Context: an optimization exercise on an open-source flow, tuned for small area. The choices shown serve that exercise and are no tape-out recipe.
Where RTL was checked, it was by simulation tests only, not by an equivalence proof against the original.
The series may have gaps, and a smaller design here may also do less where the tests do not look.
Function not checked in run 3: the RTL went through the layout flow alone.
Power and IR drop assume default switching activity.

Fig. 1: run 1, hierarchy map of the flops
(2 px per um)
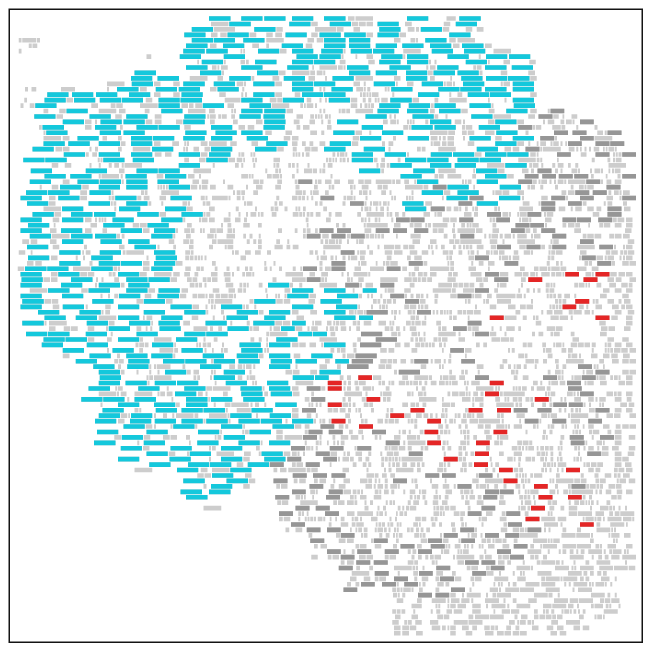
Fig. 2: run 1, layout detail
Window x 64 to 94, y 64 to 94 um. Cells in gray, sequential cells in the stronger gray; small squares are vias.
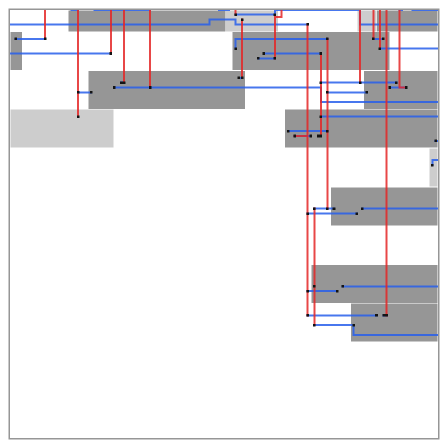
Fig. 3: run 1, metal 3
(1.5 px per um)
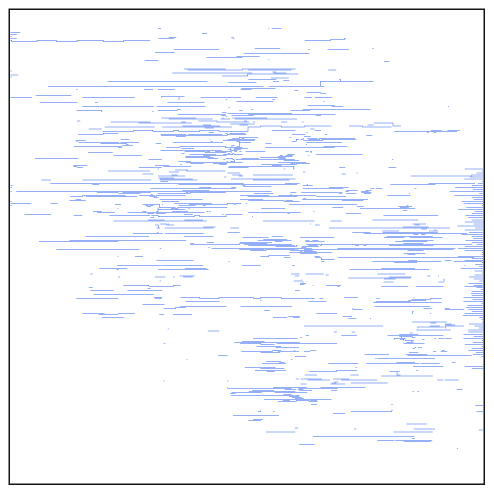
Fig. 4: run 1, signal routing as the flow saved it
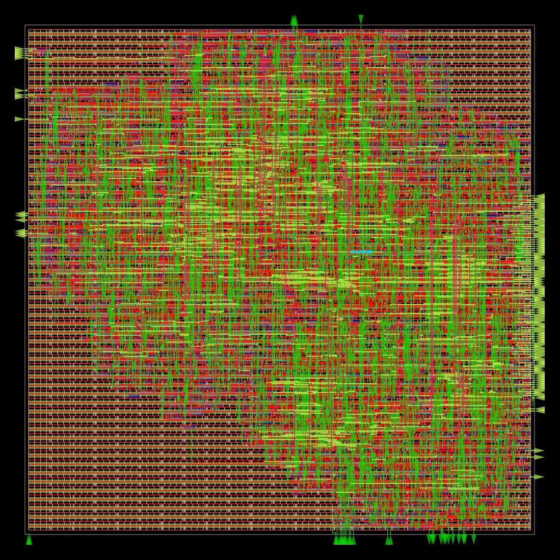
--- design/flow/design.v ---
  localparam COREID_STRING = {"EXP27-250820", 8'h00, 8'h00, 8'h00, 8'h00};
  localparam
    VSYNC_OPTION     = 1'b0,    
    FREQ_OPTION      = 3'b000,  
    SCANLINES_OPTION = 1'b0,    
    VIDEO_OPTION     = 1'b1;    
  localparam INITIAL_VIDEO_VALUE = {2'b00, VSYNC_OPTION, FREQ_OPTION, SCANLINES_OPTION, VIDEO_OPTION};
  localparam
    IOADDR = 16'hFC3B,
    IODATA = 16'hFD3B;
  localparam
    ULAPLUSADDR  = 16'hBF3B,
    ULAPLUSDATA  = 16'hFF3B;
  localparam
    TIMEXPORT    = 8'hFF,
    TIMEXMMU     = 8'hF4;
  localparam
    MASTERCONF   = 8'h00,
    MASTERMAPPER = 8'h01;
  localparam
      SPIPORT = 8'h02,      
      CSPIN   = 8'h03;      
  localparam
    SCANCODE = 8'h04,
    KBSTATUS = 8'h05,
    KEYMAP   = 8'h07;
  localparam
   JOYCONFADDR     = 8'h06;
  localparam NMIEVENT = 8'h08;
  localparam MOUSEDATA = 8'h09,
             MOUSESTATUS = 8'h0A;
  localparam
   KEMPSTONADDR    = 8'h1F,
   FULLERADDR      = 8'h7F;
  localparam
      SDCS    = 8'h1F,     
      SDSPI   = 8'h3F,      
      DIVCS   = 8'he7,     
      DIVSPI  = 8'heb;      
  localparam SCANDBLCTRL = 8'h0B;
  localparam PRISMSPEEDCTRL = 16'h8e3b;   
  localparam RASTERLINE = 8'h0C,
             RASTERCTRL = 8'h0D;
  localparam
  	DEVOPTIONS = 8'h0E,
    DEVOPTS2   = 8'h0F;
  localparam MEMREPORT = 8'h10;
  localparam
    RADASCTRL    = 8'h40,
    RADASOFFSET  = 8'h41,
    RADASPADDING = 8'h42,
    RADASPALBANK = 8'h43;
  localparam
    HOFFS48K     = 8'h80,
    VOFFS48K     = 8'h81,
    HOFFS128K    = 8'h82,
    VOFFS128K    = 8'h83,
    HOFFSPEN     = 8'h84,
    VOFFSPEN     = 8'h85;
  localparam
    DMACTRL = 8'hA0,
    DMASRC  = 8'hA1,
    DMADST  = 8'hA2,
    DMAPRE  = 8'hA3,
    DMALEN  = 8'hA4,
    DMAPROB = 8'hA5,
    DMASTAT = 8'hA6;
  localparam UARTDATA = 8'hC6,
             UARTSTAT = 8'hC7;
  localparam SRAMADDR      = 8'hF0,
             SRAMADDRINC   = 8'hF1,
             SRAMDATA      = 8'hF2,
             VDECKCTRL     = 8'hF3;
  localparam CTRLAD724 = 8'hFB;
  localparam ADDR_COREADDR = 8'hFC,
             ADDR_COREBOOT = 8'hFD;
  localparam SCRATCH = 8'hFE;
  localparam
	  IDSTRING = 8'hFF;
  localparam AUDIOMIXER	= 8'hF7;   
`timescale 1ns / 1ps
`default_nettype none
module lut (
    input wire clk,
    input wire load,
    input wire [7:0] din,
    input wire [5:0] wa,
    input wire [1:0] ahi,       
    input wire [3:0] a1lo,
    input wire [3:0] a2lo,
    output wire [7:0] do1,
    output wire [7:0] do2,
    output wire [7:0] d0
    );
    reg [511:0] m;
    wire [127:0] grp;
    genvar i;
    generate
      for (i = 0; i < 64; i = i + 1) begin : ent
        always @(posedge clk) begin
          if (load == 1'b1 && wa == i)
            m[8*i +: 8] <= din;
        end
      end
      for (i = 0; i < 16; i = i + 1) begin : g
        assign grp[8*i +: 8] = ahi[1] ? (ahi[0] ? m[8*(48+i) +: 8] : m[8*(32+i) +: 8])
                                      : (ahi[0] ? m[8*(16+i) +: 8] : m[8*i +: 8]);
      end
    endgenerate
    assign do1 = grp[8*a1lo +: 8];
    assign do2 = grp[8*a2lo +: 8];
    assign d0 = (load == 1'b1 && wa == 6'd0) ? din : m[7:0];
endmodule
`timescale 1ns / 1ps
`default_nettype none
module pal_sync_generator (
    input wire clk,
    input wire clken,
    input wire rst_n,
    input wire [1:0] mode,   
    input wire rasterint_enable,
    input wire vretraceint_disable,
    input wire [8:0] raster_line,
    output wire raster_int_in_progress,
    input wire csync_option,
    input wire [8:0] hinit48k,
    input wire [8:0] vinit48k,
    input wire [8:0] hinit128k,
    input wire [8:0] vinit128k,
    input wire [8:0] hinitpen,
    input wire [8:0] vinitpen,    
    input wire [2:0] ri,
    input wire [2:0] gi,
    input wire [2:0] bi,
    output wire [8:0] hcnt,
    output wire [8:0] vcnt,
    output reg [2:0] ro,
    output reg [2:0] go,
    output reg [2:0] bo,
    output reg hsync,
    output reg vsync,
    output reg csync,
    output wire int_n
    );
  localparam COREID_STRING = {"EXP27-250820", 8'h00, 8'h00, 8'h00, 8'h00};
  localparam
    VSYNC_OPTION     = 1'b0,    
    FREQ_OPTION      = 3'b000,  
    SCANLINES_OPTION = 1'b0,    
    VIDEO_OPTION     = 1'b1;    
  localparam INITIAL_VIDEO_VALUE = {2'b00, VSYNC_OPTION, FREQ_OPTION, SCANLINES_OPTION, VIDEO_OPTION};
  localparam
    IOADDR = 16'hFC3B,
    IODATA = 16'hFD3B;
  localparam
    ULAPLUSADDR  = 16'hBF3B,
    ULAPLUSDATA  = 16'hFF3B;
  localparam
    TIMEXPORT    = 8'hFF,
    TIMEXMMU     = 8'hF4;
  localparam
    MASTERCONF   = 8'h00,
    MASTERMAPPER = 8'h01;
  localparam
      SPIPORT = 8'h02,      
      CSPIN   = 8'h03;      
  localparam
    SCANCODE = 8'h04,
    KBSTATUS = 8'h05,
    KEYMAP   = 8'h07;
  localparam
   JOYCONFADDR     = 8'h06;
  localparam NMIEVENT = 8'h08;
  localparam MOUSEDATA = 8'h09,
             MOUSESTATUS = 8'h0A;
  localparam
   KEMPSTONADDR    = 8'h1F,
   FULLERADDR      = 8'h7F;
  localparam
      SDCS    = 8'h1F,     
      SDSPI   = 8'h3F,      
      DIVCS   = 8'he7,     
      DIVSPI  = 8'heb;      
  localparam SCANDBLCTRL = 8'h0B;
  localparam PRISMSPEEDCTRL = 16'h8e3b;   
  localparam RASTERLINE = 8'h0C,
             RASTERCTRL = 8'h0D;
  localparam
  	DEVOPTIONS = 8'h0E,
    DEVOPTS2   = 8'h0F;
  localparam MEMREPORT = 8'h10;
  localparam
    RADASCTRL    = 8'h40,
    RADASOFFSET  = 8'h41,
    RADASPADDING = 8'h42,
    RADASPALBANK = 8'h43;
  localparam
    HOFFS48K     = 8'h80,
    VOFFS48K     = 8'h81,
    HOFFS128K    = 8'h82,
    VOFFS128K    = 8'h83,
    HOFFSPEN     = 8'h84,
    VOFFSPEN     = 8'h85;
  localparam
    DMACTRL = 8'hA0,
    DMASRC  = 8'hA1,
    DMADST  = 8'hA2,
    DMAPRE  = 8'hA3,
    DMALEN  = 8'hA4,
    DMAPROB = 8'hA5,
    DMASTAT = 8'hA6;
  localparam UARTDATA = 8'hC6,
             UARTSTAT = 8'hC7;
  localparam SRAMADDR      = 8'hF0,
             SRAMADDRINC   = 8'hF1,
             SRAMDATA      = 8'hF2,
             VDECKCTRL     = 8'hF3;
  localparam CTRLAD724 = 8'hFB;
  localparam ADDR_COREADDR = 8'hFC,
             ADDR_COREBOOT = 8'hFD;
  localparam SCRATCH = 8'hFE;
  localparam
	  IDSTRING = 8'hFF;
  localparam AUDIOMIXER	= 8'hF7;   
    reg [8:0] hc;
    reg [8:0] vc;
    reg [8:0] hc_sync;
    reg [8:0] vc_sync;
    reg [1:0] tm;
    reg tr;
    assign hcnt = hc;
    assign vcnt = vc;
    wire [8:0] hc_inc = hc + 9'd1;
    wire [8:0] vc_inc = vc + 9'd1;
    wire tm48  = (tm == 2'b00);
    wire tm128 = (tm == 2'b01);
    wire tmpen = (tm == 2'b10);
    wire tmntsc = (tm == 2'b11);
    wire end_h = tm128 ? (hc == 9'd455) : (hc == 9'd447);
    reg end_v;
    always @* begin
      case (tm)
        2'b00: end_v = (vc == 9'd311);
        2'b01: end_v = (vc == 9'd310);
        2'b10: end_v = (vc == 9'd319);
        default: end_v = (vc == 9'd261);
      endcase
    end
	always @(posedge clk) begin
      if (rst_n == 1'b0) begin
        hc <= 9'h000;
        vc <= 9'h000;
        hc_sync <= 9'd104;
        vc_sync <= 9'd0;
        tm <= 2'b00;
        tr <= 1'b1;
      end
	  else if (clken) begin
      if (hc_sync == (tm128 ? 9'd455 : 9'd447)) begin
         hc_sync <= 9'd0;
         if (vc_sync == (tm48 ? 9'd311 : tm128 ? 9'd310 : tmpen ? 9'd319 : 9'd261)) begin
            vc_sync <= 9'd0;
         end
         else begin
            vc_sync <= vc_sync + 9'd1;
         end
      end
      else begin
         hc_sync <= hc_sync + 9'd1;
      end
      if (end_h) begin
        hc <= 9'd0;
        if (end_v) begin
          vc <= 9'd0;
          tm <= mode;
          tr <= 1'b0;
          case (mode)
            2'b00: begin hc_sync <= hinit48k;  vc_sync <= vinit48k;  end
            2'b01: begin hc_sync <= hinit128k; vc_sync <= vinit128k; end
            2'b10: begin hc_sync <= hinitpen;  vc_sync <= vinitpen;  end
            2'b11: begin hc_sync <= 9'd112;    vc_sync <= 9'd508;    end
          endcase
        end
        else
          vc <= vc_inc;
      end
      else
        hc <= hc_inc;
     end
	 end
    reg vretrace_int_n, raster_int_n;
    assign int_n = vretrace_int_n & raster_int_n;
    assign raster_int_in_progress = ~raster_int_n;
    reg in_vcint, in_hcint;
    always @* begin
      case (tm)
        2'b10: in_vcint = (vc == 9'd239);
        2'b11: in_vcint = (vc == 9'd216);
        default: in_vcint = (vc == 9'd248);
      endcase
      if (tr)
        in_hcint = (hc <= 9'd63);
      else case (tm)
        2'b00: in_hcint = (hc >= 9'd4 && hc <= 9'd67);
        2'b01: in_hcint = (hc >= 9'd6 && hc <= 9'd69);
        2'b10: in_hcint = (hc >= 9'd326 && hc <= 9'd397);
        default: in_hcint = (hc >= 9'd4 && hc <= 9'd67);
      endcase
      vretrace_int_n = ~(~vretraceint_disable & in_vcint & in_hcint);
    end
    always @* begin
      raster_int_n = 1'b1;
      if (rasterint_enable == 1'b1 && hc[8:6] == 3'b100) begin
        if (raster_line == 9'd0 ? end_v : (vc_inc == raster_line))
          raster_int_n = 1'b0;
      end
    end
    reg hblank;
    reg vblank;
    always @* begin
      if (tmpen) begin
        hblank = (hc >= 9'd320 && hc <= 9'd383);
        hsync = ~(hc >= 9'd320 && hc <= 9'd351);
        vblank = (vc >= 9'd240 && vc <= 9'd271);
        vsync = ~(vc >= 9'd240 && vc <= 9'd255);
      end
      else begin
        hblank = (hc >= 9'd320 && hc <= 9'd415);
        hsync = ~(hc >= 9'd344 && hc <= 9'd375);
        if (tmntsc) begin
          vblank = (vc >= 9'd216 && vc <= 9'd223);
          vsync = ~(vc >= 9'd216 && vc <= 9'd219);
        end
        else begin
          vblank = (vc >= 9'd248 && vc <= 9'd255);
          vsync = ~(vc >= 9'd248 && vc <= 9'd251);
        end
      end
    end
    always @* begin
      if (hblank == 1'b1 || vblank == 1'b1) begin
        ro = 3'b000;
        go = 3'b000;
        bo = 3'b000;
      end
      else begin
        ro = ri;
        go = gi;
        bo = bi;
      end
    end
    always @* begin
      csync = 1'b1;
      if (csync_option == 1'b1 && mode != 2'b11) begin   
         if (vc_sync < 9'd248 || vc_sync > 9'd255) begin
            if (hc_sync >= 9'd0 && hc_sync <= 9'd27)
               csync = 1'b0;
         end
         else if (vc_sync == 9'd248 || vc_sync == 9'd249 || vc_sync == 9'd250 || vc_sync == 9'd254 || vc_sync == 9'd255) begin
            if ((hc_sync >= 9'd0 && hc_sync <= 9'd13) || (hc_sync >= 9'd224 && hc_sync <= 9'd237))
               csync = 1'b0;
         end
         else if (vc_sync == 9'd251 || vc_sync == 9'd252) begin
            if ((hc_sync >= 9'd0 && hc_sync <= 9'd210) || (hc_sync >= 9'd224 && hc_sync <= 9'd433))
               csync = 1'b0;
         end
         else begin  
            if ((hc_sync >= 9'd0 && hc_sync <= 9'd210) || (hc_sync >= 9'd224 && hc_sync <= 9'd237))
               csync = 1'b0;
         end
      end
      else if (mode != 2'b11) begin
         if ((hc_sync >= 9'd0 && hc_sync <= 9'd27) || (vc_sync >= 9'd248 && vc_sync <= 9'd251))   
            csync = 1'b0;
      end
      else begin
         if ((hc_sync >= 9'd0 && hc_sync <= 9'd27) || (vc_sync >= 9'd216 && vc_sync <= 9'd219))   
            csync = 1'b0;
      end
    end    
endmodule
`timescale 1ns / 1ps
`default_nettype none
module ula_radas (
    input wire sysclk,
    input wire clk14en,
    input wire clk7en,
    input wire clk7en_n,
    input wire clk35en,
    input wire clk35en_n,
    input wire clk35en_ca,
    input wire clk35en_ca_n,
    output wire CPUContention,
    input wire rst_n,   
    input wire [15:0] a,
    input wire mreq_n,
    input wire iorq_n,
    input wire rd_n,
    input wire wr_n,
    input wire rfsh_n,
    output wire int_n,
    input wire [7:0] din,
    output reg [7:0] dout,
    input wire rasterint_enable,
    input wire vretraceint_disable,
    input wire [8:0] raster_line,
    output wire raster_int_in_progress,
    output reg [13:0] va,   
    input wire [7:0] vramdata,
    input wire [7:0] zxuno_addr,
    input wire zxuno_regrd,
    input wire zxuno_regwr,
    input wire regaddr_changed,
    input wire ear,
    input wire [4:0] kbd,
    output reg mic,
    output reg spk,
    input wire issue2_keyboard,
    input wire [1:0] mode,
    input wire ioreqbank,
    input wire disable_contention,
    input wire access_to_contmem,
    output wire doc_ext_option,
    input wire enable_timexmmu,
    input wire disable_timexscr,
    input wire disable_ulaplus,    
    input wire disable_radas,
    input wire csync_option,
    output wire [2:0] r,
    output wire [2:0] g,
    output wire [2:0] b,
    output wire [8:0] hcnt,
    output wire [8:0] vcnt,
    output wire hsync,
    output wire vsync,
    output wire csync
    );
  localparam COREID_STRING = {"EXP27-250820", 8'h00, 8'h00, 8'h00, 8'h00};
  localparam
    VSYNC_OPTION     = 1'b0,    
    FREQ_OPTION      = 3'b000,  
    SCANLINES_OPTION = 1'b0,    
    VIDEO_OPTION     = 1'b1;    
  localparam INITIAL_VIDEO_VALUE = {2'b00, VSYNC_OPTION, FREQ_OPTION, SCANLINES_OPTION, VIDEO_OPTION};
  localparam
    IOADDR = 16'hFC3B,
    IODATA = 16'hFD3B;
  localparam
    ULAPLUSADDR  = 16'hBF3B,
    ULAPLUSDATA  = 16'hFF3B;
  localparam
    TIMEXPORT    = 8'hFF,
    TIMEXMMU     = 8'hF4;
  localparam
    MASTERCONF   = 8'h00,
    MASTERMAPPER = 8'h01;
  localparam
      SPIPORT = 8'h02,      
      CSPIN   = 8'h03;      
  localparam
    SCANCODE = 8'h04,
    KBSTATUS = 8'h05,
    KEYMAP   = 8'h07;
  localparam
   JOYCONFADDR     = 8'h06;
  localparam NMIEVENT = 8'h08;
  localparam MOUSEDATA = 8'h09,
             MOUSESTATUS = 8'h0A;
  localparam
   KEMPSTONADDR    = 8'h1F,
   FULLERADDR      = 8'h7F;
  localparam
      SDCS    = 8'h1F,     
      SDSPI   = 8'h3F,      
      DIVCS   = 8'he7,     
      DIVSPI  = 8'heb;      
  localparam SCANDBLCTRL = 8'h0B;
  localparam PRISMSPEEDCTRL = 16'h8e3b;   
  localparam RASTERLINE = 8'h0C,
             RASTERCTRL = 8'h0D;
  localparam
  	DEVOPTIONS = 8'h0E,
    DEVOPTS2   = 8'h0F;
  localparam MEMREPORT = 8'h10;
  localparam
    RADASCTRL    = 8'h40,
    RADASOFFSET  = 8'h41,
    RADASPADDING = 8'h42,
    RADASPALBANK = 8'h43;
  localparam
    HOFFS48K     = 8'h80,
    VOFFS48K     = 8'h81,
    HOFFS128K    = 8'h82,
    VOFFS128K    = 8'h83,
    HOFFSPEN     = 8'h84,
    VOFFSPEN     = 8'h85;
  localparam
    DMACTRL = 8'hA0,
    DMASRC  = 8'hA1,
    DMADST  = 8'hA2,
    DMAPRE  = 8'hA3,
    DMALEN  = 8'hA4,
    DMAPROB = 8'hA5,
    DMASTAT = 8'hA6;
  localparam UARTDATA = 8'hC6,
             UARTSTAT = 8'hC7;
  localparam SRAMADDR      = 8'hF0,
             SRAMADDRINC   = 8'hF1,
             SRAMDATA      = 8'hF2,
             VDECKCTRL     = 8'hF3;
  localparam CTRLAD724 = 8'hFB;
  localparam ADDR_COREADDR = 8'hFC,
             ADDR_COREBOOT = 8'hFD;
  localparam SCRATCH = 8'hFE;
  localparam
	  IDSTRING = 8'hFF;
  localparam AUDIOMIXER	= 8'hF7;   
    localparam
      BHPIXEL =  0,
      EHPIXEL =  255,
      BVPIXEL =  0,
      EVPIXEL =  191,
      BVSYNC  =  248;    
    localparam
      ULA48K   = 2'b00,
      ULA128K  = 2'b01,
      PENTAGON = 2'b10,
      NTSC     = 2'b11;
	 reg [2:0] ri;
	 reg [2:0] gi;
	 reg [2:0] bi;
	 wire [8:0] hc;
	 wire [8:0] vc;
	 assign hcnt = hc;
	 assign vcnt = vc;
    reg radasborderpalettehalf;
    reg [1:0] radaspixelpalettequarter;
    reg [8:0] hinit48k;
    reg [8:0] vinit48k;
    reg [8:0] hinit128k;
    reg [8:0] vinit128k;
    reg [8:0] hinitpen;
    reg [8:0] vinitpen;    
    reg [13:0] radasoffset;
    reg [7:0] radaspadding;
    reg ffbitmapofs;
    reg [7:0] lastdatatoradasoffset;
   wire in_int_line;
   pal_sync_generator syncs (
    .clk(sysclk),
    .clken(clk7en),
    .rst_n(rst_n),
    .mode(mode),
    .rasterint_enable(rasterint_enable),
    .vretraceint_disable(vretraceint_disable),
    .raster_line(raster_line),
    .raster_int_in_progress(raster_int_in_progress),
    .csync_option(csync_option),
    .hinit48k(hinit48k),
    .vinit48k(vinit48k),
    .hinit128k(hinit128k),
    .vinit128k(vinit128k),
    .hinitpen(hinitpen),
    .vinitpen(vinitpen),
    .ri(ri),
    .gi(gi),
    .bi(bi),
    .hcnt(hc),
    .vcnt(vc),
    .ro(r),
    .go(g),
    .bo(b),
    .hsync(hsync),
    .vsync(vsync),
    .csync(csync),
    .int_n(int_n)
    );
    reg BitmapDataLoad;
    reg AttrDataLoad;
    reg WriteToPortFE;
    reg SerializerLoad;
    reg TimexConfigLoad;
    reg AttrOutputLoad;
    reg PaletteRegLoad;
    reg ConfigRegLoad;
    reg PaletteLoad;
    reg BitmapAddr;
    reg AttrAddr;
    reg CALoad;
    reg VideoEnable;
    wire RadasEnabled;   
    reg [7:0] BitmapData;
    always @(posedge sysclk) begin
      if (rst_n == 1'b0)
         BitmapData <= 8'h00;
      else if (BitmapDataLoad && clk7en)
         BitmapData <= vramdata;
    end
    reg [7:0] AttrData;
    always @(posedge sysclk) begin
      if (rst_n == 1'b0)
         AttrData <= 8'h00;
      else if (AttrDataLoad && clk7en)
         AttrData <= vramdata;
    end
    reg [2:0] Border;   
    always @(posedge sysclk) begin
      if (rst_n == 1'b0)
         Border <= 3'b010;
      else if (WriteToPortFE)
         Border <= din[2:0];
    end
    reg [7:0] BitmapSerializer;
    wire SerialOutput = BitmapSerializer[7];
    always @(posedge sysclk) begin
      if (rst_n == 1'b0)
        BitmapSerializer <= 8'h00;
      else if (clk7en == 1'b1) begin
        if (SerializerLoad == 1'b1)
           BitmapSerializer <= BitmapData;
        else
           BitmapSerializer <= {BitmapSerializer[6:0],1'b0};
      end
    end
    reg clkhalf14;
    always @(posedge sysclk)
      if (rst_n == 1'b0)
        clkhalf14 <= 1'b0;
      else if (clk14en == 1'b1)
        clkhalf14 <= ~clkhalf14;    
    reg [15:0] BitmapSerializerHR;
    wire SerialOutputHR = BitmapSerializerHR[15];
    always @(posedge sysclk) begin
      if (rst_n == 1'b0)
        BitmapSerializerHR <= 16'h0000;
      else if (clk14en == 1'b1) begin
        if (SerializerLoad == 1'b1 && clkhalf14 == 1'b1)
          BitmapSerializerHR <= {BitmapData,AttrData};
        else
          BitmapSerializerHR <= {BitmapSerializerHR[14:0],1'b0};
      end
    end
    reg [7:0] TimexConfigReg;
    wire PG  = TimexConfigReg[0];
    wire HCL = TimexConfigReg[1];
    wire HR  = TimexConfigReg[2];
    assign doc_ext_option = enable_timexmmu & TimexConfigReg[7];
    wire [2:0] HRInk = TimexConfigReg[5:3];
    always @(posedge sysclk) begin
      if (rst_n == 1'b0)
         TimexConfigReg <= 8'h00;
      else if (TimexConfigLoad)
         TimexConfigReg <= din;
    end
    reg [7:0] InputToAttrOutput;
    always @* begin
      InputToAttrOutput = AttrData;
      case ({VideoEnable,HR})
         2'b00 : InputToAttrOutput = (RadasEnabled)? {radasborderpalettehalf,Border,radasborderpalettehalf,Border} : {2'b00,Border,3'b000};
         2'b01,
         2'b11 : InputToAttrOutput = {2'b01,~HRInk,HRInk};
         2'b10 : InputToAttrOutput = AttrData;
      endcase
    end
    reg [7:0] AttrOutput;
    reg [2:0] BorderColorDelayed;   
    wire [2:0] StdPaperColour = AttrOutput[5:3];
    wire [2:0] StdInkColour = AttrOutput[2:0];
    wire Bright = AttrOutput[6];
    wire Flash = AttrOutput[7];
    always @(posedge sysclk) begin
      if (rst_n == 1'b0) begin
        BorderColorDelayed <= 3'b000;
        AttrOutput <= 8'h00;
      end
      else if (clk7en) begin
        BorderColorDelayed <= Border;   
        if (mode == PENTAGON && (hc<(BHPIXEL+12) || hc>(EHPIXEL+12) || vc<BVPIXEL || vc>EVPIXEL))
           AttrOutput <= {2'b00,BorderColorDelayed,3'b000};   
        else if (AttrOutputLoad)
           AttrOutput <= InputToAttrOutput;
      end
    end
    reg Pixel;
    always @* begin
      if (HR)
         Pixel = SerialOutputHR;
      else
         Pixel = SerialOutput;
    end
    reg [4:0] FlashCounter;
    wire FlashFF = FlashCounter[4];
    wire PixelWFlash = Pixel ^ (Flash & FlashFF);
    always @(posedge sysclk) begin
		if (rst_n == 1'b0)
			FlashCounter <= 5'h00;
		else if (vc==BVSYNC && hc==0 && clk7en)
			FlashCounter <= FlashCounter + 5'd1;
	  end
   reg [3:0] StdPixelColour;
   always @* begin
      if (PixelWFlash)
         StdPixelColour = {Bright,StdInkColour};
      else
         StdPixelColour = {Bright,StdPaperColour};
   end
   reg [8:0] Std9bitColour;
	always @* begin
 	  case (StdPixelColour)   
				0,8: Std9bitColour = {3'b000,3'b000,3'b000};
				1:   Std9bitColour = {3'b000,3'b000,3'b101};
				2:   Std9bitColour = {3'b000,3'b101,3'b000};
				3:   Std9bitColour = {3'b000,3'b101,3'b101};
				4:   Std9bitColour = {3'b101,3'b000,3'b000};
				5:   Std9bitColour = {3'b101,3'b000,3'b101};
				6:   Std9bitColour = {3'b101,3'b101,3'b000};
				7:   Std9bitColour = {3'b101,3'b101,3'b101};
				9:   Std9bitColour = {3'b000,3'b000,3'b111};
				10:  Std9bitColour = {3'b000,3'b111,3'b000};
				11:  Std9bitColour = {3'b000,3'b111,3'b111};
				12:  Std9bitColour = {3'b111,3'b000,3'b000};
				13:  Std9bitColour = {3'b111,3'b000,3'b111};
				14:  Std9bitColour = {3'b111,3'b111,3'b000};
				15:  Std9bitColour = {3'b111,3'b111,3'b111};
				default: Std9bitColour = {3'b000,3'b000,3'b000};
	  endcase
	end
   reg [6:0] PaletteReg;
   always @(posedge sysclk) begin
      if (rst_n == 1'b0)
        PaletteReg <= 7'h00;
      else if (PaletteRegLoad)
        PaletteReg <= din[6:0];
   end
   reg ConfigReg;
   always @(posedge sysclk) begin
      if (rst_n == 1'b0)
         ConfigReg <= 1'b0;
      else if (ConfigRegLoad)
         ConfigReg <= din[0];
   end
   reg [1:0] RadasCtrl;
   always @(posedge sysclk) begin
      if (rst_n == 1'b0)
         RadasCtrl <= 2'b00;
      else if (zxuno_addr == RADASCTRL && zxuno_regwr == 1'b1 && disable_radas == 1'b0)
         RadasCtrl <= din[1:0];
   end
   assign RadasEnabled = &RadasCtrl[1:0];
   wire ULAplusEnabled = ConfigReg | RadasEnabled;
   wire [7:0] PaletteEntryToCPU;
   wire [7:0] ULAplusPaperColour;
   wire [7:0] ULAplusInkColour;
   wire [5:0] AddressA1 = (RadasEnabled)? {radaspixelpalettequarter,InputToAttrOutput[7:4]} :
                                          {InputToAttrOutput[7:6],1'b1,InputToAttrOutput[5:3]};
   wire [5:0] AddressA2 = (RadasEnabled)? {radaspixelpalettequarter,InputToAttrOutput[3:0]} :
                                          {InputToAttrOutput[7:6],1'b0,InputToAttrOutput[2:0]};
   wire PaletteBusy = AttrOutputLoad & clk7en;
   wire [5:0] CPUPaletteAddr = PaletteRegLoad ? din[5:0] : PaletteReg[5:0];
   wire [5:0] AddressP1 = PaletteBusy ? AddressA1 : CPUPaletteAddr;
   wire [7:0] PaletteEntry0Next;
   reg [7:0] PaletteEntryShadow;
   lut palette (
      .clk(sysclk),
      .load(PaletteLoad),
      .din(din),
      .wa(PaletteReg[5:0]),
      .ahi(AddressP1[5:4]),
      .a1lo(AddressP1[3:0]),
      .a2lo(AddressA2[3:0]),
      .do1(ULAplusPaperColour),
      .do2(ULAplusInkColour),
      .d0(PaletteEntry0Next)
      );
   always @(posedge sysclk) begin
      if (!PaletteBusy) begin
         if (rst_n == 1'b0)
            PaletteEntryShadow <= PaletteEntry0Next;
         else if (PaletteLoad)
            PaletteEntryShadow <= din;
         else
            PaletteEntryShadow <= ULAplusPaperColour;
      end
   end
   assign PaletteEntryToCPU = PaletteBusy ? PaletteEntryShadow : ULAplusPaperColour;
   reg [15:0] AttrPlusOutput;
   always @(posedge sysclk) begin
      if (rst_n == 1'b0)
         AttrPlusOutput <= 16'h0000;
      else if (AttrOutputLoad && clk7en)
         AttrPlusOutput <= {ULAplusPaperColour,ULAplusInkColour};
   end
   reg [7:0] ULAplusPixelColour;
   always @* begin
      case ({RadasEnabled,hc[1],Pixel})
         3'b000,
         3'b010 : ULAplusPixelColour = AttrPlusOutput[15:8];
         3'b001,
         3'b011 : ULAplusPixelColour = AttrPlusOutput[7:0];
         3'b100,
         3'b101 : ULAplusPixelColour = AttrPlusOutput[15:8];   
         3'b110,
         3'b111 : ULAplusPixelColour = AttrPlusOutput[7:0];    
         default : ULAplusPixelColour = AttrPlusOutput[15:8];
      endcase
   end
   wire [8:0] ULAplus9bitColour = {ULAplusPixelColour,ULAplusPixelColour[1] | ULAplusPixelColour[0]};
   always @* begin
      if (ULAplusEnabled) begin
         gi = ULAplus9bitColour[8:6];
         ri = ULAplus9bitColour[5:3];
         bi = ULAplus9bitColour[2:0];
      end
      else begin
         gi = Std9bitColour[8:6];
         ri = Std9bitColour[5:3];
         bi = Std9bitColour[2:0];
      end
   end
   reg [4:0] CA;
   always @(posedge sysclk) begin
      if (rst_n == 1'b0)
         CA <= 5'h00;
      else if (CALoad && clk7en)
         CA <= hc[7:3];
   end
   reg [6:0] dram_row_for_ula_snow;
   reg snow_is_about_to_happen;
   reg [6:0] latched_row_from_first_burst;
   always @(posedge sysclk) begin
     if (rst_n == 1'b0) begin
       dram_row_for_ula_snow <= 7'h00;
       snow_is_about_to_happen <= 1'b0;
       latched_row_from_first_burst <= 7'h00;
     end
     else if (clk7en) begin
       if ((hc[3:0] == 4'd7 || hc[3:0] == 4'd8 || hc[3:0] == 4'd11) && rfsh_n == 1'b0 && mreq_n == 1'b0 && a[15:14]==2'b01) begin
         if (snow_is_about_to_happen == 1'b0)
           dram_row_for_ula_snow <= a[6:0];   
         snow_is_about_to_happen <= (mode == ULA48K);   
       end
       else if ((hc[3:0] == 4'd10) && rfsh_n == 1'b0 && mreq_n == 1'b0 && a[15:14]==2'b01) begin
         dram_row_for_ula_snow <= latched_row_from_first_burst;   
         snow_is_about_to_happen <= (mode == ULA48K);   
       end
       else if (hc[3:0] == 4'd15 || (hc[3:0] == 4'd11 && (rfsh_n == 1'b1 || mreq_n == 1'b1 || a[15:14]!=2'b01)))
         snow_is_about_to_happen <= 1'b0;
       if (hc[3:0] == 4'd9)
         latched_row_from_first_burst <= va[6:0];   
     end
   end
   wire [8:0] hcd = hc + 9'hFF8;   
   always @* begin
     if (!RadasEnabled) begin
         if (BitmapAddr) begin
            va = {PG,vc[7:6],vc[2:0],vc[5:3],CA};
            if (snow_is_about_to_happen == 1'b1)   
               va[6:0] = dram_row_for_ula_snow;
         end
         else if (AttrAddr) begin
            if (HCL==1'b0) begin
               va = {PG,3'b110,vc[7:3],CA};
               if (snow_is_about_to_happen == 1'b1)   
                  va[6:0] = dram_row_for_ula_snow;
            end
            else begin
               va = {1'b1,vc[7:6],vc[2:0],vc[5:3],CA};
            end
         end
         else
            va = 14'h0000;
     end
     else begin         
         va = {PG,vc[7:1],hcd[7:2]} + radasoffset + vc[7:1]*radaspadding;
     end
  end
   reg Border_n;
   always @* begin
     if (vc>=BVPIXEL && vc<=EVPIXEL && hc>=BHPIXEL && hc<=EHPIXEL)
        Border_n = 1;
    else
        Border_n = 0;
	end
   always @* begin
      BitmapDataLoad = 1'b0;
      AttrDataLoad = 1'b0;
      SerializerLoad = 1'b0;
      VideoEnable = 1'b0;
      AttrOutputLoad = 1'b0;
      BitmapAddr = 1'b0;
      AttrAddr = 1'b0;
      CALoad = 1'b0;
      if (!RadasEnabled) begin    
         if (hc>=(BHPIXEL+8) && hc<=(EHPIXEL+8) && vc>=BVPIXEL && vc<=EVPIXEL) begin   
            VideoEnable = 1'b1;
            if (hc[2:0]==3'd4) begin
                SerializerLoad = 1'b1;   
            end
         end
         if (hc[2:0] == 3'd4) begin         
            AttrOutputLoad = 1'b1;   
         end
         if (hc[2:0]==3'd3) begin
            CALoad = 1'b1;
         end
         if (hc>=BHPIXEL && hc<=EHPIXEL && vc>=BVPIXEL && vc<=EVPIXEL) begin
            if (hc[3:0]==4'd8 || hc[3:0]==4'd12) begin
               BitmapAddr = 1'b1;
            end
            if (hc[3:0]==4'd9 || hc[3:0]==4'd13) begin
               BitmapAddr = 1'b1;
               BitmapDataLoad = 1'b1;
            end
            if (hc[3:0]==4'd10 || hc[3:0]==4'd14) begin
               AttrAddr = 1'b1;
            end
            if (hc[3:0]==4'd11 || hc[3:0]==4'd15) begin
               AttrAddr = 1'b1;
               AttrDataLoad = 1'b1;
            end
         end
      end
      else begin   
         if (hc[1:0]==2'b11) begin    
            AttrOutputLoad = 1'b1;
         end
         if (hc>=(BHPIXEL+8) && hc<=(EHPIXEL+8) && vc>=BVPIXEL && vc<=EVPIXEL) begin   
            VideoEnable = 1'b1;
            if (hc[1:0]==2'b01) begin   
               AttrDataLoad = 1'b1;
            end
         end
      end
   end
   always @(posedge sysclk) begin
      if (rst_n == 1'b0) begin
         {spk,mic} <= 2'b00;
      end
      else if (WriteToPortFE) begin
         {spk,mic} <= din[4:3];
      end
   end
   always @* begin
      TimexConfigLoad = 1'b0;
      PaletteRegLoad = 1'b0;
      ConfigRegLoad = 1'b0;
      PaletteLoad = 1'b0;
      WriteToPortFE = 1'b0;
      if (iorq_n==1'b0 && wr_n==1'b0) begin
         if (a[0]==1'b0 && (!enable_timexmmu || a[7:0]!=TIMEXMMU))
            WriteToPortFE = 1'b1;
         else if (a[7:0]==TIMEXPORT && !disable_timexscr)
            TimexConfigLoad = 1'b1;
         else if (a==ULAPLUSADDR && !disable_ulaplus)
            PaletteRegLoad = 1'b1;
         else if (a==ULAPLUSDATA && !disable_ulaplus) begin
            if (PaletteReg[6]==1'b0)   
               PaletteLoad = 1'b1;
            else
               ConfigRegLoad = 1'b1;   
         end
      end
   end
   always @(posedge sysclk) begin
      if (rst_n == 1'b0) begin
        radasborderpalettehalf <= 1'b0;
        radaspixelpalettequarter <= 2'b00;
        hinit48k  <= 9'd112;
        vinit48k  <= 9'd0;
        hinit128k <= 9'd116;
        vinit128k <= 9'd0;
        hinitpen  <= 9'd116;
        vinitpen  <= 9'd0;
      end
      else if (zxuno_regwr == 1'b1) begin
         case (zxuno_addr)
            HOFFS48K:  hinit48k  <= {din,1'b0};
            VOFFS48K:  vinit48k  <= {din,1'b0};
            HOFFS128K: hinit128k <= {din,1'b0};
            VOFFS128K: vinit128k <= {din,1'b0};
            HOFFSPEN:  hinitpen  <= {din,1'b0};
            VOFFSPEN:  vinitpen  <= {din,1'b0};
            RADASPALBANK: {radasborderpalettehalf,radaspixelpalettequarter} <= din[2:0];
         endcase
      end
   end
   reg offset_reg_accessed;
   always @(posedge sysclk) begin
      if (rst_n == 1'b0) begin
         ffbitmapofs <= 1'b0;
         radasoffset <= 14'h0000;
         radaspadding <= 8'h00;
         lastdatatoradasoffset <= 8'h00;
         offset_reg_accessed <= 1'b0;                  
      end
      else begin
         if (regaddr_changed && zxuno_addr == RADASOFFSET)
            ffbitmapofs <= 1'b0;
         else if (offset_reg_accessed == 1'b0 && zxuno_addr == RADASOFFSET && (zxuno_regrd == 1'b1 || zxuno_regwr == 1'b1)) begin
            if (zxuno_regwr == 1'b1 && ffbitmapofs == 1'b0) begin
               radasoffset[7:0] <= din;
            end
            else if (zxuno_regwr == 1'b1 && ffbitmapofs == 1'b1) begin
               radasoffset[13:8] <= din[5:0];
            end
            else if (zxuno_regrd == 1'b1 && ffbitmapofs == 1'b0) begin
               lastdatatoradasoffset <= radasoffset[7:0];
            end
            else if (zxuno_regrd == 1'b1 && ffbitmapofs == 1'b1) begin
               lastdatatoradasoffset <= {2'b00,radasoffset[13:8]};
            end
            ffbitmapofs <= ~ffbitmapofs;
            offset_reg_accessed <= 1'b1;
         end
         else if (zxuno_regwr == 1'b1 && zxuno_addr == RADASPADDING) begin
            radaspadding <= din;
         end
         if (offset_reg_accessed == 1'b1 && zxuno_regwr == 1'b0 && zxuno_regwr == 1'b0)
            offset_reg_accessed <= 1'b0;
      end
   end
	reg post_processed_ear;   
	always @* begin
		if (issue2_keyboard)
			post_processed_ear = ear ^ (spk | mic);
		else
			post_processed_ear = ear ^ spk;
    end
   always @* begin
      dout = 8'hFF;
      if (iorq_n==1'b0 && rd_n==1'b0) begin
         if (a[0]==1'b0 && (a[7:0]!=TIMEXMMU || !enable_timexmmu))
            dout = {1'b1,post_processed_ear,1'b1,kbd};
         else if (a==ULAPLUSADDR && !disable_ulaplus)
            dout = {1'b0,PaletteReg};
         else if (a==ULAPLUSDATA && PaletteReg[6]==1'b0 && !disable_ulaplus)
            dout = PaletteEntryToCPU;
         else if (a==ULAPLUSDATA && PaletteReg[6]==1'b1 && !disable_ulaplus)
            dout = {7'b0000000,ConfigReg};
         else if (a[7:0]==TIMEXPORT && enable_timexmmu && !disable_timexscr)
            dout = TimexConfigReg;
         else if (zxuno_addr == HOFFS48K && zxuno_regrd == 1'b1)
            dout = hinit48k[8:1];
         else if (zxuno_addr == VOFFS48K && zxuno_regrd == 1'b1)
            dout = vinit48k[8:1];
         else if (zxuno_addr == HOFFS128K && zxuno_regrd == 1'b1)
            dout = hinit128k[8:1];
         else if (zxuno_addr == VOFFS128K && zxuno_regrd == 1'b1)
            dout = vinit128k[8:1];
         else if (zxuno_addr == HOFFSPEN && zxuno_regrd == 1'b1)
            dout = hinitpen[8:1];
         else if (zxuno_addr == VOFFSPEN && zxuno_regrd == 1'b1)
            dout = vinitpen[8:1];
         else if (zxuno_addr == RADASCTRL && zxuno_regrd == 1'b1 && !disable_radas)
            dout = {6'b000000,RadasCtrl};
         else if (zxuno_addr == RADASOFFSET && zxuno_regrd == 1'b1 && !disable_radas)
            dout = lastdatatoradasoffset;
         else if (zxuno_addr == RADASPADDING && zxuno_regrd == 1'b1 && !disable_radas)
            dout = radaspadding;
         else if (zxuno_addr == RADASPALBANK && zxuno_regrd == 1'b1 && !disable_radas)
            dout = {5'b00000, radasborderpalettehalf,radaspixelpalettequarter};
         else begin
            if (BitmapAddr || AttrAddr)
                dout = vramdata;
            else
                dout = 8'hFF;
         end
      end
   end
   wire iorequla = !iorq_n && (a[0]==0);
   wire iorequlaplus = !iorq_n && !disable_ulaplus && (a==ULAPLUSADDR || a==ULAPLUSDATA);
   wire ioreqall_n = !(iorequlaplus || iorequla || ioreqbank);
    reg MayContend_n;
    always @(posedge sysclk) begin   
      if (rst_n == 1'b0)
        MayContend_n <= 1'b1;
      else if (clk7en_n) begin
        if (hc[3:0]>=4'd4 && Border_n==1'b1)
          MayContend_n <= 1'b0;
        else
          MayContend_n <= 1'b1;
      end
    end
    reg CauseContention_n;
    always @* begin
        if ((access_to_contmem || !ioreqall_n) && !RadasEnabled && !disable_contention)
            CauseContention_n = 1'b0;
        else
            CauseContention_n = 1'b1;
    end
    reg CancelContention;
    reg CancelContention_cycle_before;
    always @(posedge sysclk) begin
      if (rst_n == 1'b0) begin
        CancelContention_cycle_before <= 1'b1;
        CancelContention <= 1'b1;
      end
      else begin
      if (clk35en && !CPUContention) begin        
        if (!mreq_n || !ioreqall_n)
            CancelContention_cycle_before <= 1'b1;
        else
            CancelContention_cycle_before <= 1'b0;
      end
      if (clk35en_n)
        CancelContention <= CancelContention_cycle_before;
      end
    end
    assign CPUContention = (~(MayContend_n | CauseContention_n | CancelContention));
endmodule
--- design/flow/run.sh ---
#!/bin/bash
# synth_recipe.tcl (not shown) runs the flow's synth.tcl, then flattens the netlist and writes it again
# the make line also repeats each setting of config.mk as NAME=value (left out here)
make -C /OpenROAD-flow-scripts/flow DESIGN_CONFIG=/design/flow/config.mk WORK_HOME=/design/flow/orfs CLKGATE_MAP_FILE= SYNTH_SCRIPT=/design/flow/synth_recipe.tcl finish
--- design/flow/config.mk ---
export PLATFORM = sky130hd
export DESIGN_NAME = ula_radas
export DESIGN_NICKNAME = ula_radas
export VERILOG_FILES = /design/flow/design.v
export SDC_FILE = /design/flow/constraint.sdc
export NUM_CORES = 4
export LEC_CHECK = 0
export CAP_MARGIN = 20
export CORE_MARGIN = 2
export CORE_UTILIZATION = 40
export SLEW_MARGIN = 20
--- design/flow/constraint.sdc ---
create_clock -name core_clock -period 12.0 [get_ports {sysclk}]
set_input_delay 2.4000 -clock core_clock [delete_from_list [all_inputs] [get_ports {sysclk}]]
set_output_delay 2.4000 -clock core_clock [all_outputs]
set_load 0.01 [all_outputs]
==> qor.csv, run 1 <==
metric;value;unit
cell count after synthesis;3602;
Filler Cells Inserted;8981;
Post-synth EDFFs;512;
min-delay src;AttrPlusOutput[11]$_SDFFE_PN0P_;
flip-flop and latch area;0.0204;mm2
Non-clock buffers;207;
pin count of the biggest net entering global routing;86;
Critical Path AT;8630;ps
launching point of the worst reg2reg path;syncs.hc[4]$_SDFFE_PN0P_;
Initial Util;40.3;%
status;complete, no violations;
critical path class;in -> out;
clkbuf count;120;
number of sequential cells;761;
total CTS buffers;83;
Yosys reg bits;761;
htree depth;3;
commonest non-fill, non-tap cell in the layout;edfxtp_1;
Area contributors post-synth;edfxtp_1 40%, dfxtp_1 13%, mux2i_1 10%;
Slew HR;28.3;%
Tcrit/Tclk final;91.9;%
CP startpoint kind;input port;
number of global-route vias before repair;27700;
clock latency (worst-skew pair);660;ps
Nets;3855;
share of the synthesized area in the top cell type;39.6;%
most frequent cells in the layout;512 x edfxtp_1, 447 x nand2_1, 394 x mux2i_1;
layout cell share with drive strength beyond 1;7.22;%
leading area contributor after synthesis;edfxtp_1;
ys flop type;edfxtp_1;
worst min path class;reg -> reg;
number of max-cap violations;0;
global routing usage on met2;38.6;%
# Post-CTS Setup Buffers;0;
multi-input combinational area share;38.8;%
WP data required;9600;ps
area grow syn2layout;13.6;%
Clock Skews;26.2;ps
synth cell count leaders;512 x edfxtp_1, 448 x nand2_1, 394 x mux2i_1;
tapcell count;1276;
gp weighted congestion;1.02;
placed wire-length estimate;87800;um
# setup viols final;0;
comb_multi_in;2510;
worst r2r path cells;14;
Async SR Flop Fraction;0;%
initial antenna violation count;1;
Top Usage Layer GRT;met2;
Synthesized Nets;3798;
port bufs;140;
CTS tree;done;
Synth warnings;4;
area of the multi-input gates;0.0171;mm2
final hold slack;454;ps
PwrDens;132;mW/mm2
number of remaining DRC errors;0;
top-count cell post-synth;edfxtp_1;
Worst Setup End Kind;primary output;
CP max FO;27;
Pwr Total;5.82;mW
chip width;316;um
Syn Area/Cell;10.8;um2
ClkCell Share;6.22;%
n_diodes;0;
placed inst area;0.0414;mm2
num ports;143;
routing usage on met1;36.3;%
Least-Margin Pin Slew;1080;ps
GRT Util Overall;25.4;%
clock tree root buffer cell;clkbuf_16;
row count;114;
fmax;90.6;MHz
TritonCTS sink count;761;
RSZ-0062 raised after global routing;no;
post-synth cell types;95;
hold_buf cts;0;
largest class;sequential cells;
Clock transition at path regs;70;ps
area of the core;0.0964;mm2
maximum VDD drop;103;uV
Worst Hold End;AttrPlusOutput[11]$_SDFFE_PN0P_;
setup TNS;0;ps
chip height;316;um
register area share after synthesis;52.4;%
global route total overflow;0;
sequential share of cell area;46.1;%
Data buffer area share;4.45;%
Iter 0 DRT Violations;3085;
Reg2Reg Setup Slack;5590;ps
DRT Pass-1 Iters;5;
Non-clk invs;96;
R2R Path End;PaletteEntryShadow[4]$_DFFE_PN_;
WHS Path Cells;2;
Hold Violations, Final;0;
Slew Viols, Final;0;
Resized cells post-CTS;0;
post-synth design cell area;0.0389;mm2
Post-DRT Antenna Nets;0;
DR vias/cell;5.95;
first-pass GRT wire length;189000;um
minimum clock period;11030;ps
area of all placed cells without fillers;0.0442;mm2
maximum root-to-sink buffer count;3;
Leak;15.2;nW
Notes on Fig. 1 above:
- cyan: palette (sequential cells 512)
- red: syncs (sequential cells 39)
Layout Utilization: 45.8%
fin cells: 5,004
full die area: 0.0997 mm2

Notes on Fig. 2 above:
- blue: M1
- red: M2
- netlist names of flops here include: palette.m (7)
- cells with their middle in the window: 10
- sequential cells in the window: 7
- most frequent: edfxtp_1 (7)

Notes on Fig. 3 above:
- nets with wire on the layer: 507
- wire length on this layer: 11,300 um
detailed-route via count: 29,800
met3 Resource Use GR: 5.27%
final WL: 129,000 um

Notes on Fig. 4 above:
Met3 Wirelength: 11,300 um
WL per Instance: 25.9 um
Met1 Routed Length: 57,000 um
metal2 WL: 56,500 um

run 1: sequential cells by signal (all words and copies together), names as in the netlist, 9 cells and up:
register and cells:
AttrPlusOutput 16, syncs.hc_sync 9, syncs.vc 9, syncs.vc_sync 9, radasoffset 14, syncs.hc 9, BitmapSerializerHR 16, palette.m 512
run 1: power by group:
| group | leakage [nW] | internal [mW] | total [mW] | switching [mW] |
|---|---|---|---|---|
| Sequential | 6.63 | 2.81 | 2.82 | 0.0140 |
| Clock | 1.33 | 1.51 | 2.61 | 1.10 |
| Combinational | 7.24 | 0.124 | 0.387 | 0.263 |
| Total | 15.2 | 4.44 | 5.82 | 1.37 |
run 1: cell families (layout without fill, tap and decap cells):
group | count (synthesis) | in the layout | share of synthesized area, %
AO/OA/AOI/OAI | 711 | 711 | 12.7
flip-flops | 761 | 761 | 52.4
buffers and inverters | 331 | 457 | 3.79
multiplexers | 422 | 422 | 11.1
AND/OR/NAND/NOR | 1220 | 1220 | 14.4
adder cells (fa/ha/maj) | 111 | 111 | 4.60
XOR/XNOR | 46 | 46 | 1.04
run 1: per-layer routing:
layer	part of all wire (%)	vias up
li1	-	13400
met1	44	14700
met2	44	1392
met3	8.7	254
met4	3.6	2
met5	0.0085	-
run 1: metrics by stage:
stage / std cells / setup slack [ps]
floorplan: 3602 / 4030
global placement: 4850 / 1320
detailed placement: 4850 / 1270
CTS: 5004 / 1270
global route: 5004 / 966
finish: 5004 / 968
run 1: worst max-delay path, stage by stage:
cell             delay, ps
clkdlybuf4s50_1        450
or3_1                  410
nor3_2                 590
nand3_1                440
mux2_2                 430
o221a_2                510
nor2_1                 800
a22oi_1                210
and3_1                 320
nor4_1                 510
o21ai_1                390
o211ai_1               520
clkdlybuf4s50_1        640
run 1: worst max-delay path by stage:
stage | slack, ps | depth (start not counted) | to | startpoint
2_1_floorplan | 4030 | 23 | va[13] | syncs.hc[3]$_SDFFE_PN0P_
3_3_place_gp | 1320 | 13 | dout[3] | a[2]
3_5_place_dp | 1270 | 13 | dout[3] | a[2]
4_1_cts | 1270 | 13 | dout[3] | a[2]
5_1_grt | 970 | 14 | dout[3] | a[2]
6_report | 970 | 13 | dout[3] | a[2]
==> run 2: changes to the inputs <==
==> design/flow/config.mk (replaced) <==
export PLATFORM = sky130hd
export DESIGN_NAME = ula_radas
export DESIGN_NICKNAME = ula_radas
export VERILOG_FILES = /design/flow/design.v
export SDC_FILE = /design/flow/constraint.sdc
export NUM_CORES = 4
export LEC_CHECK = 0
export CAP_MARGIN = 0
export CORE_MARGIN = 2
export CORE_UTILIZATION = 65
export CTS_BUF_LIST = sky130_fd_sc_hd__clkbuf_4 sky130_fd_sc_hd__clkbuf_8
export CTS_CLUSTER_SIZE = 30
export PLACE_DENSITY = 0.75
export SLEW_MARGIN = 0
==> run 2 against run 1 <==
Compared with the run above: non-clock buffer count grew 1; cell area decreased by 2.3%; maximum frequency rose by 2.1%; die area is 38% lower; global-route usage is 15 points higher; via count is 5.0% higher; register-to-register slack got worse by 230 ps; cell count shrank 8.8%; critical path depth increased by 2; critical path type unchanged; largest power group unchanged.
==> qor.csv, run 2 <==
metric;value;unit;change
DRT Pass-1 Iters;9;;was 5
Worst Setup End Kind;primary output;;unchanged
Slew HR;24.0;%;was 28.3%
initial antenna violation count;3;;was 1
Clock transition at path regs;60;ps;was 70 ps
Net Switching;1.33;mW;was 1.37 mW
post-synth cell types;95;;unchanged
chip width;249;um;was 316 um
worst r2r path cells;15;;was 14
CP startpoint kind;input port;;unchanged
mux cell area share after synthesis;11.1;%;unchanged
Logic pwr share;6.9;%;was 6.7%
fmax;92.5;MHz;was 90.6 MHz
GRT Util Overall;40.5;%;was 25.4%
Power Internal;4.12;mW;was 4.44 mW
biggest regs;palette.m x512, AttrPlusOutput x16, BitmapSerializerHR x16;;unchanged
commonest non-fill, non-tap cell in the layout;edfxtp_1;;unchanged
RSZ-0062 raised after global routing;no;;unchanged
clock tree root buffer cell;clkbuf_8;;was clkbuf_16
CTS tree;done;;unchanged
simple-gate area share of the yosys netlist;14.4;%;unchanged
share of the synthesized area in the top cell type;39.6;%;unchanged
Tcrit/Tclk final;90.0;%;was 91.9%
DR vias/cell;6.85;;was 5.95
Nets;3889;;was 3,855
Pwr Total;5.45;mW;was 5.82 mW
sw frac;24.4;%;was 23.6%
Post-DRT Antenna Nets;0;;unchanged
top-count cell post-synth;edfxtp_1;;unchanged
XOR/XNOR share of the synthesized area;1.04;%;unchanged
most frequent cells in the layout;512 x edfxtp_1, 447 x nand2_1, 394 x mux2i_1;;unchanged
placed inst area;0.0407;mm2;was 0.0414 mm2
Critical Path AT;8410;ps;was 8630 ps
R2R Path End;PaletteEntryShadow[7]$_DFFE_PN_;;was PaletteEntryShadow[4]$_DFFE_PN_
Hold Violations, Final;0;;unchanged
ys flop type;edfxtp_1;;unchanged
status;complete, no violations;;unchanged
PwrDens;126;mW/mm2;was 132 mW/mm2
number of global-route vias before repair;30600;;was 27,700
clock latency (worst-skew pair);780;ps;was 660 ps
maximum VDD drop;186;uV;was 103 uV
port bufs;140;;unchanged
Iter 0 DRT Violations;3752;;was 3,085
Least-Margin Pin Slew;1130;ps;was 1080 ps
Filler Cells Inserted;4042;;was 8,981
CP max FO;75;;was 27
critical path class;in -> out;;unchanged
setup TNS;0;ps;unchanged
total CTS buffers;116;;was 83
# Post-CTS Setup Buffers;0;;unchanged
Reg2Reg Setup Slack;5360;ps;was 5590 ps
adder-cell area share of the yosys netlist;4.60;%;unchanged
Final WS setup;1190;ps;was 968 ps
worst min path class;reg -> reg;;unchanged
DP Worst Slack;1480;ps;was 1270 ps
Leak;15.1;nW;was 15.2 nW
sequential share of power;51.9;%;was 48.5%
leading area contributor after synthesis;edfxtp_1;;unchanged
layout cell share with drive strength beyond 1;9.22;%;was 7.22%
Syn Area/Cell;10.8;um2;unchanged
TritonCTS sink count;761;;unchanged
first-pass GRT wire length;190000;um;was 189,000 um
Top reg by flops;palette.m;;unchanged
Synth warnings;4;;unchanged
synth cell count leaders;512 x edfxtp_1, 448 x nand2_1, 394 x mux2i_1;;unchanged
chip height;249;um;was 316 um
maximum root-to-sink buffer count;3;;unchanged
Slew Viols, Final;0;;unchanged
number of max-cap violations;0;;unchanged
Post-synth EDFFs;512;;unchanged
Initial Util;65.8;%;was 40.3%
Synthesized Nets;3798;;unchanged
register area share after synthesis;52.4;%;unchanged
Clock Skews;52.4;ps;was 26.2 ps
Area contributors post-synth;edfxtp_1 40%, dfxtp_1 13%, mux2i_1 10%;;unchanged
placed wire-length estimate;86800;um;was 87,800 um
## run 2: power groups by stage
stage	registers (mW)	clock network [mW]	logic, mW
4_1_cts	2.82	2.24	0.363
3_3_place_gp	2.88	0	0.353
5_1_grt	2.83	2.35	0.390
3_5_place_dp	2.88	0	0.361
2_1_floorplan	2.87	0	0.207
6_report	2.83	2.24	0.377
## run 2: cell type report
class	instances	area (um2)	area share, %
diodes	2	5.00	0.0116
clock buffers	176	2120	4.92
clock inverters	36	332	0.768
inverters	96	362	0.838
multi-input cells	2510	17100	39.7
flip-flops and latches	761	20400	47.2
well taps	773	967	2.24
repair buffers	208	1890	4.38
## run 2: critical path, cell delays in order
cell and delay, ps:
clkdlybuf4s50_1 700, nand3_1 170, nor2_1 710, a41o_1 360
o221a_4 730, buf_12 450, buf_4 340, mux2i_1 100
mux2i_1 500, o22ai_1 240, a21oi_1 180, nand4_1 320
o21ai_1 270, o31a_1 250, clkdlybuf4s50_1 570
## run 2: how the worst min path moves through the flow
stage / slack, ps / to / cells past startpoint / start
floorplan: 420 / AttrPlusOutput[6]$_SDFFE_PN0P_ / 2 / AttrPlusOutput[6]$_SDFFE_PN0P_
global placement: 440 / AttrPlusOutput[10]$_SDFFE_PN0P_ / 2 / AttrPlusOutput[10]$_SDFFE_PN0P_
detailed placement: 450 / AttrPlusOutput[12]$_SDFFE_PN0P_ / 2 / AttrPlusOutput[12]$_SDFFE_PN0P_
CTS: 460 / AttrPlusOutput[11]$_SDFFE_PN0P_ / 2 / AttrPlusOutput[11]$_SDFFE_PN0P_
global route: 470 / BitmapSerializerHR[11]$_SDFFE_PN0P_ / 2 / BitmapSerializerHR[10]$_SDFFE_PN0P_
finish: 470 / AttrPlusOutput[10]$_SDFFE_PN0P_ / 2 / AttrPlusOutput[10]$_SDFFE_PN0P_
## run 2: kinds of logic after synthesis
| kind of cell | count (synthesis) |
|---|---|
| simple gates | 1220 |
| flops | 761 |
| compound gates | 711 |
| xor+xnor | 46 |
| mux | 422 |
| fa+ha+maj | 111 |
| buf+inv | 331 |
## run 2: per-layer routing
metal / global-route usage [%] / wire (um)
met5: 0.232 / 0
met4: 28.6 / 10500
met3: 8.22 / 12500
met2: 64.7 / 58900
met1: 49.3 / 45300
Fig. 5: run 2, signal routing as the flow saved it
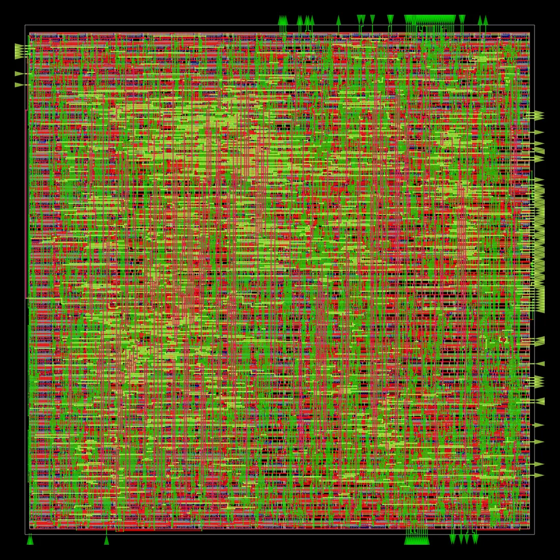
WL per Instance: 27.9 um
metal2 WL: 58,900 um
Met3 Wirelength: 12,500 um
detailed-route via count: 31,200
final WL: 127,000 um

Fig. 6: run 2, hierarchy map of the flops
(3 px per um)
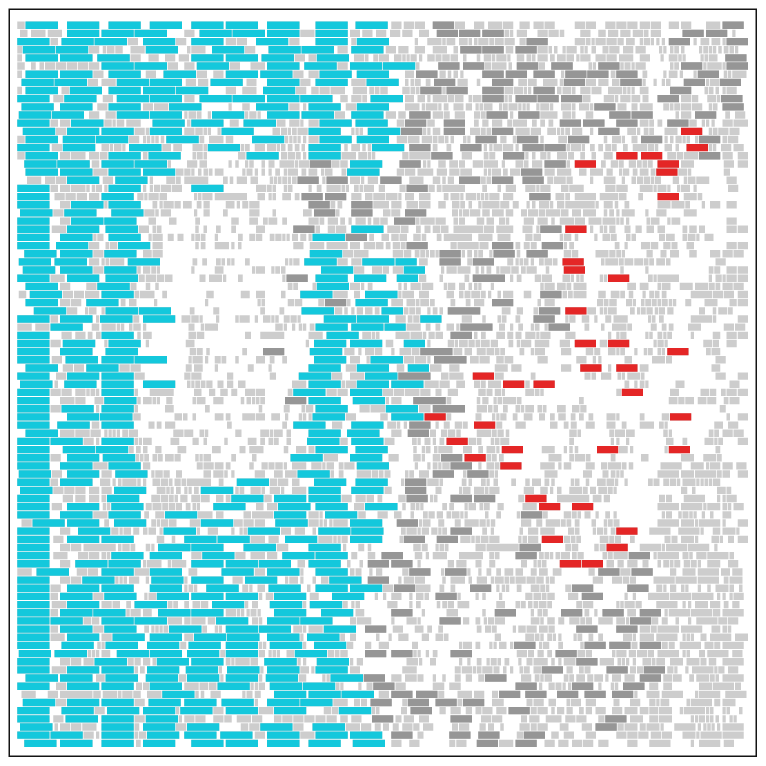
- red: syncs (sequential cells 39)
- cyan: palette (sequential cells 512)
- not colored: 210
fin cells: 4,562
full die area: 0.0618 mm2
Layout Utilization: 73.1%

Fig. 7: run 2, metal 3
(2 px per um)
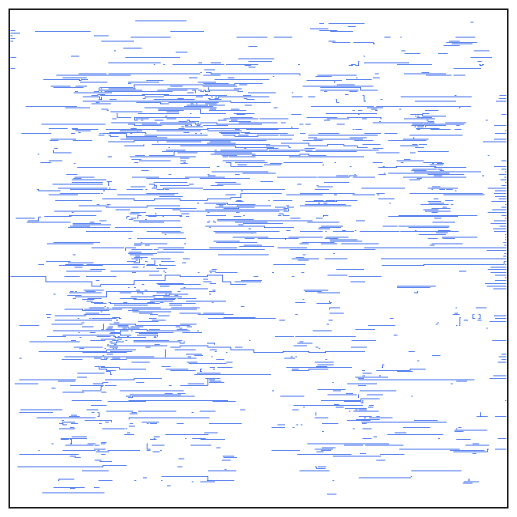
- nets with wire on the layer: 638
- main direction: horizontal
- wire length on this layer: 12,500 um
- share of all routed wire: 9.8%
- longest straight run: 85.6 um
met3 Resource Use GR: 8.22%

==> run 3: changes to the inputs <==
--- a/design/flow/design.v
+++ b/design/flow/design.v
@@ -84,32 +84,21 @@
     input wire clk,
     input wire load,
     input wire [7:0] din,
-    input wire [5:0] wa,
-    input wire [1:0] ahi,       
-    input wire [3:0] a1lo,
-    input wire [3:0] a2lo,
+    input wire [5:0] a1,
+    input wire [5:0] a2,
+    input wire [5:0] a3,
     output wire [7:0] do1,
     output wire [7:0] do2,
-    output wire [7:0] d0
+    output wire [7:0] do3
     );
-    reg [511:0] m;
-    wire [127:0] grp;
-    genvar i;
-    generate
-      for (i = 0; i < 64; i = i + 1) begin : ent
-        always @(posedge clk) begin
-          if (load == 1'b1 && wa == i)
-            m[8*i +: 8] <= din;
-        end
-      end
-      for (i = 0; i < 16; i = i + 1) begin : g
-        assign grp[8*i +: 8] = ahi[1] ? (ahi[0] ? m[8*(48+i) +: 8] : m[8*(32+i) +: 8])
-                                      : (ahi[0] ? m[8*(16+i) +: 8] : m[8*i +: 8]);
-      end
-    endgenerate
-    assign do1 = grp[8*a1lo +: 8];
-    assign do2 = grp[8*a2lo +: 8];
-    assign d0 = (load == 1'b1 && wa == 6'd0) ? din : m[7:0];
+    reg [7:0] lut[0:63];
+    assign do1 = lut[a1];
+    assign do2 = lut[a2];
+    assign do3 = lut[a3];
+    always @(posedge clk) begin
+      if (load == 1'b1)
+        lut[a3] <= din;
+    end
 endmodule
 `timescale 1ns / 1ps
 `default_nettype none
@@ -226,39 +215,45 @@
     reg [8:0] vc;
     reg [8:0] hc_sync;
     reg [8:0] vc_sync;
-    reg [1:0] tm;
-    reg tr;
+    reg [8:0] end_count_h;
+    reg [8:0] end_count_v;
+    reg [8:0] begin_hblank;
+    reg [8:0] end_hblank;
+    reg [8:0] begin_hsync;
+    reg [8:0] end_hsync;
+    reg [8:0] begin_vblank;
+    reg [8:0] end_vblank;
+    reg [8:0] begin_vsync;
+    reg [8:0] end_vsync;
+    reg [8:0] vcint;
+    reg [8:0] begin_hcint;
+    reg [8:0] end_hcint;
     assign hcnt = hc;
     assign vcnt = vc;
-    wire [8:0] hc_inc = hc + 9'd1;
-    wire [8:0] vc_inc = vc + 9'd1;
-    wire tm48  = (tm == 2'b00);
-    wire tm128 = (tm == 2'b01);
-    wire tmpen = (tm == 2'b10);
-    wire tmntsc = (tm == 2'b11);
-    wire end_h = tm128 ? (hc == 9'd455) : (hc == 9'd447);
-    reg end_v;
-    always @* begin
-      case (tm)
-        2'b00: end_v = (vc == 9'd311);
-        2'b01: end_v = (vc == 9'd310);
-        2'b10: end_v = (vc == 9'd319);
-        default: end_v = (vc == 9'd261);
-      endcase
-    end
 	always @(posedge clk) begin
       if (rst_n == 1'b0) begin
         hc <= 9'h000;
         vc <= 9'h000;
         hc_sync <= 9'd104;
         vc_sync <= 9'd0;
-        tm <= 2'b00;
-        tr <= 1'b1;
+        end_count_h <= 9'd447;
+        end_count_v <= 9'd311;
+        begin_hblank <= 9'd320;
+        end_hblank <= 9'd415;
+        begin_hsync <= 9'd344;
+        end_hsync <= 9'd375;
+        begin_vblank <= 9'd248;
+        end_vblank <= 9'd255;
+        begin_vsync <= 9'd248;
+        end_vsync <= 9'd251;
+        vcint <= 9'd248;
+        begin_hcint <= 9'd0;
+        end_hcint <= 9'd63;
       end
 	  else if (clken) begin
-      if (hc_sync == (tm128 ? 9'd455 : 9'd447)) begin
+      if (hc_sync == end_count_h) begin
          hc_sync <= 9'd0;
-         if (vc_sync == (tm48 ? 9'd311 : tm128 ? 9'd310 : tmpen ? 9'd319 : 9'd261)) begin
+         if (vc_sync == end_count_v) begin
             vc_sync <= 9'd0;
          end
          else begin
@@ -268,74 +263,126 @@
       else begin
          hc_sync <= hc_sync + 9'd1;
       end
-      if (end_h) begin
+      if (hc == end_count_h) begin
         hc <= 9'd0;
-        if (end_v) begin
+        if (vc == end_count_v) begin
           vc <= 9'd0;
-          tm <= mode;
-          tr <= 1'b0;
           case (mode)
-            2'b00: begin hc_sync <= hinit48k;  vc_sync <= vinit48k;  end
-            2'b01: begin hc_sync <= hinit128k; vc_sync <= vinit128k; end
-            2'b10: begin hc_sync <= hinitpen;  vc_sync <= vinitpen;  end
-            2'b11: begin hc_sync <= 9'd112;    vc_sync <= 9'd508;    end
-          endcase
+					  2'b00: begin  
+								  end_count_h <= 9'd447;
+								  end_count_v <= 9'd311;
+								  hc_sync <= hinit48k;
+								  vc_sync <= vinit48k;
+								  begin_hblank <= 9'd320;
+								  end_hblank <= 9'd415;
+								  begin_hsync <= 9'd344;
+								  end_hsync <= 9'd375;
+								  begin_vblank <= 9'd248;
+								  end_vblank <= 9'd255;
+								  begin_vsync <= 9'd248;
+								  end_vsync <= 9'd251;
+								  vcint <= 9'd248;
+								  begin_hcint <= 9'd4;
+								  end_hcint <= 9'd67;
+							  end
+            2'b01: begin  
+								  end_count_h <= 9'd455;
+								  end_count_v <= 9'd310;
+								  hc_sync <= hinit128k;
+								  vc_sync <= vinit128k;
+								  begin_hblank <= 9'd320;
+								  end_hblank <= 9'd415;
+								  begin_hsync <= 9'd344;
+								  end_hsync <= 9'd375;
+								  begin_vblank <= 9'd248;
+								  end_vblank <= 9'd255;
+								  begin_vsync <= 9'd248;
+								  end_vsync <= 9'd251;
+								  vcint <= 9'd248;
+								  begin_hcint <= 9'd6;
+								  end_hcint <= 9'd69;
+							  end
+					  2'b10: begin  
+								  end_count_h <= 9'd447;
+								  end_count_v <= 9'd319;
+								  hc_sync <= hinitpen;
+								  vc_sync <= vinitpen;
+								  begin_hblank <= 9'd320;
+								  end_hblank <= 9'd383;
+								  begin_hsync <= 9'd320;
+								  end_hsync <= 9'd351;
+								  begin_vblank <= 9'd240;
+								  end_vblank <= 9'd271;
+								  begin_vsync <= 9'd240;
+								  end_vsync <= 9'd255;
+								  vcint <= 9'd239;
+								  begin_hcint <= 9'd326;
+								  end_hcint <= 9'd397;
+							  end
+					  2'b11: begin  
+								  end_count_h <= 9'd447;
+								  end_count_v <= 9'd261;
+								  hc_sync <= 9'd112;
+								  vc_sync <= 9'd508;
+								  begin_hblank <= 9'd320;
+								  end_hblank <= 9'd415;
+								  begin_hsync <= 9'd344;
+								  end_hsync <= 9'd375;
+								  begin_vblank <= 9'd216;
+								  end_vblank <= 9'd223;
+								  begin_vsync <= 9'd216;
+								  end_vsync <= 9'd219;
+								  vcint <= 9'd216;
+								  begin_hcint <= 9'd4;
+								  end_hcint <= 9'd67;
+							  end
+				  endcase
         end
         else
-          vc <= vc_inc;
+          vc <= vc + 9'd1;
       end
       else
-        hc <= hc_inc;
+        hc <= hc + 9'd1;
      end
 	 end
     reg vretrace_int_n, raster_int_n;
     assign int_n = vretrace_int_n & raster_int_n;
     assign raster_int_in_progress = ~raster_int_n;
-    reg in_vcint, in_hcint;
     always @* begin
-      case (tm)
-        2'b10: in_vcint = (vc == 9'd239);
-        2'b11: in_vcint = (vc == 9'd216);
-        default: in_vcint = (vc == 9'd248);
-      endcase
-      if (tr)
-        in_hcint = (hc <= 9'd63);
-      else case (tm)
-        2'b00: in_hcint = (hc >= 9'd4 && hc <= 9'd67);
-        2'b01: in_hcint = (hc >= 9'd6 && hc <= 9'd69);
-        2'b10: in_hcint = (hc >= 9'd326 && hc <= 9'd397);
-        default: in_hcint = (hc >= 9'd4 && hc <= 9'd67);
-      endcase
-      vretrace_int_n = ~(~vretraceint_disable & in_vcint & in_hcint);
+      vretrace_int_n = 1'b1;
+      if (vretraceint_disable == 1'b0) begin
+        if (vc == vcint && hc >= begin_hcint && hc <= end_hcint) 
+            vretrace_int_n = 1'b0;
+      end
     end
     always @* begin
       raster_int_n = 1'b1;
-      if (rasterint_enable == 1'b1 && hc[8:6] == 3'b100) begin
-        if (raster_line == 9'd0 ? end_v : (vc_inc == raster_line))
+      if (rasterint_enable == 1'b1 && hc >= 256 && hc <= 319) begin
+        if (raster_line == 9'd0 && vc == end_count_v) 
+          raster_int_n = 1'b0;
+        if (raster_line != 9'd0 && vc == (raster_line - 9'd1))
           raster_int_n = 1'b0;
       end
     end
-    reg hblank;
-    reg vblank;
+    reg hblank;  
+    reg vblank;  
     always @* begin
-      if (tmpen) begin
-        hblank = (hc >= 9'd320 && hc <= 9'd383);
-        hsync = ~(hc >= 9'd320 && hc <= 9'd351);
-        vblank = (vc >= 9'd240 && vc <= 9'd271);
-        vsync = ~(vc >= 9'd240 && vc <= 9'd255);
-      end
-      else begin
-        hblank = (hc >= 9'd320 && hc <= 9'd415);
-        hsync = ~(hc >= 9'd344 && hc <= 9'd375);
-        if (tmntsc) begin
-          vblank = (vc >= 9'd216 && vc <= 9'd223);
-          vsync = ~(vc >= 9'd216 && vc <= 9'd219);
-        end
-        else begin
-          vblank = (vc >= 9'd248 && vc <= 9'd255);
-          vsync = ~(vc >= 9'd248 && vc <= 9'd251);
-        end
-      end
+      if (hc >= begin_hblank && hc <= end_hblank)
+        hblank = 1'b1;
+      else
+        hblank = 1'b0; 
+      if (vc >= begin_vblank && vc <= end_vblank)
+        vblank = 1'b1;
+      else
+        vblank = 1'b0;
+      if (hc >= begin_hsync && hc <= end_hsync)
+        hsync = 1'b0;
+      else
+        hsync = 1'b1;
+      if (vc >= begin_vsync && vc <= end_vsync)
+        vsync = 1'b0;
+      else
+        vsync = 1'b1;
     end
     always @* begin
       if (hblank == 1'b1 || vblank == 1'b1) begin
@@ -663,20 +710,20 @@
       endcase
     end
     reg [7:0] AttrOutput;
-    reg [2:0] BorderColorDelayed;   
+    reg [7:0] BorderColorDelayed;   
     wire [2:0] StdPaperColour = AttrOutput[5:3];
     wire [2:0] StdInkColour = AttrOutput[2:0];
     wire Bright = AttrOutput[6];
     wire Flash = AttrOutput[7];
     always @(posedge sysclk) begin
       if (rst_n == 1'b0) begin
-        BorderColorDelayed <= 3'b000;
+        BorderColorDelayed <= 8'h00;
         AttrOutput <= 8'h00;
       end
       else if (clk7en) begin
-        BorderColorDelayed <= Border;   
+        BorderColorDelayed <= {2'b00,Border,3'b000};   
         if (mode == PENTAGON && (hc<(BHPIXEL+12) || hc>(EHPIXEL+12) || vc<BVPIXEL || vc>EVPIXEL))
-           AttrOutput <= {2'b00,BorderColorDelayed,3'b000};   
+           AttrOutput <= BorderColorDelayed;   
         else if (AttrOutputLoad)
            AttrOutput <= InputToAttrOutput;
       end
@@ -755,34 +802,17 @@
                                           {InputToAttrOutput[7:6],1'b1,InputToAttrOutput[5:3]};
    wire [5:0] AddressA2 = (RadasEnabled)? {radaspixelpalettequarter,InputToAttrOutput[3:0]} :
                                           {InputToAttrOutput[7:6],1'b0,InputToAttrOutput[2:0]};
-   wire PaletteBusy = AttrOutputLoad & clk7en;
-   wire [5:0] CPUPaletteAddr = PaletteRegLoad ? din[5:0] : PaletteReg[5:0];
-   wire [5:0] AddressP1 = PaletteBusy ? AddressA1 : CPUPaletteAddr;
-   wire [7:0] PaletteEntry0Next;
-   reg [7:0] PaletteEntryShadow;
    lut palette (
       .clk(sysclk),
       .load(PaletteLoad),
       .din(din),
-      .wa(PaletteReg[5:0]),
-      .ahi(AddressP1[5:4]),
-      .a1lo(AddressP1[3:0]),
-      .a2lo(AddressA2[3:0]),
+      .a1(AddressA1),
+      .a2(AddressA2),
+      .a3(PaletteReg[5:0]),
       .do1(ULAplusPaperColour),
       .do2(ULAplusInkColour),
-      .d0(PaletteEntry0Next)
+      .do3(PaletteEntryToCPU)
       );
-   always @(posedge sysclk) begin
-      if (!PaletteBusy) begin
-         if (rst_n == 1'b0)
-            PaletteEntryShadow <= PaletteEntry0Next;
-         else if (PaletteLoad)
-            PaletteEntryShadow <= din;
-         else
-            PaletteEntryShadow <= ULAplusPaperColour;
-      end
-   end
-   assign PaletteEntryToCPU = PaletteBusy ? PaletteEntryShadow : ULAplusPaperColour;
    reg [15:0] AttrPlusOutput;
    always @(posedge sysclk) begin
       if (rst_n == 1'b0)
==> design/flow/config.mk (replaced) <==
export PLATFORM = sky130hd
export DESIGN_NAME = ula_radas
export DESIGN_NICKNAME = ula_radas
export VERILOG_FILES = /design/flow/design.v
export SDC_FILE = /design/flow/constraint.sdc
export NUM_CORES = 4
export LEC_CHECK = 0
export CAP_MARGIN = 20
export CORE_MARGIN = 2
export CORE_UTILIZATION = 40
export SLEW_MARGIN = 20
Fig. 8: run 3, metal 3
(1.5 px per um)
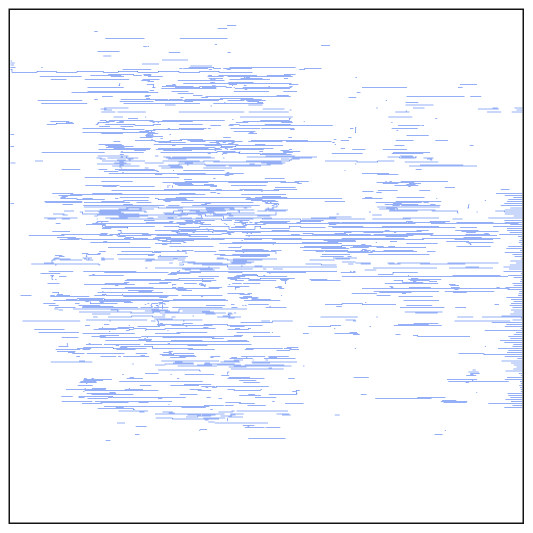
- wire length on this layer: 19,600 um
- nets with wire on the layer: 749
- main direction: horizontal
- longest straight run: 138 um
- share of all routed wire: 12%
final WL: 166,000 um
detailed-route via count: 37,800
met3 Resource Use GR: 6.19%

Fig. 9: run 3, signal routing as the flow saved it
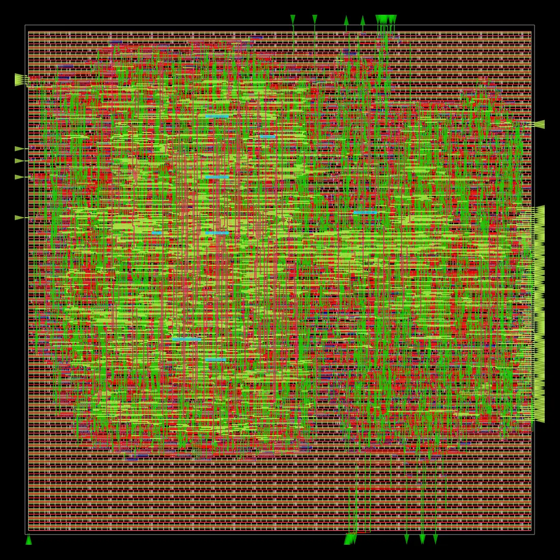
WL per Instance: 28.2 um
Met1 Routed Length: 65,400 um
metal2 WL: 73,700 um

==> run 3 against run 2 <==
Compared with the run above: sequential power barely moved; critical path type is now reg -> out; first-iteration DRC count rose by 40%; largest cell class is now multi-input gates; synthesized cell count is 20% higher; via count up 21%; maximum frequency rose by 7.9%; register-to-register slack worse by 200 ps; setup slack better by 790 ps; die area up 89%; largest power group unchanged; critical endpoint is now va[13].
==> qor.csv, run 3 <==
metric;value;unit;change
fmax;99.8;MHz;was 92.5 MHz
Logic pwr share;5.5;%;was 6.9%
XOR/XNOR share of the synthesized area;0.960;%;was 1.04%
Slew HR;18.8;%;was 24.0%
Post-synth EDFFs;512;;unchanged
Top reg by flops;palette.lut;;was palette.m
Clock Skews;32.9;ps;was 52.4 ps
share of the synthesized area in the top cell type;33.7;%;was 39.6%
Critical Path Start;syncs.hc[3]$_SDFFE_PN0P_;;was a[0]
Nets;4547;;was 3,889
# Post-CTS Setup Buffers;0;;unchanged
number of max-cap violations;0;;unchanged
htree depth;3;;unchanged
# setup viols final;0;;unchanged
clock share of power;45.3;%;was 41.2%
gp weighted congestion;0.975;;was 1.07
Compound-Gate Fraction of Synth Area;12.4;%;was 12.7%
Reg2Reg Setup Slack;5160;ps;was 5360 ps
Hold Violations, Final;0;;unchanged
Leak;18.8;nW;was 15.1 nW
R2R Path End;AttrPlusOutput[13]$_SDFFE_PN0P_;;was PaletteEntryShadow[7]$_DFFE_PN_
DRT Pass-1 Iters;6;;was 9
WHS Path Cells;2;;unchanged
Iter 0 DRT Violations;5267;;was 3,752
sw frac;23.4;%;was 24.4%
row count;123;;was 89
minimum clock period;10020;ps;was 10,810 ps
Critical Path AT;7620;ps;was 8410 ps
CTS tree;done;;unchanged
top-count cell post-synth;nand2_1;;was edfxtp_1
hold_buf cts;0;;unchanged
final hold slack;452;ps;was 471 ps
critical path class;reg -> out;;was in -> out
first-pass GRT wire length;241000;um;was 190,000 um
layout cell share with drive strength beyond 1;11.3;%;was 9.22%
clock tree root buffer cell;clkbuf_16;;was clkbuf_8
clock latency (worst-skew pair);680;ps;was 780 ps
biggest regs;palette.lut x512, AttrPlusOutput x16, BitmapSerializerHR x16;;was palette.m x512, AttrPlusOutput x16, BitmapSerializerHR x16
Worst Setup End Kind;primary output;;unchanged
RSZ-0062 raised after global routing;no;;unchanged
leading area contributor after synthesis;edfxtp_1;;unchanged
WP data required;9600;ps;about the same
area of the core;0.113;mm2;was 0.0590 mm2
Slew Viols, Final;0;;unchanged
port bufs;140;;unchanged
setup TNS;0;ps;unchanged
GRT Util Overall;27.7;%;was 40.5%
register area share after synthesis;45.1;%;was 52.4%
post-synth design cell area;0.0456;mm2;was 0.0389 mm2
Syn Area/Cell;10.5;um2;was 10.8 um2
Worst Hold End;AttrOutput[4]$_SDFFE_PN0P_;;was AttrPlusOutput[10]$_SDFFE_PN0P_
worst r2r path cells;13;;was 15
mux cell area share after synthesis;17.7;%;was 11.1%
number of remaining DRC errors;0;;unchanged
Net Switching;1.36;mW;was 1.33 mW
total CTS buffers;85;;was 116
status;complete, no violations;;unchanged
cell count after synthesis;4339;;was 3,602
launching point of the worst reg2reg path;syncs.hc[1]$_SDFFE_PN0P_;;was syncs.hc[3]$_SDFFE_PN0P_
Tcrit/Tclk final;83.5;%;was 90.0%
Yosys reg bits;771;;was 761
Fig. 10: run 3, layout detail
Window x 70 to 100, y 70 to 100 um. Cells in gray, sequential cells in the stronger gray; small squares are vias.
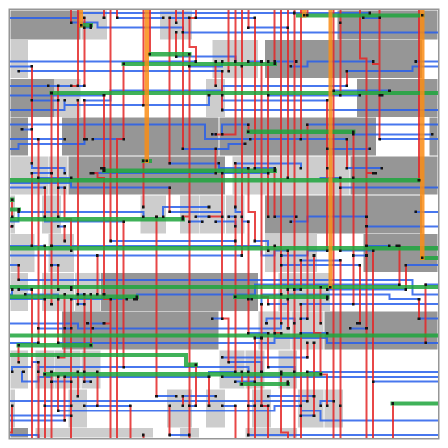
- blue: M1
- red: M2
- orange: M4
- green: M3
- sequential cells in the window: 11
- netlist names of flops here include: palette.lut (11)
- most frequent: nand2_1 (13), edfxtp_1 (11), a21oi_1 (6)
- cells with their middle in the window: 44

==> run 3: changes by cell type in the layout (fill, tap and decap cells not counted), sizes merged, moves of 17 or more <==
cell	change
a311oi	-19
mux2i	-99
nand2	+215
inv	+17
a22oi	-28
clkbuf	-63
a21oi	+104
ha	+26
o21ai	+81
nor3	-17
o22ai	+44
nand3	+104
mux4	+216
nor2	-40
==> run 3: metrics by stage <==
step	area, um2	setup slack (ps)	std cells
after floorplan	45600	4060	4339
after detailed placement	48300	2770	5738
final	51100	1980	5895
after CTS	51100	2040	5892
after global placement	48300	2740	5736
after global routing	51100	1440	5892
==> run 3: worst max-delay path, cell delays in order (launching register included) <==
cell,delay (ps)
dfxtp_1,810
inv_1,310
ha_1,330
or4b_4,250
nand2_1,90
fa_1,490
inv_1,50
fa_1,530
fa_1,440
fa_1,540
inv_1,40
ha_1,290
nor2b_1,170
o21ai_0,110
a21boi_0,280
o21ai_0,140
a21boi_0,260
o21ai_0,150
a21boi_0,250
o21ai_0,180
and3_1,210
o32ai_1,430
clkdlybuf4s50_1,630
==> run 3: layout make-up <==
class                   count  area [um2]  area share [%]
diodes                      3        7.51          0.0147
clock buffers             113        2380            4.65
clock inverters            41         354           0.693
inverters                 114         429           0.840
multi-input cells        3130       23400            45.9
flip-flops and latches    771       20600            40.3
well taps                1500        1880            3.67
repair buffers            223        2020            3.96
==> run 3: layer usage <==
| layer | up-vias | share of wire (%) | global-route usage, % |
|---|---|---|---|
| met5 | - | 0.058 | 0 |
| met4 | 16 | 4.6 | 11.4 |
| met3 | 409 | 12 | 6.19 |
| met2 | 2516 | 44 | 42.3 |
| met1 | 18700 | 39 | 38.0 |
| li1 | 16200 | - | - |
==> run 3: power groups by stage <==
| stage | clock (mW) | sequential (mW) | combinational [mW] |
|---|---|---|---|
| finish | 2.63 | 2.85 | 0.317 |
| global route | 2.74 | 2.85 | 0.333 |
| CTS | 2.64 | 2.85 | 0.310 |
| detailed placement | 0 | 2.91 | 0.309 |
| global placement | 0 | 2.91 | 0.307 |
| floorplan | 0 | 2.90 | 0.164 |

==> separate check: timing with driven ports <==
The results above use ideal ports. As a check the final layouts listed here were re-extracted and re-timed, cells and wires unchanged.
Step 1: set_driving_cell puts a clkbuf_16 on sysclk and a buf_2 on each other input, an assumption about the parent block.
Step 2 moves the port delays by t, midway between the first and last clock arrival at a register: inputs arrive t later, outputs are due t later. That takes back most of the time a late clock gives input paths.
Three values: ideal, step 1, step 2; two values: the first two.
| run | t (ns) | setup WS [ns] | worst setup path after step 2 | clock arrival spread, ns | worst slew at a driven data input, ns |
|---|---|---|---|---|---|
| run 1 | 0.712 | 0.968 / 0.942 / 0.942 | input to output | 0.031 / 0.031 | 0.09 |
| run 2 | 0.816 | 1.194 / 1.161 / 1.161 | input to output | 0.054 / 0.054 | 0.10 |
| run 3 | 0.730 | 1.982 / 1.912 / 2.642 | register to output | 0.034 / 0.034 | 0.08 |
After both steps every run listed still meets setup and hold. The setup slack of run 2, which loses most, moves by -0.033 ns with the drivers and by -0.033 ns with both steps.
